Background: an optimization exercise with open tools, aiming at small area. Do not read the settings as production practice.
In this exercise RTL edits were held to simulation tests only and were not proved equivalent to the original.
Some runs may be left out. An edit can pass the tests and still lose a function that they never use.
Power and IR drop assume default switching activity.

==> flow/run.sh <==
#!/bin/bash
# synth_recipe.tcl (not shown) runs the flow's synth.tcl, then flattens the netlist and writes it again
# the make line also repeats each setting of config.mk as NAME=value (left out here)
make -C /OpenROAD-flow-scripts/flow DESIGN_CONFIG=/design/flow/config.mk WORK_HOME=/design/flow/orfs CLKGATE_MAP_FILE= SYNTH_SCRIPT=/design/flow/synth_recipe.tcl finish
==> flow/config.mk <==
export PLATFORM = sky130hd
export DESIGN_NAME = enduro_video
export DESIGN_NICKNAME = enduro_video
export VERILOG_FILES = /design/flow/design.v
export SDC_FILE = /design/flow/constraint.sdc
export NUM_CORES = 4
export LEC_CHECK = 0
export CAP_MARGIN = 20
export CORE_MARGIN = 2
export CORE_UTILIZATION = 40
export SLEW_MARGIN = 20
==> flow/constraint.sdc <==
create_clock -name core_clock -period 15.0 [get_ports {iVGA_CLK}]
set_input_delay 3.0000 -clock core_clock [delete_from_list [all_inputs] [get_ports {iVGA_CLK}]]
set_output_delay 3.0000 -clock core_clock [all_outputs]
set_load 0.01 [all_outputs]
==> flow/design.v <==
module video_sync_generator(reset,
                            vga_clk,
                            blank_n,
                            HS,
                            VS);
input reset;
input vga_clk;
output reg blank_n;
output reg HS;
output reg VS;
parameter hori_line  = 800;                           
parameter hori_back  = 144;
parameter hori_front = 16;
parameter vert_line  = 525;
parameter vert_back  = 34;
parameter vert_front = 11;
parameter H_sync_cycle = 96;
parameter V_sync_cycle = 2;
reg [10:0] h_cnt;
reg [9:0]  v_cnt;
wire cHD,cVD,cDEN,hori_valid,vert_valid;
always@(posedge vga_clk,posedge reset)
begin
  if (reset)
  begin
     h_cnt<=11'd0;
     v_cnt<=10'd0;
  end
    else
    begin
      if (h_cnt==hori_line-1)
      begin 
         h_cnt<=11'd0;
         if (v_cnt==vert_line-1)
            v_cnt<=10'd0;
         else
            v_cnt<=v_cnt+1;
      end
      else
         h_cnt<=h_cnt+1;
    end
end
assign cHD = (h_cnt<H_sync_cycle)?1'b0:1'b1;
assign cVD = (v_cnt<V_sync_cycle)?1'b0:1'b1;
assign hori_valid = (h_cnt<(hori_line-hori_front)&& h_cnt>=hori_back)?1'b1:1'b0;
assign vert_valid = (v_cnt<(vert_line-vert_front)&& v_cnt>=vert_back)?1'b1:1'b0;
assign cDEN = hori_valid && vert_valid;
always@(posedge vga_clk)
begin
  HS<=cHD;
  VS<=cVD;
  blank_n<=cDEN;
end
endmodule
module mem_saida_seq(
    input [18:0] endereco,
    output [23:0] data_out);
wire [9:0] px = endereco % 19'd640;
wire [8:0] py = endereco / 19'd640;
wire faixa = ((py / 9'd10) % 2'd2) == 1'b1;  
reg [2:0] pixel;
always @(*) begin
    if (px < 10'd120 || px >= 10'd520)
        pixel = 3'b011;                        
    else if (px < 10'd128 || px >= 10'd512)
        pixel = faixa ? 3'b100 : 3'b111;       
    else if (px == 10'd223 || px == 10'd319 || px == 10'd414)
        pixel = 3'b111;                        
    else
        pixel = 3'b000;                        
end
assign data_out[23:16] = {8{pixel[2]}};  
assign data_out[15:8]  = {8{pixel[1]}};  
assign data_out[7:0]   = {8{pixel[0]}};  
endmodule
module draw_dynamic_cars(
input clk,
    input [18:0] addr,         
    input [23:0] bgr_data_in,
    input [5:0] CAR_WIDTH,
    input [5:0] CAR_HEIGHT,
    input [10:0] SCREEN_WIDTH,
    input [9:0] SCREEN_HEIGHT,
    input [9:0] car_user_x,
    input [8:0] CAR_USER_Y,            
    input [9:0] car2_x,               
    input [9:0] car2_y,               
    input [9:0] car3_x,               
    input [9:0] car3_y,
    input SHOW_CARS,
    output reg [23:0] bgr_data_out           
);
    wire [9:0] pixel_x = addr % SCREEN_WIDTH;
    wire [8:0] pixel_y = addr / SCREEN_WIDTH;
    always @(posedge clk) begin
		if (SHOW_CARS) begin
        	if (pixel_x >= car_user_x && pixel_x < car_user_x + CAR_WIDTH &&
            	    pixel_y >= CAR_USER_Y && pixel_y < CAR_USER_Y + CAR_HEIGHT) begin
			if (pixel_y <= (CAR_USER_Y + 1) && ((pixel_x <= (car_user_x + 4) &&
			    pixel_x >= (car_user_x + 3)) || (pixel_x <= (car_user_x + 19) && pixel_x >= (car_user_x + 18))))
				bgr_data_out = 24'hFFFFFF;
			else if ((pixel_y <= CAR_USER_Y + 10) && (pixel_y >= CAR_USER_Y + 7) && 
				(pixel_x <= car_user_x + 17) && (pixel_x >= car_user_x + 5))
				bgr_data_out = 24'hFFFFFF;
			else if ((pixel_y <= CAR_USER_Y + 29) && (pixel_y >= CAR_USER_Y + 27) && 
				(pixel_x <= car_user_x + 16) && (pixel_x >= car_user_x + 6))
				bgr_data_out = 24'hFFFFFF;
			else if (pixel_x == car_user_x + 2 || pixel_x == car_user_x + 3 ||
				 pixel_x == car_user_x + 19 || pixel_x == car_user_x + 20) begin
				if ((pixel_x == car_user_x + 2 || pixel_x == car_user_x + 20) && ((pixel_y <= CAR_USER_Y + 23)&&
				(pixel_y >= CAR_USER_Y + 13)))
				bgr_data_out = 24'hFFFFFF;
				else if ((pixel_x == car_user_x + 3 || pixel_x == car_user_x + 19) && ((pixel_y <= CAR_USER_Y + 24)&&
				(pixel_y >= CAR_USER_Y + 12)))
				bgr_data_out = 24'hFFFFFF;
				else bgr_data_out = 24'h007BFF;
			end
			else if (((pixel_y <= CAR_USER_Y + 6) && (pixel_y >= CAR_USER_Y + 3)) || 
				((pixel_y <= CAR_USER_Y + 32) && (pixel_y >= CAR_USER_Y + 29))) begin
				if (pixel_x == car_user_x || pixel_x == (car_user_x + CAR_WIDTH - 1)) 
					bgr_data_out = 24'h555555;
				else bgr_data_out = 24'h007BFF;
			end
			else if (((pixel_y == CAR_USER_Y) || (pixel_y == (CAR_USER_Y + CAR_HEIGHT - 1))) &&
    			   ((pixel_x == car_user_x) || (pixel_x == (car_user_x + CAR_WIDTH - 1)))) begin
    				bgr_data_out = 24'h000000;
			end
			else bgr_data_out = 24'h007BFF;
        	end
		else if ((pixel_y == CAR_USER_Y + 8) && (pixel_x == (car_user_x - 1) || pixel_x == (car_user_x + CAR_WIDTH))) 
			bgr_data_out = 24'h007BFF;
        	else if (pixel_x >= car2_x && pixel_x < car2_x + CAR_WIDTH &&
                	pixel_y >= car2_y && pixel_y < car2_y + CAR_HEIGHT && car2_y > 0) begin
			begin
				if (pixel_y <= (car2_y + 1) && ((pixel_x <= (car2_x + 4) &&
			    	    pixel_x >= (car2_x + 3)) || (pixel_x <= (car2_x + 19) && pixel_x >= (car2_x + 18))))
					bgr_data_out = 24'hFFFFFF;
				else if ((pixel_y <= car2_y + 10) && (pixel_y >= car2_y + 7) && 
				        (pixel_x <= car2_x + 17) && (pixel_x >= car2_x + 5))
					bgr_data_out = 24'hFFFFFF;
				else if ((pixel_y <= car2_y + 29) && (pixel_y >= car2_y + 27) && 
				        (pixel_x <= car2_x + 16) && (pixel_x >= car2_x + 6))
					bgr_data_out = 24'hFFFFFF;
				else if (pixel_x == car2_x + 2 || pixel_x == car2_x + 3 ||
				 	pixel_x == car2_x + 19 || pixel_x == car2_x + 20) begin
					if ((pixel_x == car2_x + 2 || pixel_x == car2_x + 20) && ((pixel_y <= car2_y + 23)&&
				   	   (pixel_y >= car2_y + 13)))
						bgr_data_out = 24'hFFFFFF;
					else if ((pixel_x == car2_x + 3 || pixel_x == car2_x + 19) && ((pixel_y <= car2_y + 24)&&
				        	(pixel_y >= car2_y + 12)))
						bgr_data_out = 24'hFFFFFF;
					else bgr_data_out = 24'hFF4500;
				end
				else if (((pixel_y <= car2_y + 6) && (pixel_y >= car2_y + 3)) || 
					((pixel_y <= car2_y + 32) && (pixel_y >= car2_y + 29))) begin
					if (pixel_x == car2_x || pixel_x == (car2_x + CAR_WIDTH - 1)) 
						bgr_data_out = 24'h555555;
					else bgr_data_out = 24'hFF4500;
				end
				else if (((pixel_y == car2_y) || (pixel_y == (car2_y + CAR_HEIGHT - 1))) &&
    			   		((pixel_x == car2_x) || (pixel_x == (car2_x + CAR_WIDTH - 1)))) begin
    					bgr_data_out = 24'h000000;
				end
				else bgr_data_out = 24'hFF4500;
			end
        	end
		else if ((pixel_y == car2_y + 8) && (pixel_x == (car2_x - 1) || pixel_x == (car2_x + CAR_WIDTH))) 
			bgr_data_out = 24'hFF4500;
        	else if (pixel_x >= car3_x && pixel_x < car3_x + CAR_WIDTH &&
                	pixel_y >= car3_y && pixel_y < car3_y + CAR_HEIGHT) begin
			if (pixel_y <= (car3_y + 1) && ((pixel_x <= (car3_x + 4) &&
			   pixel_x >= (car3_x + 3)) || (pixel_x <= (car3_x + 19) && pixel_x >= (car3_x + 18))))
				bgr_data_out = 24'hFFFFFF;
			else if ((pixel_y <= car3_y + 10) && (pixel_y >= car3_y + 7) && 
				(pixel_x <= car3_x + 17) && (pixel_x >= car3_x + 5))
				bgr_data_out = 24'hFFFFFF;
			else if ((pixel_y <= car3_y + 29) && (pixel_y >= car3_y + 27) && 
				(pixel_x <= car3_x + 16) && (pixel_x >= car3_x + 6))
				bgr_data_out = 24'hFFFFFF;
			else if (pixel_x == car3_x + 2 || pixel_x == car3_x + 3 ||
				 pixel_x == car3_x + 19 || pixel_x == car3_x + 20) begin
				if ((pixel_x == car3_x + 2 || pixel_x == car3_x + 20) && ((pixel_y <= car3_y + 23)&&
				  (pixel_y >= car3_y + 13)))
					bgr_data_out = 24'hFFFFFF;
				else if ((pixel_x == car3_x + 3 || pixel_x == car3_x + 19) && ((pixel_y <= car3_y + 24)&&
				        (pixel_y >= car3_y + 12)))
					bgr_data_out = 24'hFFFFFF;
				else bgr_data_out = 24'hFF4500;
			end
			else if (((pixel_y <= car3_y + 6) && (pixel_y >= car3_y + 3)) || 
				((pixel_y <= car3_y + 32) && (pixel_y >= car3_y + 29))) begin
				if (pixel_x == car3_x || pixel_x == (car3_x + CAR_WIDTH - 1)) 
					bgr_data_out = 24'h555555;
				else bgr_data_out = 24'hFF4500;
			end
			else if (((pixel_y == car3_y) || (pixel_y == (car3_y + CAR_HEIGHT - 1))) &&
    			   	((pixel_x == car3_x) || (pixel_x == (car3_x + CAR_WIDTH - 1)))) begin
    				bgr_data_out = 24'h000000;
			end
			else bgr_data_out = 24'hFF4500;
        	end
		else if ((pixel_y == car3_y + 8) && (pixel_x == (car3_x - 1) || pixel_x == (car3_x + CAR_WIDTH))) 
			bgr_data_out = 24'hFF4500;
		else bgr_data_out = bgr_data_in;
		end
		else bgr_data_out = bgr_data_in;
    end
endmodule
module enduro_video(iRST_n,
                    iVGA_CLK,
                    show_cars,
                    car_user_x,
                    car2_x,
                    car2_y,
                    car3_x,
                    car3_y,
                    oBLANK_n,
                    oHS,
                    oVS,
                    b_data,
                    g_data,
                    r_data);
input iRST_n;
input iVGA_CLK;
input show_cars;
input [9:0] car_user_x;
input [9:0] car2_x;
input [9:0] car2_y;
input [9:0] car3_x;
input [9:0] car3_y;
output reg oBLANK_n;
output reg oHS;
output reg oVS;
output [7:0] b_data;
output [7:0] g_data;
output [7:0] r_data;
wire rst;
reg [18:0] ADDR;
wire [9:0] SCREEN_HEIGHT;
wire [10:0] SCREEN_WIDTH;
wire [5:0] CAR_WIDTH, CAR_HEIGHT;
wire [8:0] CAR_USER_Y;
wire [23:0] BGR_data_out;
assign SCREEN_HEIGHT = 10'd480;
assign SCREEN_WIDTH = 11'd640;
assign CAR_WIDTH = 6'd23;
assign CAR_HEIGHT = 6'd36;
assign CAR_USER_Y = SCREEN_HEIGHT - CAR_HEIGHT;
wire [23:0] bgr_data_raw;
wire cBLANK_n,cHS,cVS;
assign rst = ~iRST_n;
video_sync_generator LTM_ins (.vga_clk(iVGA_CLK),
                              .reset(rst),
                              .blank_n(cBLANK_n),
                              .HS(cHS),
                              .VS(cVS));
always@(posedge iVGA_CLK, negedge iRST_n)
begin
  if (!iRST_n)
     ADDR<=19'd0;
  else if (cHS==1'b0 && cVS==1'b0)
     ADDR<=19'd0;
  else if (cBLANK_n==1'b1)
     ADDR<=ADDR+1;
end
    draw_dynamic_cars draw_cars(
			.clk(iVGA_CLK),
        .addr(ADDR),
        .bgr_data_in(bgr_data_raw),
        .bgr_data_out(BGR_data_out),
			.SHOW_CARS(show_cars),
        .CAR_WIDTH(CAR_WIDTH),
        .CAR_HEIGHT(CAR_HEIGHT),
        .SCREEN_WIDTH(SCREEN_WIDTH),
        .SCREEN_HEIGHT(SCREEN_HEIGHT),
			.CAR_USER_Y(CAR_USER_Y),
        .car_user_x(car_user_x),
        .car2_x(car2_x),
        .car2_y(car2_y),
        .car3_x(car3_x),
        .car3_y(car3_y)
    );
mem_saida_seq memu0 (
    .endereco(ADDR),
	.data_out(bgr_data_raw)
);
assign b_data = BGR_data_out[7:0];
assign g_data = BGR_data_out[15:8];
assign r_data = BGR_data_out[23:16];
always@(posedge iVGA_CLK)
begin
  oHS<=cHS;
  oVS<=cVS;
  oBLANK_n<=cBLANK_n;
end
endmodule
==> flow_summary.ini, run 1 <==
[cts]
h-tree-depth = 2
cts_buffers = 5
post_cts_resized = 0
clk_latency_ns = 0.31
cts_setup_buffers = 0
cts_tree = done
path_clk_slew_ns = 0.08
postCtsHoldBufs = 0
root_buffer = clkbuf_16
clk_path_buf_depth = 2
clock-sinks = 53

[job]
drv_cap = 0

[worst_setup_path]
crit_path_start_kind = input port
path_max_fanout = 14
path_class = in -> reg
endpoint_kind = flip-flop
cp.required_ns = 15.19
cp_data_arrival_time_ns = 8.64

[die]
die_x_microns = 257
ioPinCount = 80
fp.dieH_microns = 257
rows = 92
start_util_pct = 40.5
die_area_sq_um = 66000
core_sq_um = 63200
tapcell.inserted = 846

[grt]
gr-total-overflow = 0
grt_max_degree = 48
grt_util_all_layers_pct = 25.6
grt_pass1_wl_microns = 138000
grt_pass1_vias = 23700
antenna_found_initial = 4

[placed_design]
post-place-ws_ns = 6.23
dpl.hpwl_microns = 65600
port_buffers = 79
place_inst = 4235
place_congestion = 0.947
place_area_sq_um = 27000

[finish]
final_util_pct = 43.0
multi_input_cells = 3049
final.clkbuf_count = 5
antenna_cells = 2
regMostFlops = ADDR
n_all_buffers = 123
fill_cells = 6578
numSequentialCells = 53
largest_register_ffs = 19
multi_input_area_sq_um = 22900
reg_top3 = ADDR (19), LTM_ins.h_cnt (11), LTM_ins.v_cnt (10)
dominant-cell-class = multi-input gates
drive_gt1_share_pct = 4.21
layout_commonest_cell = ha_1
num-nets-final = 3983
design_area_sq_um = 27200
seq_area_sq_um = 1270
clock_area_share_pct = 0.585
synthToLayoutAreaGrowth_pct = 6.24
layout_common_cells = 534 x ha_1, 424 x xnor2_1, 303 x nor2_1, 219 x nand2_1, 212 x a21oi_1
seq_area_share_pct = 4.66
nNonClkInverters = 164
bufAreaShareNonClock_pct = 4.12

[logic_synthesis]
seq_area_frac_synth_pct = 4.93
synth_compound_area_share_pct = 23.4
synth_mux_area_share_pct = 0.607
synth_area_sq_um = 25600
synth_top_area_cell = ha_1
synth_edf_count = 0
synth_xor_area_share_pct = 17.3
yosys_warnings = 4
synth_commonest_cells = 534 x ha_1, 424 x xnor2_1, 303 x nor2_1, 219 x nand2_1, 213 x a21oi_1
ys.flop_type = dfrtp_1
synth_adder_area_share_pct = 26.2
ys_types = 119
synth_top_area_share_pct = 26.1
synthSimpleGateAreaFrac_pct = 22.2
synth_top_family_by_area = adder cells
synth.avg_cell_area_sq_um = 7.45
async_flop_share_pct = 75.5
syn-num-nets = 4018
yosys-top-cells-area = ha_1 26%, xnor2_1 15%, nor2_1 4.4%
syn_inst = 3431
synth_most_common_cell = ha_1
synth_seq_cells = 53

[pwr]
p_total_mw = 0.730
top_power_group = combinational cells
p_sw_mw = 0.340
powerSeq_mw = 0.144
seq_power_share_pct = 19.8
power_per_cell_area_nw_per_um2 = 26.9
comb_power_mw = 0.458
switching_share_pct = 46.5
cellLeakagePower_nw = 12.2
p_int_mw = 0.391
peakVddDrop_v = 0.0000373
comb_power_share_pct = 62.7

[route]
via_per_inst = 5.96
ant_nets = 0
drcViolationCount = 0
drtPass1Iterations = 6
drt_iter0_drc = 2035

[timing]
rsz0062_at_grt = false
finalHoldWorstSlack_ns = 0.354
setup_violations = 0
period_share_pct = 56.3
worst_slack_ns = 6.55
worstMarginPinSlew_ns = 1.03
relSlewSlack_pct = 31.2
fin_worst_skew_ns = 0.0134
slew_violations = 0
hold_viol = 0
fin_crit_ns = 8.45
clock.fmax_mhz = 118
tns_ns = 0

[hold_path]
holdCritPathClass = reg -> reg

[run_status]
status = finished clean
-- run 1: worst max-delay path: stages --
cell,delay (ns)
clkdlybuf4s50_1,0.92
ha_1,0.54
a21oi_1,0.18
o21bai_1,0.49
nand3_1,0.17
xnor2_1,0.33
ha_1,0.30
nor2b_1,0.13
o21ai_0,0.16
nand4_1,0.10
a21oi_1,0.14
o21ai_0,0.12
a31oi_1,0.14
and4_1,0.29
and2_1,0.17
o311a_1,0.17
o311ai_0,0.14
o41ai_2,0.44
o2111ai_1,0.28
o21ai_0,0.29
o211ai_1,0.14
-- run 1: final timing paths --
check                           start                    endpoint  slack [ns]  cells after the start
min in group asynchronous      iRST_n           LTM_ins.h_cnt[10]        2.67                      1
min                        LTM_ins.VS                         oVS        0.35                      0
max reg2reg                  ADDR[17]  draw_cars.bgr_data_out[10]        6.57                     30
max in group asynchronous      iRST_n                     ADDR[3]       11.88                      1
min reg2reg                LTM_ins.VS                         oVS        0.35                      0
max                         car2_x[3]  draw_cars.bgr_data_out[10]        6.55                     21
-- run 1: per-layer routing --
layer	global-route usage [%]	part of all wire (%)	vias up
li1	-	-	12300
met1	36.1	46	11900
met2	41.6	45	933
met3	2.15	6.4	147
met4	7.11	2.6	0
met5	0	0	-
Figure 1. Selected gate families (run 1).
The bar under the picture is 100 microns long.
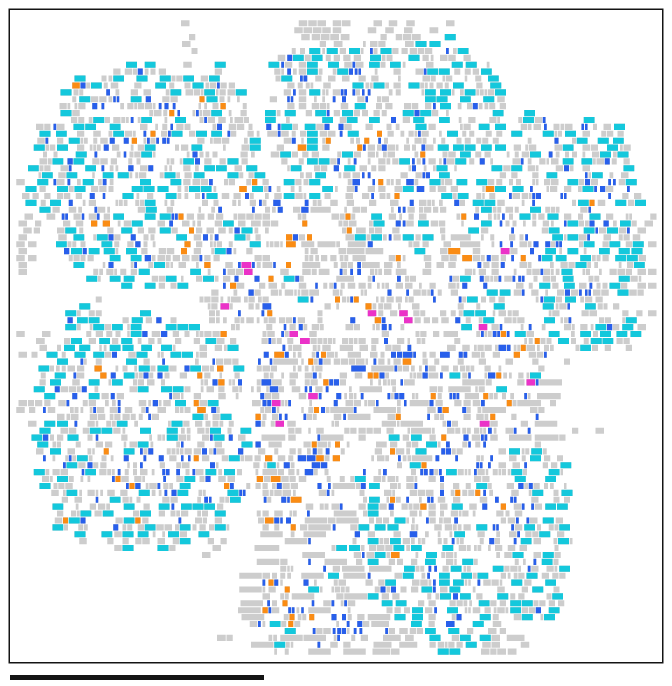
Key: magenta = multiplexers [cells 15, most used mux2i_1, where middle]; cyan = adder and majority cells [cells 535, most used ha_1, where spread over the die]; blue = NOR gates [cells 523, most used nor2_1, where spread over the die]; orange = AND and OR gates [cells 105, most used and3_1]
final non-filler cell total: 4245
multi-input gate share of the layout cell area: 84.4%

Figure 2. Wiring by layer (run 1).
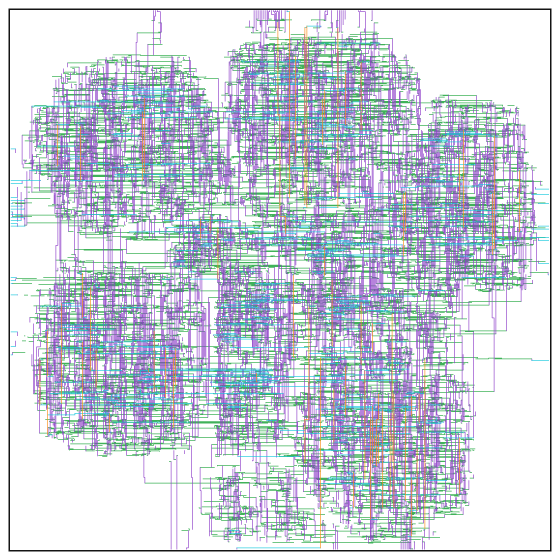
Key: orange = met4 [wire length 2290 microns]; green = met1 [wire length 40.2 mm]; purple = met2 [wire length 38.9 mm]; cyan = met3 [wire length 5520 microns]
via count: 25300
DRT Wirelength: 86900 microns
Routed WL per cell: 20.5 microns

Figure 3. Clock network drawn from the DEF (run 1).
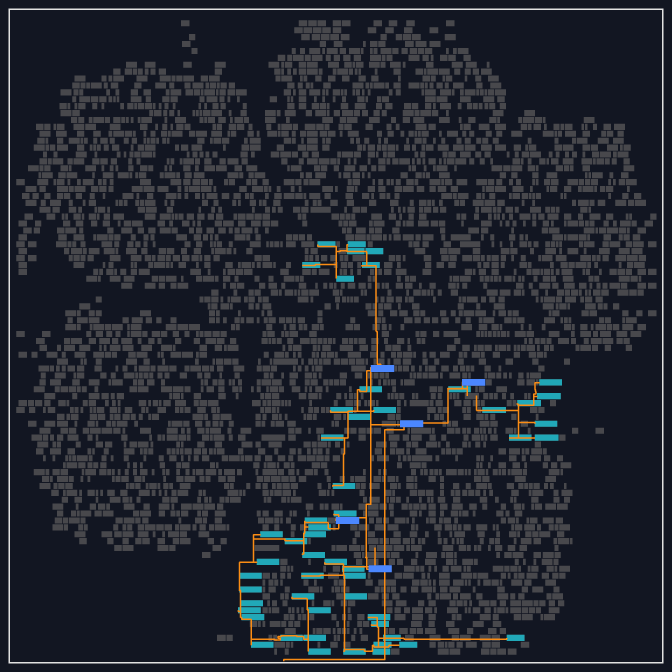
Key: cyan = flip-flops [count 53]; blue = cells driving clock nets [count 5]; orange = clock wires [length 946 microns]
There are 6 routed clock nets.
Clock power frac: 17.5%
clock network power: 0.128 mW

==> run 2: a larger rewrite; changed files in full <==
==> flow/design.v <==
module enduro_video(iRST_n,
                    iVGA_CLK,
                    show_cars,
                    car_user_x,
                    car2_x,
                    car2_y,
                    car3_x,
                    car3_y,
                    oBLANK_n,
                    oHS,
                    oVS,
                    b_data,
                    g_data,
                    r_data);
input iRST_n;
input iVGA_CLK;
input show_cars;
input [9:0] car_user_x;
input [9:0] car2_x;
input [9:0] car2_y;
input [9:0] car3_x;
input [9:0] car3_y;
output reg oBLANK_n;
output reg oHS;
output reg oVS;
output [7:0] b_data;
output [7:0] g_data;
output [7:0] r_data;
reg [9:0] X;
reg [9:0] Y;
wire h0 = (X == 10'd655);           
wire eol = (X == 10'd654);          
always @(posedge iVGA_CLK, negedge iRST_n)
  if (!iRST_n) begin
    X <= 10'd655;
    Y <= 10'd491;
  end else begin
    X <= (X == 10'd799) ? 10'd0 : X + 10'd1;
    if (eol)
      Y <= (Y == 10'd524) ? 10'd0 : Y + 10'd1;
  end
always @(posedge iVGA_CLK, negedge iRST_n)
  if (!iRST_n) begin
    oHS <= 1'b0;
    oVS <= 1'b0;
    oBLANK_n <= 1'b0;
  end else begin
    oHS <= h0 ? oHS : !(X >= 10'd656 && X <= 10'd751);
    oVS <= h0 ? oVS : !(Y == 10'd491 || Y == 10'd492);
    oBLANK_n <= (X < 10'd640) && (Y < 10'd480);
  end
wire [2:0] code;
enduro_color color (.X(X), .y(Y[8:0]), .show_cars(show_cars), .car_user_x(car_user_x),
                    .car2_x(car2_x), .car2_y(car2_y), .car3_x(car3_x), .car3_y(car3_y),
                    .code(code));
reg [2:0] c;
always @(posedge iVGA_CLK)
  c <= code;
wire r_hi = c[2];
wire r_lo = c[2] | (c[0] & ~c[1]);
wire g7 = c[1] & c[0];
wire g6 = c[1] | c[0];
wire g5 = c[1];
wire g4 = c[1] | (c[0] & ~c[2]);
wire g2 = c[0];
assign r_data = {r_hi, r_lo, r_hi, r_lo, r_hi, r_lo, r_hi, r_lo};
assign g_data = {g7, g6, g5, g4, g5, g2, g5, g6};
assign b_data = {g5, g4, g5, g4, g5, g4, g5, g4};
endmodule
module enduro_color(
    input [9:0] X,
    input [8:0] y,
    input show_cars,
    input [9:0] car_user_x,
    input [9:0] car2_x,
    input [9:0] car2_y,
    input [9:0] car3_x,
    input [9:0] car3_y,
    output [2:0] code);
localparam BLK = 3'b000, GRY = 3'b001, BLU = 3'b010, CYN = 3'b011,
           RED = 3'b100, ORG = 3'b101, WHT = 3'b111;
wire band = ((y / 9'd10) % 2) == 1;
reg [2:0] track;
always @(*) begin
  if (X < 10'd120 || X >= 10'd520) track = CYN;
  else if (X < 10'd128 || X >= 10'd512) track = band ? RED : WHT;
  else if (X == 10'd223 || X == 10'd319 || X == 10'd414) track = WHT;
  else track = BLK;
end
function [1:0] sprite(input [4:0] dx, input [5:0] dy);
  reg side;
  begin
    side = (dx == 5'd0) || (dx == 5'd22);
    if ((dy <= 6'd1 && (dx == 5'd3 || dx == 5'd4 || dx == 5'd18 || dx == 5'd19)) ||
        (dy >= 6'd7 && dy <= 6'd10 && dx >= 5'd5 && dx <= 5'd17) ||
        (dy >= 6'd27 && dy <= 6'd29 && dx >= 5'd6 && dx <= 5'd16) ||
        ((dx == 5'd2 || dx == 5'd20) && dy >= 6'd13 && dy <= 6'd23) ||
        ((dx == 5'd3 || dx == 5'd19) && dy >= 6'd12 && dy <= 6'd24))
      sprite = 2'd1;
    else if (side && ((dy >= 6'd3 && dy <= 6'd6) || (dy >= 6'd29 && dy <= 6'd32)))
      sprite = 2'd2;
    else if (side && (dy == 6'd0 || dy == 6'd35))
      sprite = 2'd3;
    else
      sprite = 2'd0;
  end
endfunction
function [2:0] scol(input [1:0] s, input [2:0] body);
  scol = (s == 2'd1) ? WHT : (s == 2'd2) ? GRY : (s == 2'd3) ? BLK : body;
endfunction
wire [10:0] dx1 = {1'b0, X} - {1'b0, car_user_x};
wire [10:0] dx2 = {1'b0, X} - {1'b0, car2_x};
wire [10:0] dx3 = {1'b0, X} - {1'b0, car3_x};
wire [10:0] dy2 = {2'b0, y} - {1'b0, car2_y};
wire [10:0] dy3 = {2'b0, y} - {1'b0, car3_y};
wire [5:0]  dy1 = y[5:0] - 6'd60;    
wire inx1 = dx1 <= 11'd22;
wire inx2 = dx2 <= 11'd22;
wire inx3 = dx3 <= 11'd22;
wire iny1 = y >= 9'd444;
wire iny2 = dy2 <= 11'd35;
wire iny3 = dy3 <= 11'd35;
wire mx1 = dx1 == 11'h7ff || dx1[9:0] == 10'd23;
wire mx2 = dx2 == 11'h7ff || dx2[9:0] == 10'd23;
wire mx3 = dx3 == 11'h7ff || dx3[9:0] == 10'd23;
reg [2:0] code_r;
assign code = code_r;
always @(*) begin
  if (!show_cars) code_r = track;
  else if (inx1 && iny1) code_r = scol(sprite(dx1[4:0], dy1), BLU);
  else if (mx1 && y == 9'd452) code_r = BLU;
  else if (inx2 && iny2 && car2_y != 10'd0) code_r = scol(sprite(dx2[4:0], dy2[5:0]), ORG);
  else if (mx2 && dy2 == 11'd8) code_r = ORG;
  else if (inx3 && iny3) code_r = scol(sprite(dx3[4:0], dy3[5:0]), ORG);
  else if (mx3 && dy3 == 11'd8) code_r = ORG;
  else code_r = track;
end
endmodule
Figure 4. Wiring by layer (run 2).
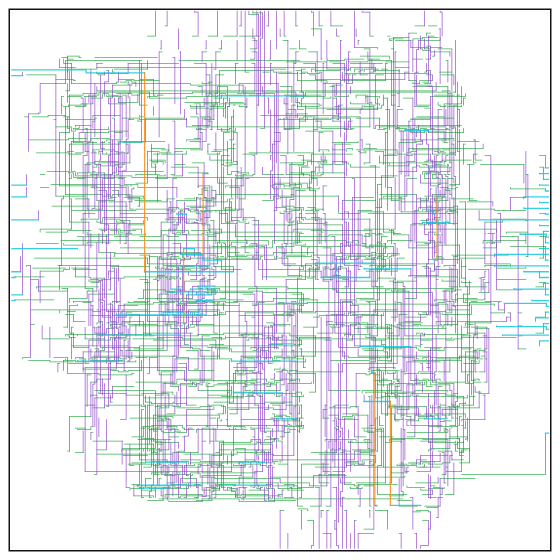
DRT Wirelength: 17000 microns
Routed WL per cell: 15.8 microns
Tot GR Track Use: 20.7%

Figure 5. Wire density map (run 2).
The die is cut into 25 by 25 equal tiles; dark blue is low, red is high, scaled to the fullest tile. Values are wire area over tile area, all layers added.
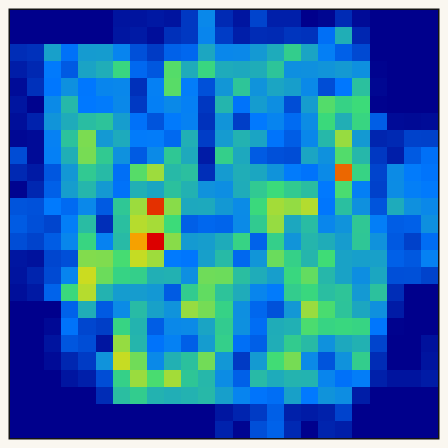
18% of the tiles are nearly empty. 8.2% of the tiles are over half the peak. The emptiest ninth of the die: bottom left. The densest ninth of the die: middle. The mean over all tiles is 0.16.
via count: 6200

==> run 2 against run 1 <==
  * Still clean on timing, DRC and antenna
  * Sequential share of layout area increased by 4.8 points
  * Routed wire length decreased by 80%
  * Final cell count decreased by 75%
  * Worst setup slack improved by 1.7 ns
  * Clock skew decreased by 0.0087 ns
  * Non-clock buffer count decreased by 42
  * Hold slack improved by 0.16 ns
  * Sequential power decreased by 51%
  * Design area decreased by 75%
  * Clock-buffer cell count decreased by 1
  * Combinational power decreased by 78%
  * Register-to-register slack improved by 4.0 ns
  * Largest cell class unchanged
==> flow_summary.ini, run 2 <==
[placed_design]
port_buffers = 79
place_congestion = 0.892
dpl.hpwl_microns = 13400

[die]
fp.dieH_microns = 127
core_sq_um = 15000
die_x_microns = 127
start_util_pct = 40.5
die_area_sq_um = 16200
rows = 45
tapcell.inserted = 188
ioPinCount = 80

[cts]
path_clk_slew_ns = 0.08
clock-sinks = 26
post_cts_resized = 0
clk_path_buf_depth = 2
cts_buffers = 3
postCtsHoldBufs = 0
cts_setup_buffers = 0

[pwr]
p_sw_mw = 0.0832
top_power_group = combinational cells
cellLeakagePower_nw = 2.87
comb_power_mw = 0.0989
p_clk_share_pct = 28.0
seq_power_share_pct = 30.1
switching_share_pct = 35.2
powerSeq_mw = 0.0712
p_int_mw = 0.153
comb_power_share_pct = 41.8

[finish]
seq_area_share_pct = 9.47
drive_gt1_share_pct = 5.06
multi_input_cells = 702
layout_common_cells = 82 x nor2_1, 78 x clkdlybuf4s50_1, 76 x inv_1, 73 x nand2_1, 62 x ha_1
antenna_cells = 0
n_all_buffers = 81
final.clkbuf_count = 4
layout_commonest_cell = nor2_1
nNonClkInverters = 76
bufAreaShareNonClock_pct = 11.6
clock_area_share_pct = 1.15
reg_top3 = X (10), Y (10), c (3)
seq_area_sq_um = 652

[logic_synthesis]
synth_top_area_share_pct = 12.7
syn_inst = 858
yosys-top-cells-area = ha_1 13%, dfstp_2 5.6%, xnor2_1 5.3%
syn-num-nets = 978
ys_types = 88
synth_edf_count = 0
async_flop_share_pct = 88.5
seq_area_frac_synth_pct = 10.7
synth_most_common_cell = nor2_1
synth_top_area_cell = ha_1
yosys_warnings = 2
ys.flop_type = dfstp_2

[worst_setup_path]
r2r_slack_ns = 10.60
cp_top_family = compound AO/OA/AOI/OAI gates
crit_path_start_kind = input port
cp.depth = 16
setup.worst_path.start = car2_x[0]
critical_path_buf_inv_count = 2
path_cells = clkdlybuf4s50_1 > ha_1 > inv_1 > fa_1 > a21o_1 > a21oi_1 > o21ai_0 > nor2_1 > xor2_1 > nand2_1 > or4_1 > nand2b_1 > a2111oi_1 > nor2_1 > a211o_1 > a22oi_1
ff2ff_path_depth = 14
slowest_delay_ns = 0.60
path_max_fanout = 3
cp_data_arrival_time_ns = 6.90
cp_common_cell = nor2_1
cp.required_ns = 15.19
endpoint_kind = flip-flop
r2r_start = Y[7]
cp_slowest_cell = a2111oi_1
path_class = in -> reg
crit_path_end = c[2]
r2r-end = c[0]

[hold_path]
holdCritPathClass = reg -> reg
hold_path_end = oBLANK_n
hold_depth = 1

[route]
drtPass1Iterations = 5
ant_nets = 0
drt_iter0_drc = 387
via_per_inst = 5.76

[timing]
relSlewSlack_pct = 43.0
slew_violations = 0
rsz0062_at_grt = false
period_share_pct = 44.7
tns_ns = 0
fin_crit_ns = 6.71
worst_slack_ns = 8.29
clock.fmax_mhz = 149
fin_worst_skew_ns = 0.00467
hold_viol = 0
worstMarginPinSlew_ns = 0.853

[grt]
antenna_found_initial = 0
grt_pass1_wl_microns = 27700
grt_max_degree = 34
grt_pass1_vias = 5708
gr-total-overflow = 0

[run_status]
status = finished clean

[job]
drv_cap = 0
Figure 6. Clock network drawn from the DEF (run 2).
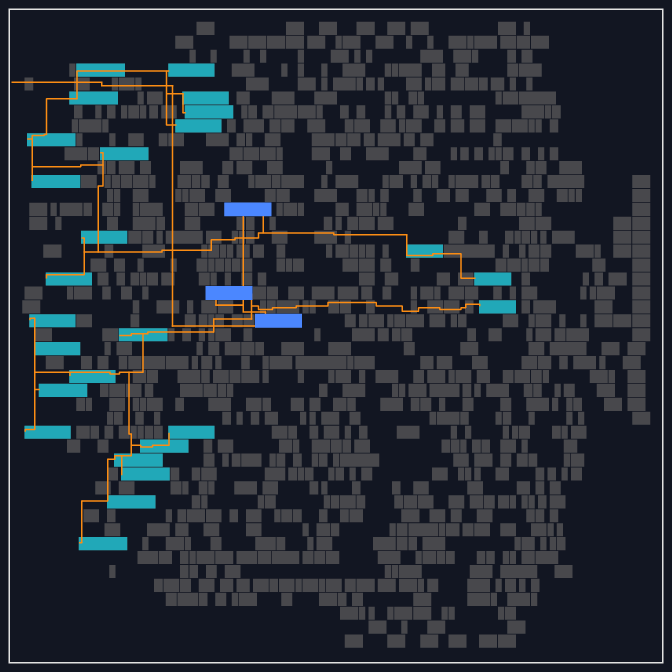
Key: orange = clock wires [length 564 microns]; cyan = flip-flops [count 26]; blue = cells driving clock nets [count 3]
There are 4 routed clock nets.
clock network power: 0.0662 mW
Skew-Pair Late Insertion Delay: 0.27 ns

-- run 2: changes by cell type after synthesis, sizes merged, moves of 103 or more --
cell and change:
a21o -103, a21oi -162, ha -472, nand2 -146
nor2 -223, o21a -112, xnor2 -387
-- run 2: kinds of logic (layout without fill, tap and decap cells) --
kind of cell	Yosys count	count (layout)	share of synthesized area, %
buffers and inverters	130	161	9.91
AOI/OAI and AO/OA	250	250	29.1
DFF	26	26	10.7
and+or+nand+nor	317	317	25.9
muxes	6	6	0.987
adders and majority gates	68	68	14.6
xor gates and xnor gates	61	61	8.78
-- run 2: through the flow --
step / hold slack [ns] / total power, mW / instances / area, sq um / util, %
final: 0.517 / 0.236 / 1077 / 6880 / 45.8
after global routing: 0.550 / 0.250 / 1077 / 6880 / 45.8
after CTS: 0.516 / 0.237 / 1077 / 6890 / 45.8
after detailed placement: 0.499 / 0.171 / 1073 / 6810 / 45.3
after global placement: 0.516 / 0.171 / 1073 / 6810 / 45.3
after floorplan: 0.467 / 0.139 / 858 / 6090 / -
-- run 2: metal layers --
layer | part of all wire, % | GRT usage, %
met5 | 0 | 0
met4 | 0.90 | 3.23
met3 | 3.3 | 1.47
met2 | 48 | 36.4
met1 | 48 | 28.3
## Run 3: files that changed since run 2, shown whole
==> flow/design.v <==
module enduro_video(iRST_n,
                    iVGA_CLK,
                    show_cars,
                    car_user_x,
                    car2_x,
                    car2_y,
                    car3_x,
                    car3_y,
                    oBLANK_n,
                    oHS,
                    oVS,
                    b_data,
                    g_data,
                    r_data);
input iRST_n;
input iVGA_CLK;
input show_cars;
input [9:0] car_user_x;
input [9:0] car2_x;
input [9:0] car2_y;
input [9:0] car3_x;
input [9:0] car3_y;
output oBLANK_n;
output reg oHS;
output reg oVS;
output [7:0] b_data;
output [7:0] g_data;
output [7:0] r_data;
function lt10(input [9:0] a, input [9:0] b);
  integer i;
  reg r;
  begin
    r = 1'b0;
    for (i = 0; i < 10; i = i + 1)
      r = (~a[i] & b[i]) | (~(a[i] ^ b[i]) & r);
    lt10 = r;
  end
endfunction
function [10:0] add10(input [9:0] a, input [9:0] b);
  integer i;
  reg c;
  begin
    c = 1'b0;
    for (i = 0; i < 10; i = i + 1) begin
      add10[i] = a[i] ^ b[i] ^ c;
      c = (a[i] & b[i]) | (c & (a[i] ^ b[i]));
    end
    add10[10] = c;
  end
endfunction
function [9:0] dec10(input [9:0] a);
  integer i;
  reg b;
  begin
    b = 1'b1;
    for (i = 0; i < 10; i = i + 1) begin
      dec10[i] = a[i] ^ b;
      b = b & ~a[i];
    end
  end
endfunction
reg [9:0] XN;
reg [9:0] YN;
wire [9:0] X = ~XN;
wire [9:0] Y = ~YN;
wire h0 = (X == 10'd655);           
wire eol = (X == 10'd654);          
always @(posedge iVGA_CLK, negedge iRST_n)
  if (!iRST_n) begin
    XN <= ~10'd655;
    YN <= ~10'd491;
  end else begin
    XN <= (X == 10'd799) ? ~10'd0 : dec10(XN);
    if (eol)
      YN <= (Y == 10'd524) ? ~10'd0 : dec10(YN);
  end
always @(posedge iVGA_CLK, negedge iRST_n)
  if (!iRST_n) begin
    oHS <= 1'b0;
    oVS <= 1'b0;
  end else begin
    oHS <= h0 ? oHS : (lt10(X, 10'd656) | ~lt10(X, 10'd752));
    oVS <= h0 ? oVS : ~(Y == 10'd491 || Y == 10'd492);
  end
assign oBLANK_n = ~lt10(X, 10'd1) & lt10(X, 10'd641) & lt10(Y, 10'd480);
reg [3:0] rmod;
reg band;
always @(posedge iVGA_CLK)
  if (eol) begin
    if (Y == 10'd524) begin
      rmod <= 4'd0;
      band <= 1'b0;
    end else if (rmod[3] & rmod[0]) begin
      rmod <= 4'd0;
      band <= ~band;
    end else
      rmod <= rmod + 4'd1;
  end
wire [2:0] code;
enduro_color color (.XN(XN), .YN(YN[8:0]), .band(band), .show_cars(show_cars),
                    .car_user_x(car_user_x), .car2_x(car2_x), .car2_y(car2_y),
                    .car3_x(car3_x), .car3_y(car3_y), .code(code));
reg [2:0] c;
always @(posedge iVGA_CLK)
  c <= code;
wire r_hi = c[2];
wire r_lo = c[2] | (c[0] & ~c[1]);
wire g7 = c[1] & c[0];
wire g6 = c[1] | c[0];
wire g5 = c[1];
wire g4 = c[1] | (c[0] & ~c[2]);
wire g2 = c[0];
assign r_data = {r_hi, r_lo, r_hi, r_lo, r_hi, r_lo, r_hi, r_lo};
assign g_data = {g7, g6, g5, g4, g5, g2, g5, g6};
assign b_data = {g5, g4, g5, g4, g5, g4, g5, g4};
endmodule
module enduro_color(
    input [9:0] XN,
    input [8:0] YN,
    input band,
    input show_cars,
    input [9:0] car_user_x,
    input [9:0] car2_x,
    input [9:0] car2_y,
    input [9:0] car3_x,
    input [9:0] car3_y,
    output reg [2:0] code);
localparam BLK = 3'b000, GRY = 3'b001, BLU = 3'b010, CYN = 3'b011,
           RED = 3'b100, ORG = 3'b101, WHT = 3'b111;
function lt10(input [9:0] a, input [9:0] b);
  integer i;
  reg r;
  begin
    r = 1'b0;
    for (i = 0; i < 10; i = i + 1)
      r = (~a[i] & b[i]) | (~(a[i] ^ b[i]) & r);
    lt10 = r;
  end
endfunction
function [10:0] add10(input [9:0] a, input [9:0] b);
  integer i;
  reg c;
  begin
    c = 1'b0;
    for (i = 0; i < 10; i = i + 1) begin
      add10[i] = a[i] ^ b[i] ^ c;
      c = (a[i] & b[i]) | (c & (a[i] ^ b[i]));
    end
    add10[10] = c;
  end
endfunction
wire [9:0] X = ~XN;
wire [8:0] y = ~YN;
reg [2:0] track;
always @(*) begin
  if (lt10(X, 10'd120) || ~lt10(X, 10'd520)) track = CYN;
  else if (lt10(X, 10'd128) || ~lt10(X, 10'd512)) track = band ? RED : WHT;
  else if (X == 10'd223 || X == 10'd319 || X == 10'd414) track = WHT;
  else track = BLK;
end
function [1:0] sprite(input [4:0] dx, input [5:0] dy);
  reg side;
  begin
    side = (dx == 5'd0) || (dx == 5'd22);
    if ((dy <= 6'd1 && (dx == 5'd3 || dx == 5'd4 || dx == 5'd18 || dx == 5'd19)) ||
        (dy >= 6'd7 && dy <= 6'd10 && dx >= 5'd5 && dx <= 5'd17) ||
        (dy >= 6'd27 && dy <= 6'd29 && dx >= 5'd6 && dx <= 5'd16) ||
        ((dx == 5'd2 || dx == 5'd20) && dy >= 6'd13 && dy <= 6'd23) ||
        ((dx == 5'd3 || dx == 5'd19) && dy >= 6'd12 && dy <= 6'd24))
      sprite = 2'd1;
    else if (side && ((dy >= 6'd3 && dy <= 6'd6) || (dy >= 6'd29 && dy <= 6'd32)))
      sprite = 2'd2;
    else if (side && (dy == 6'd0 || dy == 6'd35))
      sprite = 2'd3;
    else
      sprite = 2'd0;
  end
endfunction
wire [10:0] s1 = add10(XN, car_user_x);
wire [10:0] s2 = add10(XN, car2_x);
wire [10:0] s3 = add10(XN, car3_x);
wire [10:0] t2 = add10({1'b0, YN}, car2_y);
wire [10:0] t3 = add10({1'b0, YN}, car3_y);
wire inx1 = ~s1[10] & (&s1[9:5]) & (s1[4] | (s1[3] & (|s1[2:0])));
wire inx2 = ~s2[10] & (&s2[9:5]) & (s2[4] | (s2[3] & (|s2[2:0])));
wire inx3 = ~s3[10] & (&s3[9:5]) & (s3[4] | (s3[3] & (|s3[2:0])));
wire mx1 = (s1 == 11'd1024) | (s1[9:0] == 10'd1000);
wire mx2 = (s2 == 11'd1024) | (s2[9:0] == 10'd1000);
wire mx3 = (s3 == 11'd1024) | (s3[9:0] == 10'd1000);
wire iny2 = (t2[10:6] == 5'b00111) & (t2[5] | (&t2[4:2]));
wire iny3 = (t3[10:6] == 5'b00111) & (t3[5] | (&t3[4:2]));
wire my2 = t2 == 11'd503;
wire my3 = t3 == 11'd503;
wire iny1 = ~lt10({1'b0, y}, 10'd444);
wire my1 = y == 9'd452;
wire [5:0] dy1 = {y[5:2] + 4'd1, y[1:0]};
wire hit1 = inx1 & iny1;
wire m1 = mx1 & my1;
wire hit2 = inx2 & iny2 & (car2_y != 10'd0);
wire m2 = mx2 & my2;
wire hit3 = inx3 & iny3;
wire m3 = mx3 & my3;
wire [4:0] dxs = hit1 ? ~s1[4:0] : hit2 ? ~s2[4:0] : ~s3[4:0];
wire [5:0] dys = hit1 ? dy1 : hit2 ? ~t2[5:0] : ~t3[5:0];
wire [1:0] cls = sprite(dxs, dys);
wire [2:0] body = hit1 | m1 ? BLU : ORG;
wire [2:0] scl = (cls == 2'd1) ? WHT : (cls == 2'd2) ? GRY : (cls == 2'd3) ? BLK : body;
always @(*) begin
  if (!show_cars) code = track;
  else if (hit1) code = scl;
  else if (m1) code = BLU;
  else if (hit2 | (~m2 & hit3)) code = scl;
  else if (m2 | m3) code = ORG;
  else code = track;
end
endmodule
Figure 7. Wiring by layer (run 3).
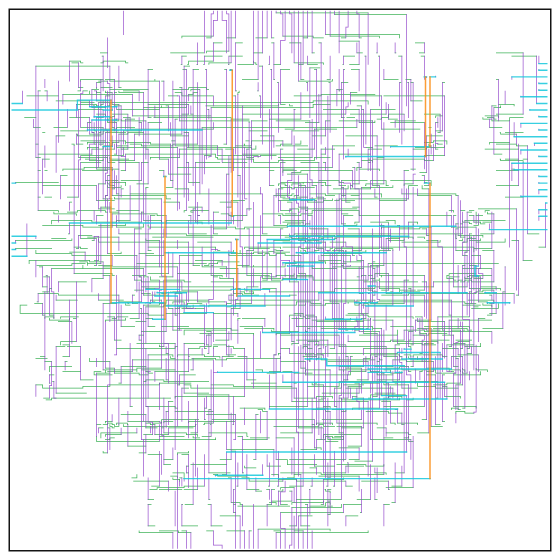
Key: orange = met4 [wire length 203 microns]; cyan = met3 [wire length 793 microns]; purple = met2 [wire length 5980 microns]; green = met1 [wire length 5320 microns]
DRT Wirelength: 12300 microns
via count: 4012

Figure 8. Selected gate families (run 3).
The bar under the picture is 20 microns long.
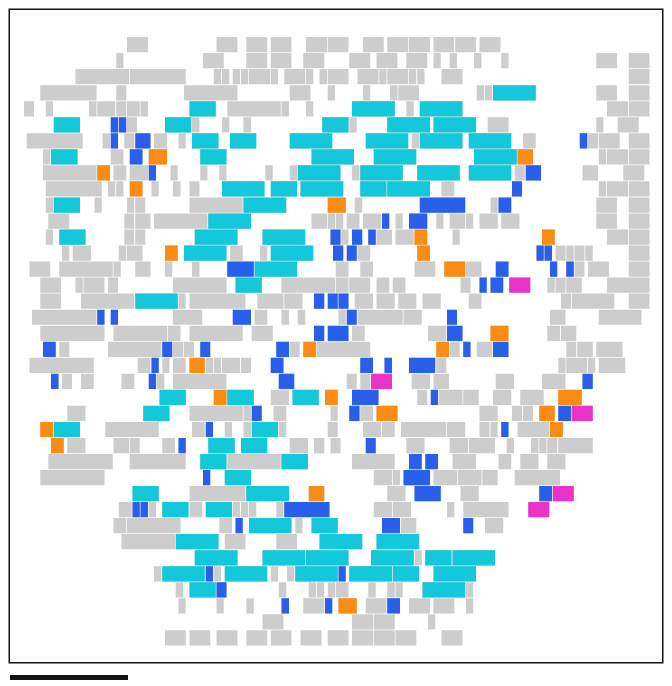
Key: orange = AND and OR gates [cells 24, most used and3_1]; cyan = adder and majority cells [cells 74, most used fa_1]; magenta = multiplexers [cells 5, most used mux2i_1]; blue = NOR gates [cells 79, most used nor2_1]
multi-input gate share of the layout cell area: 59.9%
most common library cell in the layout ignoring fill and taps: clkdlybuf4s50_1

==> run 3 against run 2 <==
  * Maximum frequency fell by 30%
  * Power rose by 9.0%
  * Via count fell by 35%
  * Utilization rose by 3.3 points
  * Still clean
==> flow_summary.ini, run 3 <==
[logic_synthesis]
synth_edf_count = 5
seq_area_frac_synth_pct = 16.9
async_flop_share_pct = 73.3
ys.flop_type = dfrtp_1
synth_top_area_cell = fa_1
yosys-top-cells-area = fa_1 19%, ha_1 8.5%, dfrtp_1 8.3%
synth_seq_cells = 30
yosys_warnings = 2
synth.avg_cell_area_sq_um = 8.84
syn_inst = 514
synth_most_common_cell = inv_1
syn-num-nets = 641
synth_area_sq_um = 4550
ys_types = 80
synth_top_area_share_pct = 18.9
synth_commonest_cells = 75 x inv_1, 43 x fa_1, 41 x nand2_1, 31 x ha_1, 31 x nor2_1

[timing]
tns_ns = 0
relSlewSlack_pct = 42.3
setup_violations = 0
worstMarginPinSlew_ns = 0.865
rsz0062_at_grt = false
finalHoldWorstSlack_ns = 0.530
fin_crit_ns = 9.65
slew_violations = 0
hold_viol = 0
worst_slack_ns = 5.35
period_share_pct = 64.4

[route]
drtPass1Iterations = 5
via_per_inst = 5.74
ant_nets = 0
routed.top_layer = met4
met2_length_microns = 5980
routed-wl-met3_microns = 792
drcViolationCount = 0
met1_length_microns = 5320
drt_iter0_drc = 184

[cts]
cts_setup_buffers = 0
path_clk_slew_ns = 0.06
clk_path_buf_depth = 2
cts_tree = done
postCtsHoldBufs = 0
cts_buffers = 5
clock-sinks = 30
root_buffer = clkbuf_16

[pwr]
comb_power_mw = 0.0662
comb_power_share_pct = 25.7
top_power_group = the clock network
peakVddDrop_v = 0.0000386
p_sw_mw = 0.0771
seq_power_share_pct = 32.2
powerSeq_mw = 0.0828
power_per_cell_area_nw_per_um2 = 47.8
p_total_mw = 0.258
p_int_mw = 0.180
cellLeakagePower_nw = 2.19

[placed_design]
place_congestion = 0.891
port_buffers = 79
post-place-ws_ns = 5.15
place_inst = 691
dpl.hpwl_microns = 10200

[finish]
reg_top3 = XN (10), YN (10), rmod (4)
final_util_pct = 49.1
drive_gt1_share_pct = 7.69
seq_area_sq_um = 769
layout_common_cells = 78 x clkdlybuf4s50_1, 75 x inv_1, 43 x fa_1, 41 x nand2_1
antenna_cells = 0
design_area_sq_um = 5390
multi_input_area_sq_um = 3230
stdcell_count = 699
num-nets-final = 685
fill_cells = 1056
synthToLayoutAreaGrowth_pct = 18.6

[hold_path]
holdCritPathClass = reg -> reg
holdCritStartpoint = YN[2]

[die]
fp.dieH_microns = 111
die_area_sq_um = 12200
rows = 38
die_x_microns = 111
ioPinCount = 80
start_util_pct = 41.4

[worst_setup_path]
crit_path_start_kind = input port
cp_data_arrival_time_ns = 9.87
cp.required_ns = 15.21
path_cells = clkdlybuf4s50_1 > ha_1 > inv_1 > fa_1 > fa_1 > fa_1 > fa_1 > fa_1 > fa_1 > fa_1 > fa_1 > fa_1 > nor4_4 > nand3_2 > o41ai_1 > a31oi_1 > or4b_1 > o211ai_1 > a41oi_1 > and3_4 > a31oi_2
setup.worst_path.start = car2_x[0]
r2r_start = XN[0]
cp_common_cell = fa_1
path_max_fanout = 14
critical_path_buf_inv_count = 2
path_class = in -> reg
slowest_delay_ns = 0.58
endpoint_kind = flip-flop
cp_slowest_cell = or4b_1

[grt]
grt_max_degree = 26
grtUsageMet3_pct = 3.18
use_met2_pct = 34.1
grt_pass1_wl_microns = 20200
grtUsageMet1_pct = 27.2
grt_pass1_vias = 4035
antenna_found_initial = 0
gr-total-overflow = 0

[run_status]
status = finished clean

[job]
drv_cap = 0
Figure 9. Clock network drawn from the DEF (run 3).
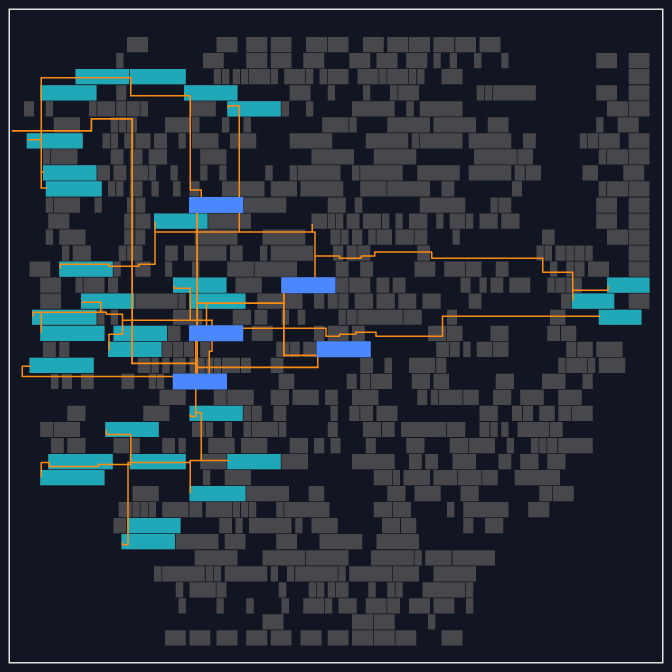
Key: cyan = flip-flops [count 30]; blue = cells driving clock nets [count 5]; orange = clock wires [length 672 microns]
There are 6 routed clock nets.
clock network power: 0.108 mW
Clock Skew: 0.0112 ns
Clock power frac: 42.1%
Skew-Pair Late Insertion Delay: 0.28 ns

==> run 3: cell type report <==
cell class,count,area share (%)
multi-input cells,367,59.9
repair buffers,79,14.6
flip-flops and latches,30,14.3
inverters,75,5.22
well taps,140,3.25
clock buffers,6,2.58
clock inverters,2,0.232
==> run 3: logic make-up after synthesis <==
family                     Yosys count  synth area share (%)
AOI/OAI and AO/OA                  100                  18.0
xor gates and xnor gates             5                 0.964
adders and majority gates           74                  27.5
buffers and inverters              117                  12.1
DFF                                 30                  16.9
muxes                                5                  1.10
and+or+nand+nor                    183                  23.5
==> run 3: tightest hold or removal path, delay by kind of cell, from the launching register on <==
family,cells,cell delay [ns]
and+or+nand+nor,1,0.09
AOI/OAI and AO/OA,1,0.05
DFF,1,0.38
==> run 3: worst paths after layout <==
kind / endpoint / slack [ns] / depth (start not counted)
worst max register to register: c[0] / 7.94 / 20
worst max-delay path: c[0] / 5.35 / 21
max in group asynchronous: XN[8] / 11.94 / 1
worst min register to register: YN[2] / 0.53 / 2
min in group asynchronous: XN[9] / 2.69 / 1
worst min-delay path: YN[2] / 0.53 / 2
==> run 4, diff against run 3 <==
--- a/flow/design.v
+++ b/flow/design.v
@@ -41,10 +41,10 @@
   reg c;
   begin
-    c = 1'b0;
+    c = 1'b1;
     for (i = 0; i < 10; i = i + 1) begin
-      add10[i] = a[i] ^ b[i] ^ c;
-      c = (a[i] & b[i]) | (c & (a[i] ^ b[i]));
+      add10[i] = ~(~a[i] ^ ~b[i] ^ c);
+      c = (~a[i] & ~b[i]) | (c & (~a[i] ^ ~b[i]));
     end
-    add10[10] = c;
+    add10[10] = ~c;
   end
 endfunction
@@ -142,10 +142,10 @@
   reg c;
   begin
-    c = 1'b0;
+    c = 1'b1;
     for (i = 0; i < 10; i = i + 1) begin
-      add10[i] = a[i] ^ b[i] ^ c;
-      c = (a[i] & b[i]) | (c & (a[i] ^ b[i]));
+      add10[i] = ~(~a[i] ^ ~b[i] ^ c);
+      c = (~a[i] & ~b[i]) | (c & (~a[i] ^ ~b[i]));
     end
-    add10[10] = c;
+    add10[10] = ~c;
   end
 endfunction
==> flow/flow/run.sh (new file) <==
#!/bin/bash
# Own layout flow: the standard flow (standard.sh) with two changes:
#  - synthesis maps the logic with the area-oriented ABC script flow/abc.script
#    (everything else in ORFS's synthesis, and the standard flow's wrapper around it, is unchanged,
#    so the registers keep the standard synthesis's names and cell types);
#  - the port buffers that global placement inserts are sky130_fd_sc_hd__buf_1.
# Each tool's output goes to a log file here; ORFS's own logs are under orfs/logs.
set -euo pipefail
W=$PWD
# ORFS's synth.tcl, with its abc call given our script
sed 's|^\( *\)log_cmd abc {\*}$abc_args|\1set abc_args [lreplace $abc_args 1 1 '"$W"'/flow/abc.script]\n\1log_cmd abc {*}$abc_args|' \
  "$FLOW_HOME/scripts/synth.tcl" > "$W/own_synth.tcl"
grep -q "flow/abc.script" "$W/own_synth.tcl"
sed "s|\$::env(SCRIPTS_DIR)/synth.tcl|$W/own_synth.tcl|" synth_recipe.tcl > own_synth_recipe.tcl
grep -q "own_synth.tcl" own_synth_recipe.tcl
sed "s|SYNTH_SCRIPT=[^ ]*|SYNTH_SCRIPT=$W/own_synth_recipe.tcl|" standard.sh > own_standard.sh
grep -q "own_synth_recipe.tcl" own_standard.sh
export BUFFER_PORTS_ARGS="-buffer_cell sky130_fd_sc_hd__buf_1"
bash own_standard.sh synth > synth.log 2>&1
bash own_standard.sh > layout.log 2>&1
==> flow/flow/abc.script (new file) <==
strash
&get -n
&fraig -x
&put
scorr
dc2
dretime
strash
&get -n
&dch -f
&nf
&put
==> flow/standard.sh (new file) <==
#!/bin/bash
# synth_recipe.tcl (not shown) runs the flow's synth.tcl, then flattens the netlist and writes it again
# the make line also repeats each setting of config.mk as NAME=value (left out here)
make -C /OpenROAD-flow-scripts/flow DESIGN_CONFIG=/design/flow/config.mk WORK_HOME=/design/flow/orfs CLKGATE_MAP_FILE= SYNTH_SCRIPT=/design/flow/synth_recipe.tcl "${@:-finish}"
removed: flow/run.sh
Figure 10. Wiring by layer (run 4).
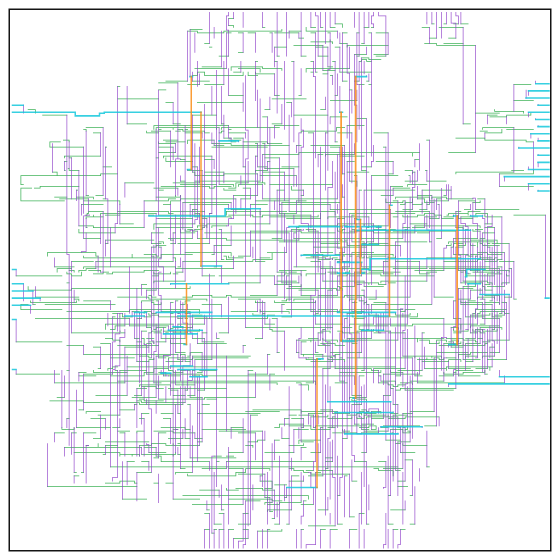
Key: green = met1 [wire length 4370 microns]; orange = met4 [wire length 243 microns]; purple = met2 [wire length 5090 microns]; cyan = met3 [wire length 439 microns]
via count: 3473
Tot GR Track Use: 20.1%

Figure 11. Wire density map (run 4).
The die is cut into 21 by 21 equal tiles; dark blue is low, red is high, scaled to the fullest tile. Values are wire area over tile area, all layers added.
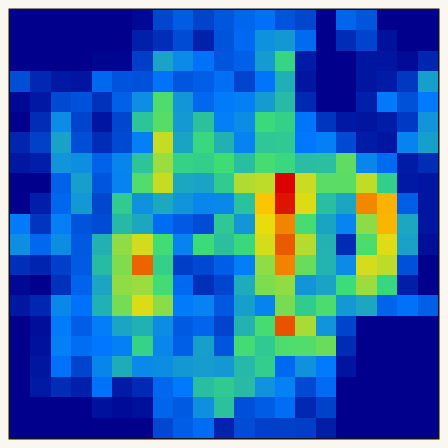
The fullest tile reaches 0.62. 19% of the tiles are nearly empty. The densest ninth of the die: middle. The mean over all tiles is 0.15. 13% of the tiles are over half the peak.
Routed WL per cell: 15.9 microns
DRT Wirelength: 10100 microns

==> run 4 against run 3 <==
  * Still clean on timing, DRC and antenna
  * Clock-buffer cell count decreased by 1
  * Maximum frequency is 2.7% lower
  * Non-clock buffer count rose by 3
  * Sequential power grew 0.5%
  * Utilization is 4.6 points lower
  * Largest cell class unchanged
==> flow_summary.ini, run 4 <==
[route]
via_per_inst = 5.45
met2_length_microns = 5090
drt_iter0_drc = 168
ant_nets = 0
routed-wl-met3_microns = 438
met1_length_microns = 4370
drcViolationCount = 0
routed.top_layer = met4

[finish]
antenna_cells = 0
reg_top3 = XN (10), YN (10), rmod (4)
seq_area_sq_um = 769
multi_input_area_sq_um = 2780
fill_cells = 982
num-nets-final = 630
synthToLayoutAreaGrowth_pct = 10.0
layout_common_cells = 79 x buf_1, 47 x clkinv_1, 43 x nor2_1, 43 x fa_1, 32 x nand2_1
drive_gt1_share_pct = 3.37
final_util_pct = 44.5

[pwr]
peakVddDrop_v = 0.0000313
p_total_mw = 0.200
power_per_cell_area_nw_per_um2 = 46.6

[placed_design]
post-place-ws_ns = 4.89
place_inst = 629
port_buffers = 79
dpl.hpwl_microns = 8500
place_area_sq_um = 4210
place_congestion = 0.952

[timing]
clock.fmax_mhz = 101
tns_ns = 0
relSlewSlack_pct = 47.5
slew_violations = 0
hold_viol = 0
finalHoldWorstSlack_ns = 0.522
setup_violations = 0
worstMarginPinSlew_ns = 0.768
period_share_pct = 66.1
rsz0062_at_grt = false
fin_worst_skew_ns = 0.00411
fin_crit_ns = 9.92

[logic_synthesis]
syn_inst = 438
syn-num-nets = 565
synth_edf_count = 5
yosys_warnings = 2
synth.avg_cell_area_sq_um = 8.91
synth_top_area_cell = fa_1
synth_top_area_share_pct = 22.1
synth_xor_area_share_pct = 1.12
yosys-top-cells-area = fa_1 22%, ha_1 9.9%, dfrtp_1 9.6%
ys.flop_type = dfrtp_1
synth_commonest_cells = 46 x clkinv_1, 43 x fa_1, 43 x nor2_1, 32 x nand2_1, 31 x ha_1
synth_most_common_cell = clkinv_1
synthSimpleGateAreaFrac_pct = 21.1
synth_area_sq_um = 3900
synth_compound_area_share_pct = 14.2
ys_types = 52
synth_mux_area_share_pct = 2.82
synth_top_family_by_area = adder cells
synth_adder_area_share_pct = 32.0
async_flop_share_pct = 73.3
seq_area_frac_synth_pct = 19.7

[die]
die_area_sq_um = 10600
rows = 36
ioPinCount = 80
core_sq_um = 9640
start_util_pct = 40.5
fp.dieH_microns = 103
die_x_microns = 103

[worst_setup_path]
cp_common_cell = fa_1
path_cells = buf_1 > ha_1 > fa_1 > fa_1 > fa_1 > fa_1 > fa_1 > fa_1 > fa_1 > clkinv_1 > fa_1 > fa_1 > nor4b_1 > nand4_1 > a21oi_1 > o21ai_0 > nor3b_1 > o41ai_1 > a22oi_1 > o31ai_1 > o22ai_1
crit_path_start_kind = input port
endpoint_kind = flip-flop
cp_slowest_cell = nand4_1
path_max_fanout = 16
path_class = in -> reg
cp.required_ns = 15.16

[cts]
clk_latency_ns = 0.29
post_cts_resized = 0
cts_buffers = 5
postCtsHoldBufs = 0
clock-sinks = 30
cts_tree = done
clk_path_buf_depth = 2
h-tree-depth = 2
cts_setup_buffers = 0

[grt]
use_met2_pct = 35.1
grtUsageMet3_pct = 2.78
busiest_layer = met2
grtUsageMet1_pct = 25.7
grt_pass1_vias = 3414
antenna_found_initial = 0
grt_pass1_wl_microns = 16300
gr-total-overflow = 0
grt_max_degree = 23

[job]
drv_cap = 0

[run_status]
status = finished clean

[hold_path]
holdCritPathClass = reg -> reg
Figure 12. Selected gate families (run 4).
The bar under the picture is 20 microns long.
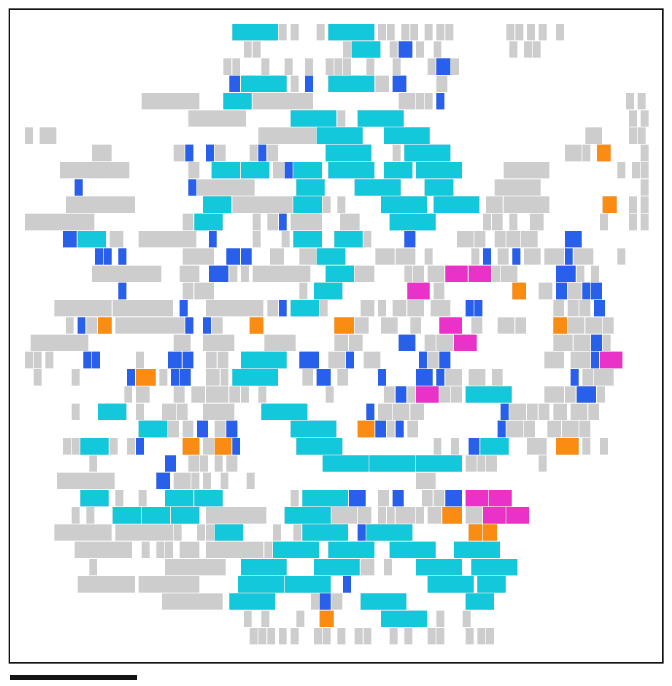
final non-filler cell total: 637
most common library cell in the layout ignoring fill and taps: buf_1
multi-input gate share of the layout cell area: 64.8%

[run 4: cell count changes after synthesis, sizes merged, moves of 6 or more]
cell / delta
buf: -11
nor4: -7
clkbuf: -7
inv: -75
clkinv: +46
a21oi: +17
nand2: -9
nor2: +10
a31oi: -12
mux2i: +6
[run 4: area by class of cell]
type,count,share of cell area (%)
inverters,46,4.02
clock buffers,5,1.60
flip-flops and latches,30,17.9
well taps,133,3.88
clock inverters,3,0.379
multi-input cells,338,64.8
repair buffers,82,7.43
[run 4: worst max-delay path, delay by kind of cell]
kind,cells,cell delay [ns]
AOI/OAI and AO/OA,6,1.88
adders and majority gates,10,3.50
buffers and inverters,2,0.14
and+or+nand+nor,3,1.55
[run 4: final timing paths]
check	depth (start not counted)	end	from	slack (ns)
worst max-delay path	21	c[0]	car_user_x[0]	5.08
worst min-delay path	2	oHS	oHS	0.52
worst max register to register	20	c[0]	XN[0]	7.31
worst min register to register	2	oHS	oHS	0.52
max in group asynchronous	2	XN[6]	iRST_n	12.04
min in group asynchronous	2	YN[1]	iRST_n	2.67
[run 4: where the power goes]
group          switching, mW  total, mW  internal [mW]
sequential          0.000420     0.0832         0.0828
clock                 0.0347     0.0665         0.0318
combinational         0.0302     0.0502         0.0200
--- run 5 (changed files replaced; the others as in run 4) ---
==> flow/design.v <==
module enduro_video(iRST_n,
                    iVGA_CLK,
                    show_cars,
                    car_user_x,
                    car2_x,
                    car2_y,
                    car3_x,
                    car3_y,
                    oBLANK_n,
                    oHS,
                    oVS,
                    b_data,
                    g_data,
                    r_data);
input iRST_n;
input iVGA_CLK;
input show_cars;
input [9:0] car_user_x;
input [9:0] car2_x;
input [9:0] car2_y;
input [9:0] car3_x;
input [9:0] car3_y;
output oBLANK_n;
output reg oHS;
output reg oVS;
output [7:0] b_data;
output [7:0] g_data;
output [7:0] r_data;
function [9:0] dec10(input [9:0] a, input bin);
  integer i;
  reg b;
  begin
    b = bin;
    for (i = 0; i < 10; i = i + 1) begin
      dec10[i] = a[i] ^ b;
      b = b & ~a[i];
    end
  end
endfunction
reg [9:0] XN;
reg [9:0] YN;
wire x_wrap = (~XN[0] & ~XN[1] & ~XN[2] & ~XN[3] & ~XN[4] & ~XN[8] & ~XN[9]);      
wire x_h0 = (~XN[0] & ~XN[1] & ~XN[2] & ~XN[3] & XN[4] & XN[5] & XN[6] & ~XN[7] & ~XN[9]);          
wire x_eol = (XN[0] & ~XN[1] & ~XN[2] & ~XN[3] & XN[4] & XN[5] & XN[6] & ~XN[7] & ~XN[9]);        
wire x_hs = (~XN[4] & ~XN[5] & ~XN[6]) | (XN[4] & XN[5] & XN[6]) | (XN[7]) | (XN[9]);          
wire x_blank = (~XN[8] & XN[9]) | (~XN[7] & XN[9]) | (~XN[5] & XN[7]) | (~XN[6] & XN[7]) | (~XN[1] & XN[7] & XN[8]) | (~XN[4] & XN[7] & XN[8]) | (~XN[0] & XN[7] & XN[8]) | (XN[7] & XN[8] & ~XN[9]) | (~XN[3] & XN[9]) | (~XN[2] & XN[9]) | (XN[0] & XN[1] & XN[2] & XN[3] & XN[4] & XN[5] & XN[6] & ~XN[7]);    
wire y_wrap = (~YN[2] & ~YN[3] & ~YN[9]);      
wire y_vs = (~YN[4]) | (YN[3]) | (YN[5]) | (YN[6]) | (YN[7]) | (YN[8]) | (YN[0] & ~YN[1]) | (YN[1] & YN[2]) | (~YN[0] & ~YN[2]);          
wire y_blank = (YN[8] & YN[9]) | (YN[7] & ~YN[8]) | (YN[6] & ~YN[8]) | (YN[5] & ~YN[8]);    
always @(posedge iVGA_CLK, negedge iRST_n)
  if (!iRST_n) begin
    XN <= ~10'd655;
    YN <= ~10'd491;
  end else begin
    XN <= dec10(XN, 1'b1) | {10{x_wrap}};
    YN <= dec10(YN, x_eol) | {10{x_eol & y_wrap}};
  end
always @(posedge iVGA_CLK, negedge iRST_n)
  if (!iRST_n) begin
    oHS <= 1'b0;
    oVS <= 1'b0;
  end else begin
    oHS <= x_h0 ? oHS : x_hs;
    oVS <= x_h0 ? oVS : y_vs;
  end
assign oBLANK_n = x_blank & y_blank;
reg [3:0] rmod;
reg band;
wire r9 = rmod[3] & rmod[0];
wire rclr = x_eol & (y_wrap | r9);
reg [3:0] rinc;
reg rc;
integer k;
always @(*) begin
  rc = x_eol;
  for (k = 0; k < 4; k = k + 1) begin
    rinc[k] = rmod[k] ^ rc;
    rc = rc & rmod[k];
  end
end
always @(posedge iVGA_CLK) begin
  rmod <= rinc & {4{~rclr}};
  band <= (band ^ (x_eol & r9)) & ~(x_eol & y_wrap);
end
wire [2:0] code;
enduro_color color (.XN(XN), .YN(YN[8:0]), .band(band), .show_cars(show_cars),
                    .car_user_x(car_user_x), .car2_x(car2_x), .car2_y(car2_y),
                    .car3_x(car3_x), .car3_y(car3_y), .code(code));
reg [2:0] c;
always @(posedge iVGA_CLK)
  c <= code;
wire r_hi = c[2];
wire r_lo = c[2] | (c[0] & ~c[1]);
wire g7 = c[1] & c[0];
wire g6 = c[1] | c[0];
wire g5 = c[1];
wire g4 = c[1] | (c[0] & ~c[2]);
wire g2 = c[0];
assign r_data = {r_hi, r_lo, r_hi, r_lo, r_hi, r_lo, r_hi, r_lo};
assign g_data = {g7, g6, g5, g4, g5, g2, g5, g6};
assign b_data = {g5, g4, g5, g4, g5, g4, g5, g4};
endmodule
module enduro_color(
    input [9:0] XN,
    input [8:0] YN,
    input band,
    input show_cars,
    input [9:0] car_user_x,
    input [9:0] car2_x,
    input [9:0] car2_y,
    input [9:0] car3_x,
    input [9:0] car3_y,
    output reg [2:0] code);
localparam BLK = 3'b000, GRY = 3'b001, BLU = 3'b010, CYN = 3'b011,
           RED = 3'b100, ORG = 3'b101, WHT = 3'b111;
function [10:0] add10(input [9:0] a, input [9:0] b);
  integer i;
  reg c;
  begin
    c = 1'b1;
    for (i = 0; i < 10; i = i + 1) begin
      add10[i] = ~(~a[i] ^ ~b[i] ^ c);
      c = (~a[i] & ~b[i]) | (c & (~a[i] ^ ~b[i]));
    end
    add10[10] = ~c;
  end
endfunction
wire t_grass = (~XN[4] & ~XN[9]) | (XN[3] & XN[7] & XN[8] & XN[9]) | (~XN[3] & XN[4] & XN[7] & XN[8]) | (~XN[6] & ~XN[9]) | (~XN[4] & XN[5] & XN[7] & XN[8]) | (~XN[5] & XN[6] & XN[7] & XN[8]);    
wire t_kerb = (~XN[3] & ~XN[4] & ~XN[5] & ~XN[6] & XN[7] & XN[8] & XN[9]) | (XN[3] & XN[4] & XN[5] & XN[6] & ~XN[9]);      
wire t_lane = (~XN[0] & ~XN[1] & ~XN[2] & ~XN[3] & ~XN[4] & XN[5] & ~XN[6] & ~XN[7] & XN[8]) | (XN[0] & ~XN[1] & ~XN[2] & ~XN[3] & ~XN[4] & XN[5] & XN[6] & ~XN[7] & ~XN[8]) | (~XN[0] & ~XN[1] & ~XN[2] & ~XN[3] & ~XN[4] & ~XN[5] & XN[6] & XN[7] & ~XN[8]);      
wire [2:0] track = t_grass ? CYN : t_kerb ? (band ? RED : WHT) : t_lane ? WHT : BLK;
function [1:0] sprite(input [4:0] dx, input [5:0] dy);
  reg rA, rB, rC, rD, rE, rG, rK, cA, cB, cC, cD, cE, cS;
  begin
    rA = (~dy[1] & ~dy[2] & ~dy[3] & ~dy[4] & ~dy[5]);    
    rB = (~dy[1] & ~dy[2] & dy[3] & ~dy[4]) | (dy[0] & dy[1] & dy[2] & ~dy[3] & ~dy[4]) | (~dy[0] & ~dy[2] & dy[3] & ~dy[4]);    
    rC = (dy[0] & dy[1] & ~dy[2] & dy[3] & dy[4]) | (~dy[1] & dy[2] & dy[3] & dy[4]);    
    rD = (dy[0] & dy[2] & dy[3] & ~dy[4]) | (dy[1] & dy[2] & dy[3] & ~dy[4]) | (~dy[3] & dy[4]);    
    rE = (dy[2] & dy[3] & ~dy[4]) | (~dy[3] & dy[4]) | (~dy[0] & ~dy[1] & ~dy[2] & dy[4]);    
    rG = (~dy[0] & ~dy[1] & dy[5]) | (dy[0] & dy[1] & ~dy[2] & ~dy[3] & ~dy[4] & ~dy[5]) | (~dy[1] & dy[2] & ~dy[3] & ~dy[4]) | (~dy[0] & dy[2] & ~dy[3] & ~dy[4]) | (dy[0] & dy[2] & dy[3] & dy[4]) | (dy[1] & dy[2] & dy[3] & dy[4]);    
    rK = (~dy[0] & ~dy[1] & ~dy[2] & ~dy[3] & ~dy[4] & ~dy[5]) | (dy[0] & dy[1] & dy[5]);    
    cA = (dx[0] & dx[1] & ~dx[2] & ~dx[3]) | (dx[1] & ~dx[2] & dx[4]) | (~dx[0] & ~dx[1] & dx[2] & ~dx[3] & ~dx[4]);    
    cB = (dx[0] & dx[2] & ~dx[4]) | (dx[1] & dx[2] & ~dx[4]) | (dx[3]) | (~dx[1] & ~dx[2] & dx[4]);    
    cC = (dx[1] & dx[2] & ~dx[4]) | (dx[3]) | (~dx[0] & ~dx[1] & ~dx[2] & dx[4]);    
    cD = (~dx[0] & dx[1] & ~dx[2] & ~dx[3] & ~dx[4]) | (~dx[0] & ~dx[1] & dx[2] & dx[4]);    
    cE = (dx[0] & dx[1] & ~dx[2] & ~dx[3]);    
    cS = (~dx[0] & ~dx[1] & ~dx[2] & ~dx[3] & ~dx[4]) | (dx[1] & dx[2] & dx[4]);    
    if ((rA & cA) | (rB & cB) | (rC & cC) | (rD & cD) | (rE & cE))
      sprite = 2'd1;           
    else if (cS & rG)
      sprite = 2'd2;           
    else if (cS & rK)
      sprite = 2'd3;           
    else
      sprite = 2'd0;           
  end
endfunction
wire [10:0] s1 = add10(XN, car_user_x);
wire [10:0] s2 = add10(XN, car2_x);
wire [10:0] s3 = add10(XN, car3_x);
wire [10:0] t2 = add10({1'b0, YN}, car2_y);
wire [10:0] t3 = add10({1'b0, YN}, car3_y);
wire inx1 = ~s1[10] & (&s1[9:5]) & (s1[4] | (s1[3] & (|s1[2:0])));
wire inx2 = ~s2[10] & (&s2[9:5]) & (s2[4] | (s2[3] & (|s2[2:0])));
wire inx3 = ~s3[10] & (&s3[9:5]) & (s3[4] | (s3[3] & (|s3[2:0])));
wire mx1 = (s1 == 11'd1024) | (s1[9:0] == 10'd1000);
wire mx2 = (s2 == 11'd1024) | (s2[9:0] == 10'd1000);
wire mx3 = (s3 == 11'd1024) | (s3[9:0] == 10'd1000);
wire iny2 = (t2[10:6] == 5'b00111) & (t2[5] | (&t2[4:2]));
wire iny3 = (t3[10:6] == 5'b00111) & (t3[5] | (&t3[4:2]));
wire my2 = t2 == 11'd503;
wire my3 = t3 == 11'd503;
wire iny1 = (~YN[6] & ~YN[7] & ~YN[8]) | (~YN[2] & ~YN[3] & ~YN[4] & ~YN[5] & ~YN[7] & ~YN[8]);
wire my1 = (YN[0] & YN[1] & ~YN[2] & YN[3] & YN[4] & ~YN[6] & ~YN[7] & ~YN[8]);
wire [5:0] dy1 = {(~YN[2] & ~YN[3] & ~YN[4] & YN[5]), (YN[2] & ~YN[4]) | (YN[3] & ~YN[4]) | (~YN[2] & ~YN[3] & YN[4]), (YN[2] & ~YN[3]) | (~YN[2] & YN[3]), (YN[2]), (~YN[1]), (~YN[0])};
wire hit1 = inx1 & iny1;
wire m1 = mx1 & my1;
wire hit2 = inx2 & iny2 & (car2_y != 10'd0);
wire m2 = mx2 & my2;
wire hit3 = inx3 & iny3;
wire m3 = mx3 & my3;
wire sel2 = ~hit1 & hit2;
wire sel3 = ~hit1 & ~hit2;
wire [4:0] dxs = ({5{hit1}} & ~s1[4:0]) | ({5{sel2}} & ~s2[4:0]) | ({5{sel3}} & ~s3[4:0]);
wire [5:0] dys = ({6{hit1}} & dy1) | ({6{sel2}} & ~t2[5:0]) | ({6{sel3}} & ~t3[5:0]);
wire [1:0] cls = sprite(dxs, dys);
wire [2:0] body = hit1 | m1 ? BLU : ORG;
wire [2:0] scl = (cls == 2'd1) ? WHT : (cls == 2'd2) ? GRY : (cls == 2'd3) ? BLK : body;
always @(*) begin
  if (!show_cars) code = track;
  else if (hit1) code = scl;
  else if (m1) code = BLU;
  else if (hit2 | (~m2 & hit3)) code = scl;
  else if (m2 | m3) code = ORG;
  else code = track;
end
endmodule
Figure 13. Wire density map (run 5).
The die is cut into 20 by 20 equal tiles; dark blue is low, red is high, scaled to the fullest tile. Values are wire area over tile area, all layers added.
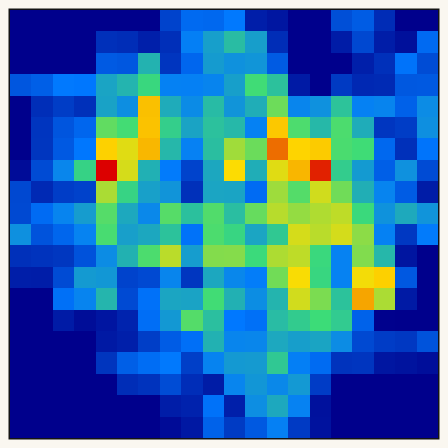
The fullest tile reaches 0.56. 20% of the tiles are nearly empty. The emptiest ninth of the die: bottom left.
Tot GR Track Use: 18.7%
Routed WL per cell: 15.3 microns
DRT Wirelength: 9250 microns

Figure 14. Wiring by layer (run 5).
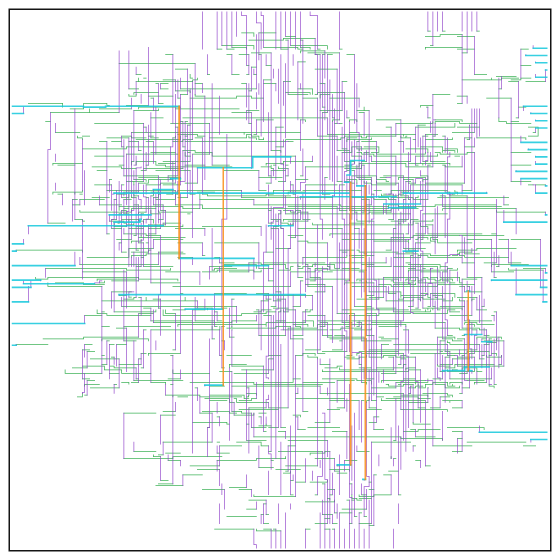
Key: green = met1 [wire length 4110 microns]; purple = met2 [wire length 4510 microns]; cyan = met3 [wire length 440 microns]; orange = met4 [wire length 192 microns]
via count: 3282

==> run 5 against run 4 <==
  * Highest routed layer unchanged
  * Synthesized cell count decreased by 1.8%
  * Combinational power is 2% lower
  * First-iteration DRC count shrank 26%
  * Final cell count decreased by 4.9%
  * Power increased by 0.22%
  * Critical path type unchanged
  * Area after synthesis shrank 2.9%
  * Maximum frequency up 0.57%
  * Design area is 3.1% lower
  * Non-clock buffer count is 1 lower
==> flow_summary.ini, run 5 <==
[run_status]
status = finished clean

[grt]
grt_max_degree = 23
antenna_found_initial = 0
grt_pass1_wl_microns = 15100
gr-total-overflow = 0
grt_pass1_vias = 3203

[cts]
postCtsHoldBufs = 0
cts_tree = done
clock-sinks = 30
h-tree-depth = 2
clk_latency_ns = 0.29
clk_path_buf_depth = 2
cts_setup_buffers = 0
root_buffer = clkbuf_8
cts_buffers = 5
path_clk_slew_ns = 0.07
post_cts_resized = 0

[job]
drv_cap = 0

[timing]
rsz0062_at_grt = false
relSlewSlack_pct = 48.1
worstMarginPinSlew_ns = 0.768
clock.fmax_mhz = 101
setup_violations = 0
hold_viol = 0
worst_slack_ns = 5.14
fin_worst_skew_ns = 0.00504
slew_violations = 0
finalHoldWorstSlack_ns = 0.559
period_share_pct = 65.7
tns_ns = 0

[pwr]
seq_power_share_pct = 40.6
switching_share_pct = 31.1
peakVddDrop_v = 0.0000354
power_per_cell_area_nw_per_um2 = 48.1
cellLeakagePower_nw = 1.65
p_total_mw = 0.200
comb_power_share_pct = 24.5
p_clk_share_pct = 34.9
powerSeq_mw = 0.0813
top_power_group = registers
p_int_mw = 0.138
p_sw_mw = 0.0623
clk-power_mw = 0.0699
comb_power_mw = 0.0491

[die]
ioPinCount = 80
fp.dieH_microns = 101
core_sq_um = 9200
rows = 35
start_util_pct = 41.2
die_area_sq_um = 10300
die_x_microns = 101

[hold_path]
hold_depth = 2
holdCritPathClass = reg -> reg
hold_path_end = oHS

[finish]
reg_top3 = XN (10), YN (10), rmod (4)
design_area_sq_um = 4160
synthToLayoutAreaGrowth_pct = 9.77
drive_gt1_share_pct = 3.64
layout_common_cells = 79 x buf_1, 62 x clkinv_1, 47 x nand2_1, 43 x fa_1, 33 x ha_1
layout_commonest_cell = buf_1
num-nets-final = 623
antenna_cells = 0

[logic_synthesis]
synth_mux_area_share_pct = 0
synth_xor_area_share_pct = 0.924
synth_most_common_cell = clkinv_1
yosys-top-cells-area = fa_1 23%, ha_1 11%, dfrtp_1 9.9%
synth_top_area_cell = fa_1
synth_top_area_share_pct = 22.7
synth_top_family_by_area = adder cells
async_flop_share_pct = 73.3
synth_seq_cells = 30
synth_compound_area_share_pct = 13.2
synth.avg_cell_area_sq_um = 8.82
syn-num-nets = 559
syn_inst = 430
synthSimpleGateAreaFrac_pct = 22.4
synth_edf_count = 0
synth_commonest_cells = 62 x clkinv_1, 47 x nand2_1, 43 x fa_1, 33 x ha_1, 24 x buf_4
ys.flop_type = dfrtp_1
synth_area_sq_um = 3790
synth_adder_area_share_pct = 33.6
seq_area_frac_synth_pct = 19.0
ys_types = 53

[route]
drtPass1Iterations = 5
drt_iter0_drc = 124
drcViolationCount = 0

[placed_design]
port_buffers = 79
place_area_sq_um = 4060
post-place-ws_ns = 4.68
dpl.hpwl_microns = 7950

[worst_setup_path]
r2r_start = XN[0]
ff2ff_path_depth = 20
endpoint_kind = flip-flop
r2r_slack_ns = 7.36
setup.worst_path.start = car_user_x[0]
cp.required_ns = 15.19
crit_path_start_kind = input port
crit_path_end = c[1]
cp_data_arrival_time_ns = 10.05
Figure 15. Selected gate families (run 5).
The bar under the picture is 20 microns long.
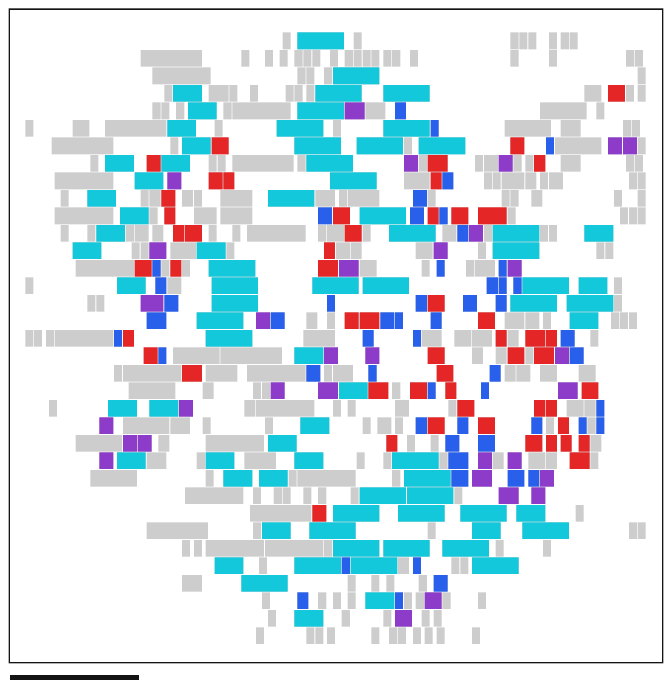
multi-input gate share of the layout cell area: 64.0%
final non-filler cell total: 606

[run 5: cell count changes after synthesis, moves of 7 or more]
cell,delta
mux2i_1,-11
and3_1,+8
clkinv_1,+16
nand2_1,+15
a21oi_1,-20
a211oi_1,+7
nor2_1,-21
[run 5: routing by layer]
layer  vias to the layer above  track usage [%]  share of wire (%)
met5                         -                0                  0
met3                        12             2.83                4.7
met4                         0             5.51                2.1
met2                        87             31.6                 49
li1                       1614                -                  -
met1                      1569             24.8                 44
[run 5: area by class of cell]
class	count	area, sq um	share of cell area, %
repair buffers	81	312	7.49
flip-flops and latches	30	719	17.3
clock buffers	6	82.6	1.98
clock inverters	2	12.5	0.301
multi-input cells	314	2660	64.0
inverters	62	233	5.59
well taps	111	139	3.34
[run 5: worst max-delay path: stages]
cell and delay [ns]:
buf_1 0.08, ha_1 0.20, fa_1 0.38, fa_1 0.40
fa_1 0.39, fa_1 0.39, fa_1 0.38, fa_1 0.37
clkinv_1 0.06, fa_1 0.17, fa_1 0.19, fa_1 0.43
nor4_1 0.53, nand3_1 0.51, and3_1 0.51, a211oi_1 0.70
nand3_1 0.25, and4_1 0.25, nor4_1 0.46, o21ai_0 0.16
a31o_1 0.22
==> run 6, diff against run 5 <==
==> flow/flow/abc.script (replaced) <==
strash
&get -n
&fraig -x
&put
scorr
dc2
strash
&get -n
&dch -f
&nf -R 1000
&put
--- a/flow/config.mk
+++ b/flow/config.mk
@@ -8,4 +8,7 @@
 export CAP_MARGIN = 20
 export CORE_MARGIN = 2
-export CORE_UTILIZATION = 40
+export CORE_UTILIZATION = 60
+export CTS_BUF_LIST = sky130_fd_sc_hd__clkbuf_8
+export CTS_CLUSTER_DIAMETER = 200
+export CTS_CLUSTER_SIZE = 40
 export SLEW_MARGIN = 20
Figure 16. Wire density map (run 6).
The die is cut into 16 by 16 equal tiles; dark blue is low, red is high, scaled to the fullest tile. Values are wire area over tile area, all layers added.
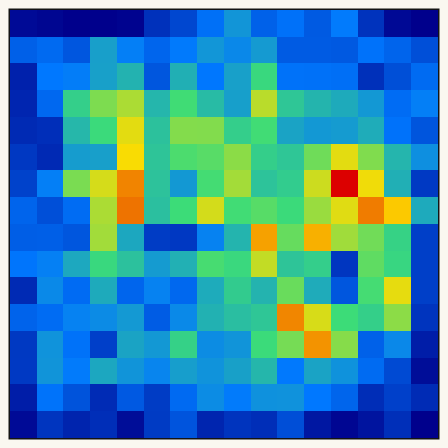
Routed WL per cell: 15.7 microns
Tot GR Track Use: 28.4%
via count: 3301

Figure 17. Clock network drawn from the DEF (run 6).
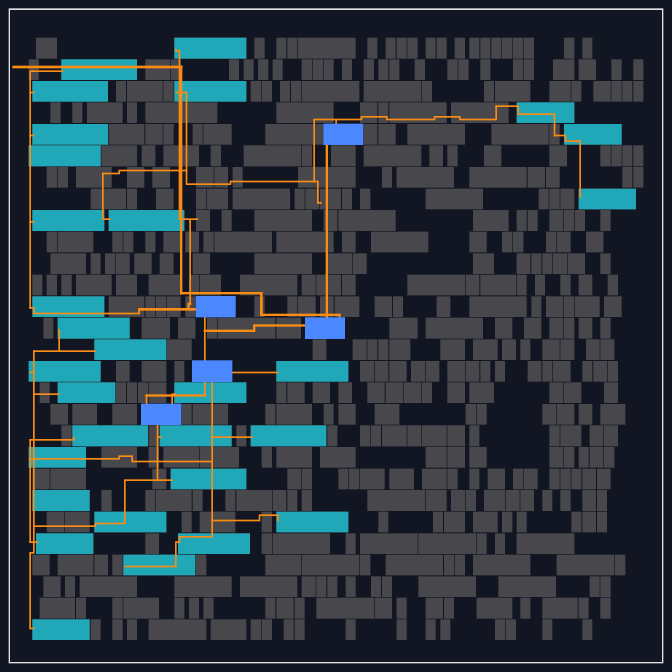
Key: cyan = flip-flops [count 30]; orange = clock wires [length 544 microns]; blue = cells driving clock nets [count 5]
There are 6 routed clock nets.
Clock power frac: 35.7%
Clock Skew: 0.00985 ns
clock network power: 0.0720 mW

==> run 6 against run 5 <==
  * Still clean
  * Register-to-register slack improved by 0.22 ns
  * Sequential power barely moved
  * Clock skew increased by 0.0048 ns
  * Sequential share of layout area grew 0.72 points
  * Non-clock buffer count down 1
  * Worst setup slack gained 0.19 ns
  * Power increased by 0.65%
  * Via count increased by 0.58%
  * Flip-flop and latch count unchanged
  * Clock-buffer cell count unchanged
  * Largest power group unchanged
  * Synthesized cell count decreased by 0.47%
==> flow_summary.ini, run 6 <==
[logic_synthesis]
synth_xor_area_share_pct = 0.951
yosys-top-cells-area = fa_1 23%, ha_1 11%, dfrtp_1 10%
synth_compound_area_share_pct = 12.7
synth_top_area_cell = fa_1
synth_most_common_cell = nand2_1
syn_inst = 428
synth_seq_cells = 30
async_flop_share_pct = 73.3
synth.avg_cell_area_sq_um = 8.60
synth_adder_area_share_pct = 34.6
syn-num-nets = 557
ys_types = 47
synth_top_family_by_area = adder cells
seq_area_frac_synth_pct = 19.5
ys.flop_type = dfrtp_1
synth_mux_area_share_pct = 0
synth_area_sq_um = 3680
yosys_warnings = 2

[route]
via_per_inst = 5.82
drcViolationCount = 0
drtPass1Iterations = 5
ant_nets = 0
drt_iter0_drc = 183

[pwr]
powerSeq_mw = 0.0813
power_per_cell_area_nw_per_um2 = 50.5
p_sw_mw = 0.0642
comb_power_mw = 0.0483
cellLeakagePower_nw = 1.60
p_int_mw = 0.137
seq_power_share_pct = 40.3
comb_power_share_pct = 24.0
p_total_mw = 0.202
top_power_group = registers
peakVddDrop_v = 0.0000533

[cts]
root_buffer = clkbuf_8
post_cts_resized = 0
postCtsHoldBufs = 0
clk_path_buf_depth = 2
path_clk_slew_ns = 0.08
cts_buffers = 5
cts_setup_buffers = 0
clock-sinks = 30
h-tree-depth = 2
cts_tree = done
clk_latency_ns = 0.29

[die]
ioPinCount = 80
die_area_sq_um = 6780
tapcell.inserted = 75
die_x_microns = 82.3
core_sq_um = 5920
start_util_pct = 62.2
rows = 28

[worst_setup_path]
cp_common_cell = fa_1
path_max_fanout = 17
cp_top_family = adder cells
endpoint_kind = flip-flop
cp_data_arrival_time_ns = 9.82
crit_path_start_kind = input port
r2r_start = XN[0]
slowest_delay_ns = 0.54
cp_slowest_cell = nand4b_1
cp.required_ns = 15.15
path_class = in -> reg
critical_path_buf_inv_count = 3

[run_status]
status = finished clean

[finish]
design_area_sq_um = 4000
stdcell_count = 567
seq_area_sq_um = 719
multi_input_area_sq_um = 2580
numSequentialCells = 30
antenna_cells = 0
multi_input_cells = 319
n_all_buffers = 80
fill_cells = 541
synthToLayoutAreaGrowth_pct = 8.49
layout_common_cells = 79 x buf_1, 57 x nand2_1, 55 x clkinv_1, 43 x fa_1, 33 x ha_1
final_util_pct = 67.5
clock_area_share_pct = 2.38
dominant-cell-class = multi-input gates
multi_input_area_share_pct = 64.5
drive_gt1_share_pct = 3.25
layout_commonest_cell = buf_1
seq_area_share_pct = 18.0
bufAreaShareNonClock_pct = 7.61
reg_top3 = XN (10), YN (10), rmod (4)
final.clkbuf_count = 6
num-nets-final = 620
nNonClkInverters = 55

[timing]
worst_slack_ns = 5.33
clock.fmax_mhz = 103
fin_crit_ns = 9.67
hold_viol = 0
worstMarginPinSlew_ns = 0.848
setup_violations = 0
tns_ns = 0
relSlewSlack_pct = 42.7
period_share_pct = 64.5
finalHoldWorstSlack_ns = 0.545
slew_violations = 0
rsz0062_at_grt = false

[placed_design]
place_congestion = 0.942
place_inst = 559
dpl.hpwl_microns = 7460
port_buffers = 79
place_area_sq_um = 3900
post-place-ws_ns = 5.18

[job]
drv_cap = 0

[hold_path]
holdCritStartpoint = oHS
holdCritPathClass = reg -> reg

[grt]
grt_max_degree = 23
gr-total-overflow = 0
antenna_found_initial = 0
Figure 18. Wiring by layer (run 6).
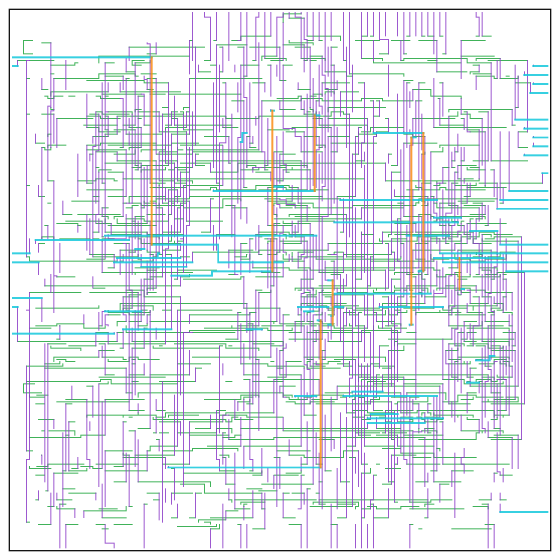
Key: green = met1 [wire length 3770 microns]; purple = met2 [wire length 4520 microns]; orange = met4 [wire length 148 microns]; cyan = met3 [wire length 480 microns]
DRT Wirelength: 8920 microns

-- run 6: cell types whose count changed after synthesis, sizes merged, moves of 6 or more --
| cell | previous run | this run |
|---|---|---|
| o21ai | 11 | 21 |
| clkinv | 62 | 55 |
| o22ai | 4 | 10 |
| nand2 | 47 | 57 |
| nor2 | 22 | 32 |
| a211oi | 9 | 1 |
-- run 6: cell families (layout without fill, tap and decap cells) --
group                    Yosys count  in the layout
AND/OR/NAND/NOR                  165            165
buffers and inverters             79            143
adder cells (fa/ha/maj)           76             76
AO/OA/AOI/OAI                     74             74
flip-flops                        30             30
XOR/XNOR                           4              4
-- run 6: final timing paths --
path | to | slack [ns] | cells past startpoint
worst max-delay path | c[0] | 5.33 | 30
worst min-delay path | oHS | 0.54 | 2
worst max register to register | c[0] | 7.58 | 29
worst min register to register | oHS | 0.54 | 2
max in group asynchronous | YN[2] | 12.04 | 2
min in group asynchronous | XN[7] | 2.67 | 2
-- run 6: metal layers --
metal	up-vias	global-route usage, %	wire length [microns]
met2	102	50.2	4520
met4	0	9.00	148
met1	1601	36.2	3770
met3	16	3.80	479
li1	1582	-	-
met5	-	0	0
==> run 7, diff against run 6 <==
--- a/flow/config.mk
+++ b/flow/config.mk
@@ -9,5 +9,5 @@
 export CORE_MARGIN = 2
 export CORE_UTILIZATION = 60
-export CTS_BUF_LIST = sky130_fd_sc_hd__clkbuf_8
+export CTS_BUF_LIST = sky130_fd_sc_hd__clkbuf_4
 export CTS_CLUSTER_DIAMETER = 200
 export CTS_CLUSTER_SIZE = 40
Figure 19. Wire density map (run 7).
The die is cut into 16 by 16 equal tiles; dark blue is low, red is high, scaled to the fullest tile. Values are wire area over tile area, all layers added.
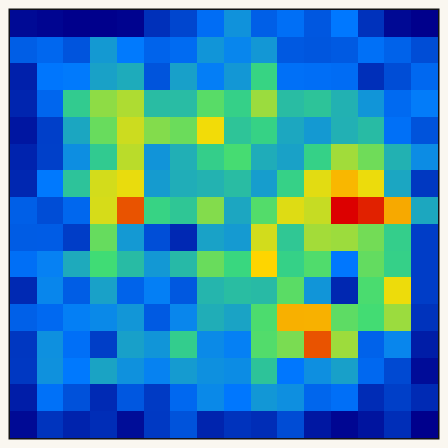
20% of the tiles are over half the peak. The densest ninth of the die: right middle. The emptiest ninth of the die: bottom left.
DRT Wirelength: 8940 microns
via count: 3280
Routed WL per cell: 15.8 microns

Figure 20. Wiring by layer (run 7).
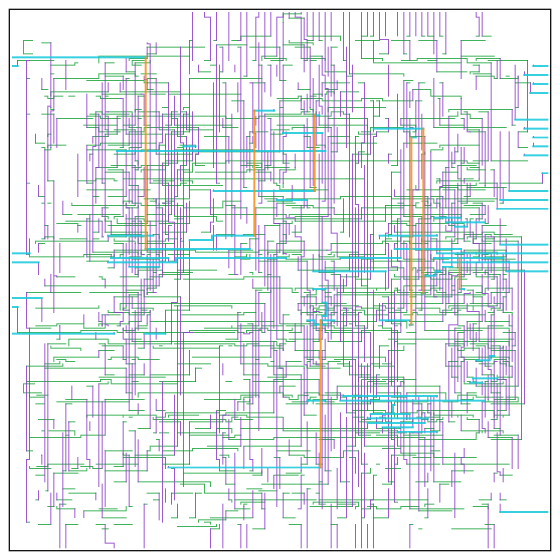
Key: orange = met4 [wire length 141 microns]; green = met1 [wire length 3800 microns]; purple = met2 [wire length 4510 microns]; cyan = met3 [wire length 488 microns]

==> run 7 against run 6 <==
  * Via count fell by 0.64%
  * Register-to-register slack got worse by 0.02 ns
  * Synthesized cell count did not move
  * Flip-flop and latch count unchanged
  * Design area down 1.0%
  * Area after synthesis is the same
  * Non-clock buffer count unchanged
==> flow_summary.ini, run 7 <==
[pwr]
cellLeakagePower_nw = 1.58
comb_power_share_pct = 26.9
comb_power_mw = 0.0484
switching_share_pct = 34.5
p_total_mw = 0.180
p_clk_share_pct = 28.0
powerSeq_mw = 0.0813
p_int_mw = 0.118
top_power_group = registers
clk-power_mw = 0.0506
power_per_cell_area_nw_per_um2 = 45.6
peakVddDrop_v = 0.0000415
seq_power_share_pct = 45.1
p_sw_mw = 0.0623

[die]
die_x_microns = 82.3
rows = 28
die_area_sq_um = 6780
ioPinCount = 80
start_util_pct = 62.2

[worst_setup_path]
crit_path_start_kind = input port
ff2ff_path_depth = 29
slowest_delay_ns = 0.56
endpoint_kind = flip-flop
r2r_slack_ns = 7.56
cp_top_family = adder cells
path_class = in -> reg
cp_common_cell = fa_1
path_max_fanout = 17
cp.required_ns = 15.21

[finish]
antenna_cells = 0
synthToLayoutAreaGrowth_pct = 7.37
design_area_sq_um = 3950
layout_commonest_cell = buf_1
reg_top3 = XN (10), YN (10), rmod (4)
drive_gt1_share_pct = 3.05
num-nets-final = 620
final_util_pct = 66.8

[route]
routed.top_layer = met4
routed-wl-met3_microns = 488
via_per_inst = 5.78
drt_iter0_drc = 178

[grt]
grtUsageMet3_pct = 3.80
busiest_layer = met2
grt_pass1_vias = 3265
grt_pass1_wl_microns = 14400
antenna_found_initial = 0
grt_util_all_layers_pct = 28.4
grtUsageMet1_pct = 36.2
gr-total-overflow = 0
grt_max_degree = 23

[run_status]
status = finished clean

[cts]
root_buffer = clkbuf_4
h-tree-depth = 2
clk_latency_ns = 0.34
cts_tree = done
clk_path_buf_depth = 2

[timing]
tns_ns = 0
slew_violations = 0
fin_worst_skew_ns = 0.0109
setup_violations = 0
finalHoldWorstSlack_ns = 0.556
worst_slack_ns = 5.37
relSlewSlack_pct = 42.7
hold_viol = 0
rsz0062_at_grt = false
period_share_pct = 64.2

[logic_synthesis]
syn_inst = 428
synth_edf_count = 0
synth_top_area_cell = fa_1
yosys_warnings = 2
synth_area_sq_um = 3680
yosys-top-cells-area = fa_1 23%, ha_1 11%, dfrtp_1 10%
synth_seq_cells = 30
syn-num-nets = 557
seq_area_frac_synth_pct = 19.5
synth_commonest_cells = 57 x nand2_1, 55 x clkinv_1, 43 x fa_1, 33 x ha_1, 32 x nor2_1
synth_top_area_share_pct = 23.4

[placed_design]
place_area_sq_um = 3900
port_buffers = 79
post-place-ws_ns = 5.18
place_inst = 559
dpl.hpwl_microns = 7460

[hold_path]
hold_depth = 2
hold_path_end = oHS

[job]
drv_cap = 0
Figure 21. Selected gate families (run 7).
The bar under the picture is 20 microns long.
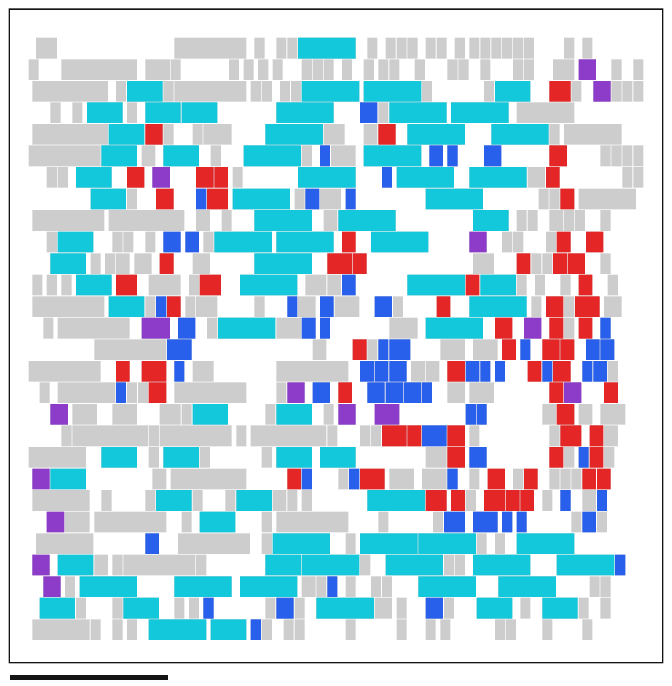
Key: cyan = adder and majority cells [cells 76, most used fa_1, where spread over the die]; purple = AND and OR gates [cells 15, most used and3_1, where spread over the die]; red = inverting AOI/OAI gates [cells 64, most used o21ai_0]; blue = NOR gates [cells 64, most used nor2_1]
final non-filler cell total: 567
multi-input gate share of the layout cell area: 65.2%

run 7: cell types whose count changed in the layout (fill, tap and decap cells not counted), sizes merged:
cell	previous run	this run
clkinv	56	57
clkbuf	6	5
run 7: worst reg2reg max path, delay by kind of cell (launching register included):
family | cells | cell delay (ns)
buffers and inverters | 2 | 0.25
and+or+nand+nor | 10 | 2.08
AOI/OAI and AO/OA | 7 | 1.14
DFF | 1 | 0.51
adders and majority gates | 10 | 3.32
run 7: worst max-delay path by stage:
stage,from,to,cells after the start
after floorplan,car_user_x[0],c[0],25
after global placement,car_user_x[0],c[0],30
after detailed placement,car_user_x[0],c[2],29
after CTS,car_user_x[0],c[2],29
after global routing,car_user_x[0],c[1],29
final,car_user_x[0],c[0],30
run 7: area by class of cell:
type,count,area [sq um]
clock buffer,5,37.5
sequential,30,719
timing repair buffer,80,304
inverter,55,206
fill,545,1970
clock inverter,3,16.3
tap,75,93.8
multi-input combinational,319,2580
run 7: kinds of logic after synthesis:
group	synth area share, %
AOI/OAI and AO/OA	12.7
xor gates and xnor gates	0.952
adders and majority gates	34.6
and+or+nand+nor	21.7
DFF	19.5
buffers and inverters	10.5
==> run 8, diff against run 7 <==
--- a/flow/flow/run.sh
+++ b/flow/flow/run.sh
@@ -4,5 +4,7 @@
 #    (everything else in ORFS's synthesis, and the standard flow's wrapper around it, is unchanged,
 #    so the registers keep the standard synthesis's names and cell types);
-#  - the port buffers that global placement inserts are sky130_fd_sc_hd__buf_1.
+#  - the port buffers that global placement inserts are sky130_fd_sc_hd__buf_1;
+#  - clock tree synthesis builds its tree from sky130_fd_sc_hd__clkbuf_8 and adds
+#    no dummy loads.
 # Each tool's output goes to a log file here; ORFS's own logs are under orfs/logs.
 set -euo pipefail
@@ -17,4 +19,5 @@
 grep -q "own_synth_recipe.tcl" own_standard.sh
 export BUFFER_PORTS_ARGS="-buffer_cell sky130_fd_sc_hd__buf_1"
+export CTS_ARGS="-sink_clustering_enable -repair_clock_nets -buf_list sky130_fd_sc_hd__clkbuf_8 -dont_use_dummy_load"
 bash own_standard.sh synth > synth.log 2>&1
 bash own_standard.sh > layout.log 2>&1
--- a/flow/config.mk
+++ b/flow/config.mk
@@ -9,6 +9,3 @@
 export CORE_MARGIN = 2
 export CORE_UTILIZATION = 60
-export CTS_BUF_LIST = sky130_fd_sc_hd__clkbuf_4
-export CTS_CLUSTER_DIAMETER = 200
-export CTS_CLUSTER_SIZE = 40
 export SLEW_MARGIN = 20
Figure 22. Wire density map (run 8).
The die is cut into 16 by 16 equal tiles; dark blue is low, red is high, scaled to the fullest tile. Values are wire area over tile area, all layers added.
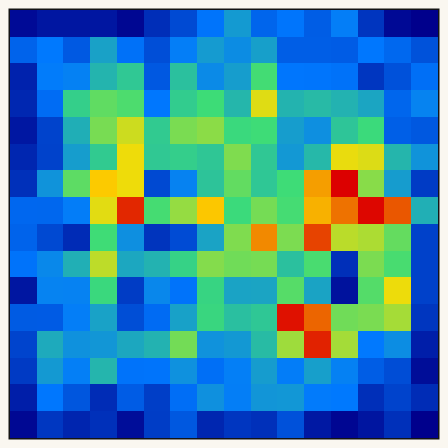
via count: 3279
Tot GR Track Use: 28.4%
DRT Wirelength: 8830 microns

Figure 23. Clock network drawn from the DEF (run 8).
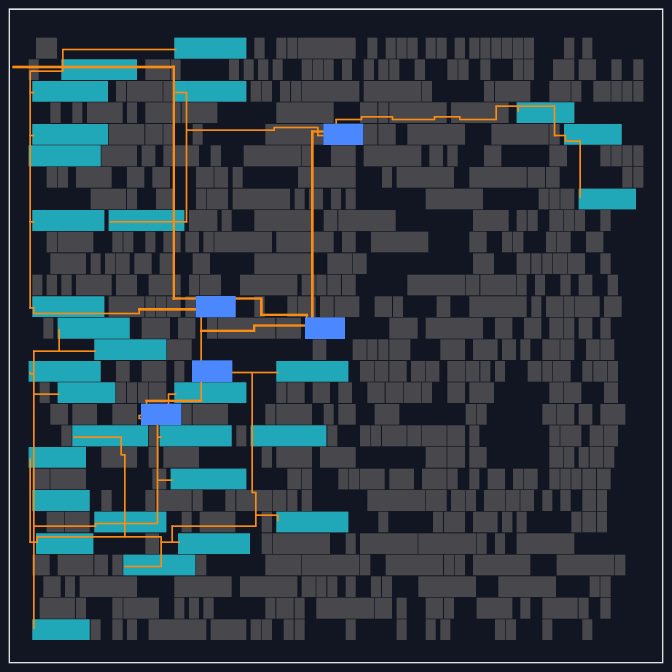
Key: blue = cells driving clock nets [count 5]; orange = clock wires [length 502 microns]; cyan = flip-flops [count 30]
There are 6 routed clock nets.
clock network power: 0.0592 mW
Clock Skew: 0.00784 ns
Clock power frac: 31.3%

==> run 8 against run 7 <==
  * Sequential share of layout area fell by 0.069 points
  * Sequential power about the same
  * Final cell count is 0.53% lower
  * Still clean
  * Power up 4.8%
==> flow_summary.ini, run 8 <==
[timing]
relSlewSlack_pct = 43.1
fin_crit_ns = 9.69
clock.fmax_mhz = 103
hold_viol = 0
setup_violations = 0
worst_slack_ns = 5.31
period_share_pct = 64.6

[pwr]
cellLeakagePower_nw = 1.59
power_per_cell_area_nw_per_um2 = 47.6

[route]
wl_per_cell_microns = 15.7
drt_iter0_drc = 218
met2_length_microns = 4480
routed.top_layer = met4
drtPass1Iterations = 5
routed-wl-met3_microns = 513

[worst_setup_path]
cp.depth = 30
setup.worst_path.start = car_user_x[0]
cp_slowest_cell = nand4b_1
slowest_delay_ns = 0.54
r2r_start = XN[0]
crit_path_start_kind = input port
cp.required_ns = 15.13
r2r_slack_ns = 7.56
critical_path_buf_inv_count = 3
ff2ff_path_depth = 29
path_max_fanout = 17
cp_top_family = adder cells
r2r-end = c[0]

[cts]
root_buffer = clkbuf_8
cts_buffers = 5
post_cts_resized = 0
path_clk_slew_ns = 0.07
h-tree-depth = 2
cts_setup_buffers = 0
cts_tree = done
clk_path_buf_depth = 2

[logic_synthesis]
synth_compound_area_share_pct = 12.7
synth_adder_area_share_pct = 34.6
synth_mux_area_share_pct = 0
synth_commonest_cells = 57 x nand2_1, 55 x clkinv_1, 43 x fa_1, 33 x ha_1, 32 x nor2_1
ys_types = 47
synth_edf_count = 0
synth_most_common_cell = nand2_1
seq_area_frac_synth_pct = 19.5
yosys-top-cells-area = fa_1 23%, ha_1 11%, dfrtp_1 10%
synth_area_sq_um = 3680
synth_top_family_by_area = adder cells
ys.flop_type = dfrtp_1

[hold_path]
hold_depth = 2
holdCritStartpoint = oHS

[grt]
busiest_layer = met2
grtUsageMet3_pct = 3.80
grt_max_degree = 23
grt_pass1_vias = 3253

[placed_design]
place_congestion = 0.942
post-place-ws_ns = 5.18
dpl.hpwl_microns = 7460

[die]
core_sq_um = 5920

[run_status]
status = finished clean

[finish]
synthToLayoutAreaGrowth_pct = 7.78
antenna_cells = 0
num-nets-final = 620

[job]
drv_cap = 0
Figure 24. Selected gate families (run 8).
The bar under the picture is 20 microns long.
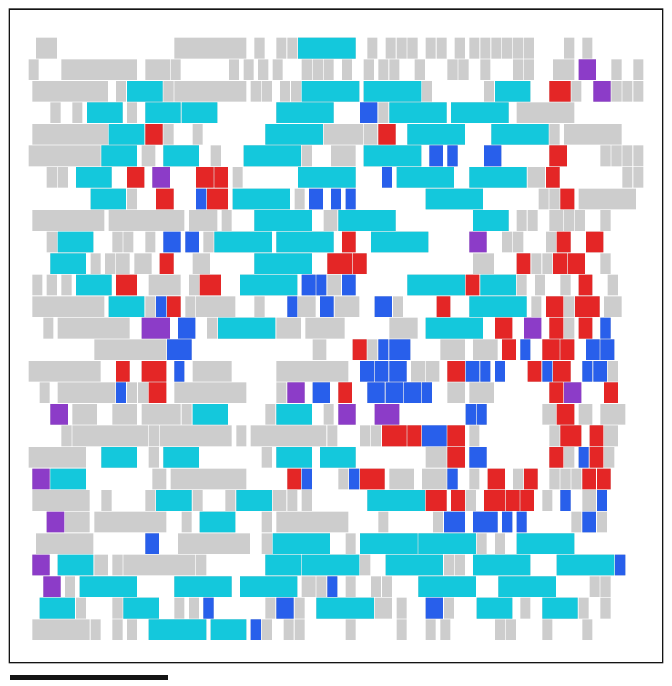
Key: purple = AND and OR gates [cells 15, most used and3_1, where spread over the die]; red = inverting AOI/OAI gates [cells 64, most used o21ai_0]; blue = NOR gates [cells 64, most used nor2_1]; cyan = adder and majority cells [cells 76, most used fa_1, where spread over the die]
final non-filler cell total: 564
multi-input gate share of the layout cell area: 64.9%

-- run 8: cell count changes in the layout (fill, tap and decap cells not counted), sizes merged --
cell | before | now
clkinv | 57 | 55
clkinvlp | 1 | 0
-- run 8: per-stage QoR --
| step | hold slack [ns] | util [%] | total power, mW | instance area, sq um | cells |
|---|---|---|---|---|---|
| floorplan | 0.530 | - | 0.116 | 3680 | 428 |
| global placement | 0.534 | 65.9 | 0.130 | 3900 | 559 |
| detailed placement | 0.531 | 65.9 | 0.131 | 3900 | 559 |
| CTS | 0.564 | 67.0 | 0.190 | 3970 | 564 |
| global route | 0.616 | 67.0 | 0.200 | 3970 | 564 |
| finish | 0.546 | 67.0 | 0.189 | 3970 | 564 |
-- run 8: area by class of cell --
type	count	area [sq um]
Tap cell	75	93.8
Inverter	55	206
Fill cell	542	1950
Multi-Input combinational cell	319	2580
Timing Repair Buffer	80	304
Clock buffer	5	68.8
Sequential cell	30	719
-- run 8: where the power goes --
group          switching, mW  internal, mW
clock                 0.0293        0.0299
sequential          0.000396        0.0810
combinational         0.0287        0.0197
total                 0.0584         0.131
==> run 9, diff against run 8 <==
--- a/flow/design.v
+++ b/flow/design.v
@@ -65,21 +65,22 @@
   end
 assign oBLANK_n = x_blank & y_blank;
-reg [3:0] rmod;
+reg [2:0] r5;
 reg band;
-wire r9 = rmod[3] & rmod[0];
-wire rclr = x_eol & (y_wrap | r9);
-reg [3:0] rinc;
+wire r_step = x_eol & ~YN[0];           
+wire r_wrap = r_step & r5[2];           
+wire r_clr = r_wrap | (x_eol & y_wrap);
+reg [2:0] rinc;
 reg rc;
 integer k;
 always @(*) begin
-  rc = x_eol;
-  for (k = 0; k < 4; k = k + 1) begin
-    rinc[k] = rmod[k] ^ rc;
-    rc = rc & rmod[k];
+  rc = r_step;
+  for (k = 0; k < 3; k = k + 1) begin
+    rinc[k] = r5[k] ^ rc;
+    rc = rc & r5[k];
   end
 end
 always @(posedge iVGA_CLK) begin
-  rmod <= rinc & {4{~rclr}};
-  band <= (band ^ (x_eol & r9)) & ~(x_eol & y_wrap);
+  r5 <= rinc & {3{~r_clr}};
+  band <= (band ^ r_wrap) & ~(x_eol & y_wrap);
 end
 wire [2:0] code;
Figure 25. Wiring by layer (run 9).
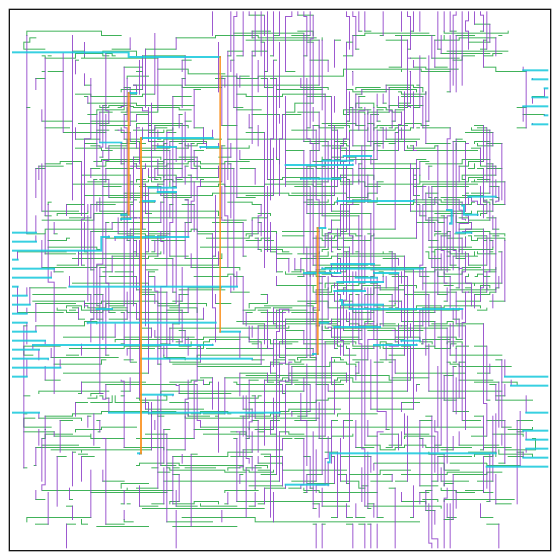
Routed WL per cell: 16.3 microns
via count: 3162
Tot GR Track Use: 27.7%
DRT Wirelength: 8880 microns

Figure 26. Wire density map (run 9).
The die is cut into 16 by 16 equal tiles; dark blue is low, red is high, scaled to the fullest tile. Values are wire area over tile area, all layers added.
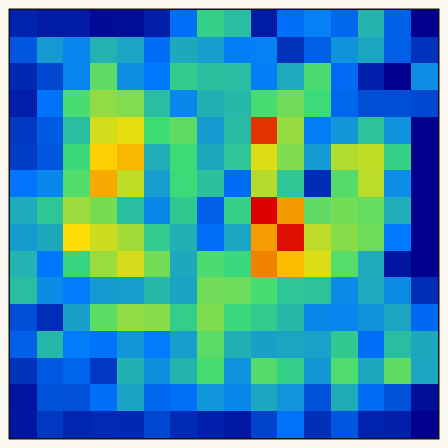
The fullest tile reaches 0.60. 3.5% of the tiles are nearly empty. 24% of the tiles are over half the peak. The mean over all tiles is 0.21.

==> run 9 against run 8 <==
  * Combinational power decreased by 1%
  * Global-route usage decreased by 0.63 points
  * Maximum frequency decreased by 2.0%
  * Clock skew increased by 0.0038 ns
  * Clock-buffer cell count unchanged
  * Critical endpoint unchanged
  * Flip-flop and latch count decreased by 1
  * Die area decreased by 1.9%
  * Final cell count decreased by 3.5%
  * Via count decreased by 3.6%
==> flow_summary.ini, run 9 <==
[run_status]
status = finished clean

[worst_setup_path]
slowest_delay_ns = 0.75
cp.depth = 24
cp_data_arrival_time_ns = 10.06
r2r-end = c[0]
r2r_start = XN[0]
ff2ff_path_depth = 23
r2r_slack_ns = 7.39
endpoint_kind = flip-flop
setup.worst_path.start = car2_x[0]
path_class = in -> reg
path_max_fanout = 9
critical_path_buf_inv_count = 3
cp_common_cell = fa_1
cp_top_family = adder cells
cp_slowest_cell = o21ai_0
cp.required_ns = 15.17
path_cells = buf_1 > ha_1 > fa_1 > fa_1 > fa_1 > fa_1 > fa_1 > fa_1 > clkinv_1 > fa_1 > fa_1 > clkinv_1 > fa_1 > nor4b_1 > nor4b_1 > nand3b_1 > nand2b_1 > o21ai_0 > nor3_1 > a221oi_1 > o22ai_1 > a211oi_1 > o2111ai_1 > a31o_1
crit_path_end = c[0]
crit_path_start_kind = input port

[hold_path]
holdCritStartpoint = oHS
hold_depth = 2
holdCritPathClass = reg -> reg
hold_path_end = oHS

[pwr]
peakVddDrop_v = 0.0000462
p_clk_share_pct = 31.9
power_per_cell_area_nw_per_um2 = 47.6
seq_power_share_pct = 42.4
switching_share_pct = 31.3
cellLeakagePower_nw = 1.56
comb_power_share_pct = 25.7
p_sw_mw = 0.0581
p_int_mw = 0.127

[timing]
relSlewSlack_pct = 42.2
worstMarginPinSlew_ns = 0.858
rsz0062_at_grt = false
fin_worst_skew_ns = 0.0116
worst_slack_ns = 5.11
period_share_pct = 65.9
tns_ns = 0
setup_violations = 0
clock.fmax_mhz = 101
fin_crit_ns = 9.89
hold_viol = 0
finalHoldWorstSlack_ns = 0.546
slew_violations = 0

[finish]
layout_common_cells = 79 x buf_1, 51 x clkinv_1, 44 x nand2_1, 43 x fa_1, 35 x nor2_1
antenna_cells = 0
multi_input_area_sq_um = 2540
layout_commonest_cell = buf_1
numSequentialCells = 29
clock_area_share_pct = 1.77
seq_area_share_pct = 18.0
reg_top3 = XN (10), YN (10)
bufAreaShareNonClock_pct = 7.81
final.clkbuf_count = 5
num-nets-final = 599
nNonClkInverters = 51
dominant-cell-class = multi-input gates
fill_cells = 515
final_util_pct = 66.6
synthToLayoutAreaGrowth_pct = 7.94
drive_gt1_share_pct = 2.77
multi_input_cells = 304
seq_area_sq_um = 699
n_all_buffers = 80

[logic_synthesis]
synthSimpleGateAreaFrac_pct = 20.8
synth_xor_area_share_pct = 0.971
synth_area_sq_um = 3610
synth_compound_area_share_pct = 13.6
synth_top_area_cell = fa_1
synth_most_common_cell = clkinv_1
yosys_warnings = 2
synth_commonest_cells = 51 x clkinv_1, 44 x nand2_1, 43 x fa_1, 35 x nor2_1, 32 x ha_1
synth_mux_area_share_pct = 0
async_flop_share_pct = 75.9
synth_adder_area_share_pct = 35.0
ys.flop_type = dfrtp_1
synth_seq_cells = 29
syn_inst = 408
ys_types = 52
synth_top_family_by_area = adder cells
syn-num-nets = 536
yosys-top-cells-area = fa_1 24%, ha_1 11%, dfrtp_1 10%
synth_top_area_share_pct = 23.9
synth.avg_cell_area_sq_um = 8.84
seq_area_frac_synth_pct = 19.4
synth_edf_count = 0

[die]
rows = 28
die_x_microns = 81.6
fp.dieH_microns = 81.6
die_area_sq_um = 6650
tapcell.inserted = 75
ioPinCount = 80
start_util_pct = 61.7
core_sq_um = 5850

[grt]
grt_max_degree = 23
gr-total-overflow = 0
use_met2_pct = 43.6
grt_pass1_vias = 2872
grtUsageMet3_pct = 4.73
busiest_layer = met2
grtUsageMet1_pct = 39.7
grt_pass1_wl_microns = 13700
antenna_found_initial = 0

[placed_design]
place_congestion = 0.943
dpl.hpwl_microns = 7320
port_buffers = 79
post-place-ws_ns = 4.97

[cts]
cts_tree = done
clk_latency_ns = 0.29
cts_setup_buffers = 0
postCtsHoldBufs = 0
clk_path_buf_depth = 2
post_cts_resized = 0
h-tree-depth = 2
cts_buffers = 5
clock-sinks = 29
path_clk_slew_ns = 0.06
root_buffer = clkbuf_8

[route]
drcViolationCount = 0
drt_iter0_drc = 226
drtPass1Iterations = 5
ant_nets = 0
via_per_inst = 5.81

[job]
drv_cap = 0
Figure 27. Selected gate families (run 9).
The bar under the picture is 20 microns long.
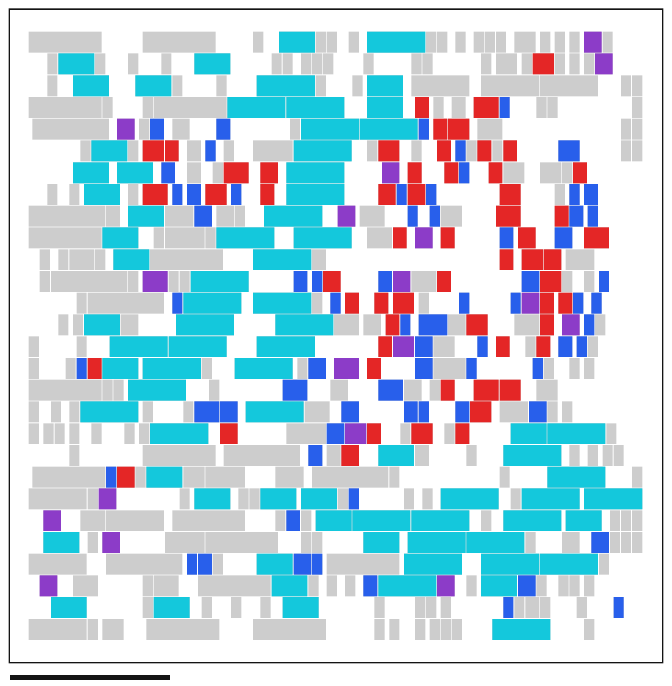
Key: red = inverting AOI/OAI gates [cells 58, most used o21ai_0]; blue = NOR gates [cells 69, most used nor2_1]; purple = AND and OR gates [cells 18, where spread over the die]; cyan = adder and majority cells [cells 75, most used fa_1, where spread over the die]
final non-filler cell total: 544
multi-input gate share of the layout cell area: 65.1%

run 9: cell count changes after synthesis, sizes merged, moves of 3 or more:
cell / previous run / this run
o22ai: 10 / 3
nand2: 57 / 44
o21ai: 21 / 16
nor2: 32 / 35
nand3: 17 / 8
clkinv: 55 / 51
o31ai: 1 / 4
run 9: power groups by stage:
stage | clock, mW | combinational, mW | sequential (mW)
after CTS | 0.0600 | 0.0472 | 0.0787
final | 0.0592 | 0.0477 | 0.0787
after detailed placement | 0 | 0.0469 | 0.0802
after floorplan | 0 | 0.0320 | 0.0801
after global routing | 0.0632 | 0.0531 | 0.0788
after global placement | 0 | 0.0460 | 0.0801
run 9: tightest hold or removal path, stage by stage, from the launching register on:
cell and delay, ns:
dfrtp_1 0.34, nor2_1 0.05, a21oi_1 0.11
run 9: per-stage QoR:
step	power (mW)	std cells	instance area, sq um
2_1_floorplan	0.112	408	3610
3_3_place_gp	0.126	539	3830
3_5_place_dp	0.127	539	3830
4_1_cts	0.186	544	3890
5_1_grt	0.195	544	3890
6_report	0.186	544	3890
run 9: routing by layer:
layer  routed length (microns)  vias up
li1                          -     1528
met2                      4130      116
met5                         0        -
met1                      4120     1507
met3                       500       11
met4                       126        0

==> screenshots <==
Clock network drawn from the DEF.
(a)
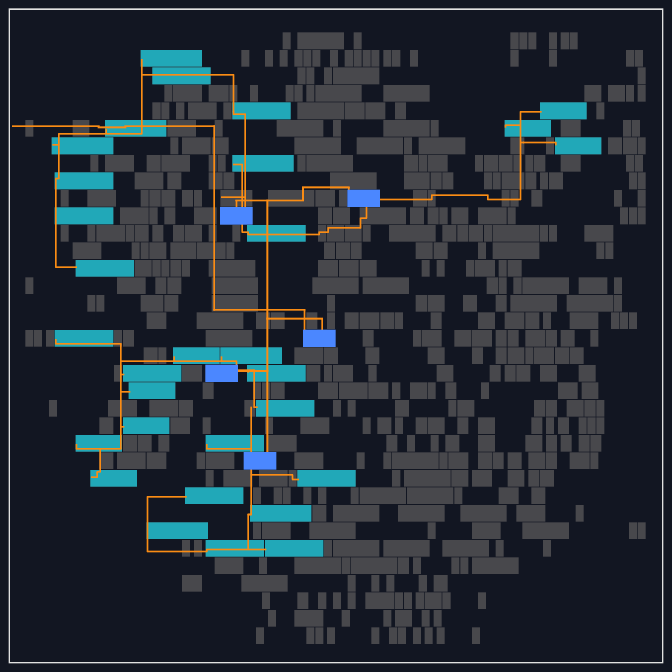
(b)
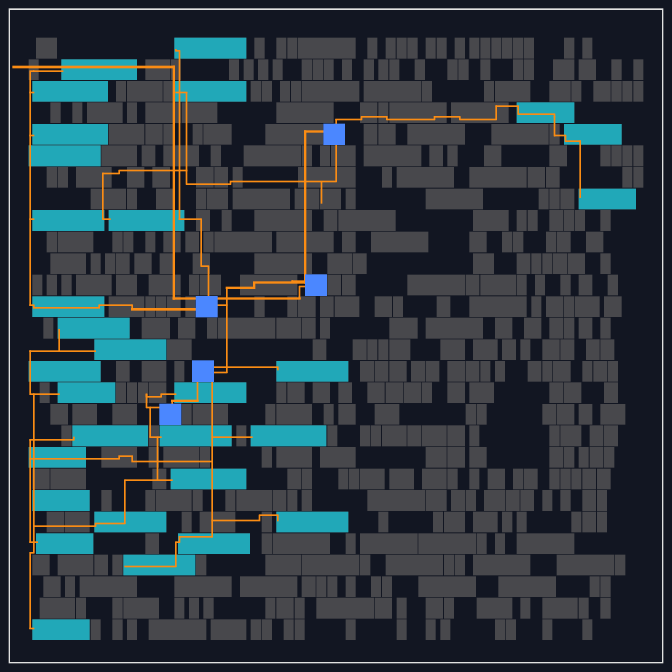
(c)
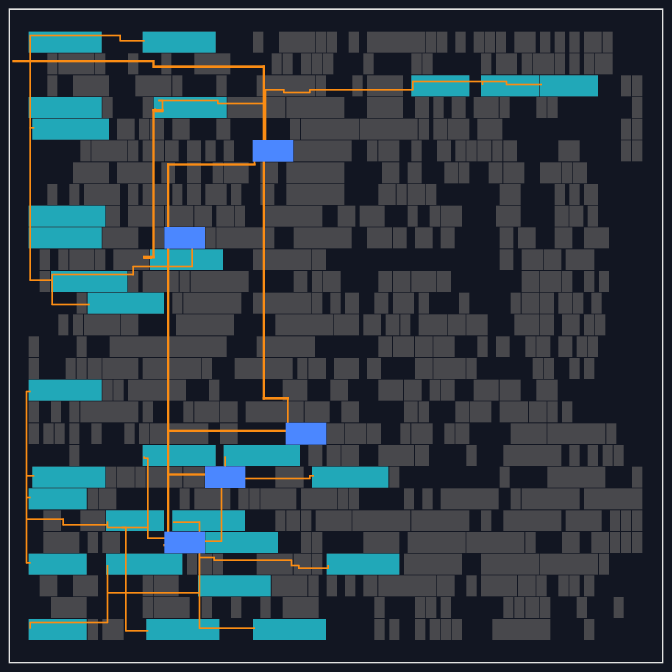
(d)
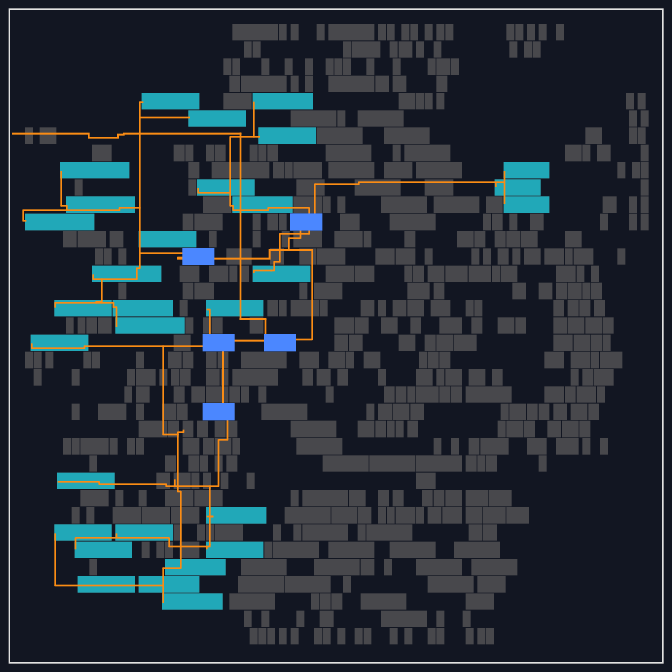
| from | picture |
|---|---|
| run 5 | (a) |
| run 9 | (c) |
| run 4 | (d) |
| run 7 | (b) |

## port drivers added, routing unchanged
Ports are ideal in the flow. The routed layouts listed here were re-timed in OpenROAD. Step 1 (the two cells are an assumption about what drives the block):
set clk [get_ports {iVGA_CLK}]
set_driving_cell -lib_cell sky130_fd_sc_hd__clkbuf_16 $clk
set_driving_cell -lib_cell sky130_fd_sc_hd__buf_2 [delete_from_list [all_inputs] $clk]
Step 2 moves the port delays by t, midway between the first and last clock arrival at a register: inputs arrive t later, outputs are due t later. That takes back most of the time a late clock gives input paths. Three values: no drivers, after step 1, after step 2; two values: the first two.
run	t (ns)	setup slack, ns	worst setup path after step 2	clock arrival spread, ns
run 1	0.353	6.552 / 6.569 / 6.215	input to register	0.013 / 0.013
run 2	0.311	8.290 / 8.296 / 7.985	input to register	0.005 / 0.004
run 3	0.321	5.346 / 5.359 / 5.038	input to register	0.012 / 0.011
run 4	0.312	5.081 / 5.086 / 4.773	input to register	0.004 / 0.005
run 5	0.316	5.138 / 5.146 / 4.830	input to register	0.005 / 0.005
run 6	0.315	5.330 / 5.336 / 5.021	input to register	0.010 / 0.009
run 7	0.358	5.368 / 5.369 / 5.011	input to register	0.011 / 0.011
run 8	0.305	5.306 / 5.310 / 5.005	input to register	0.008 / 0.008
run 9	0.314	5.113 / 5.122 / 4.809	input to register	0.011 / 0.011
After both steps every run listed still meets setup and hold. For run 7, which loses most, drivers alone change the setup slack by +0.001 ns; drivers and shift together by -0.357 ns.
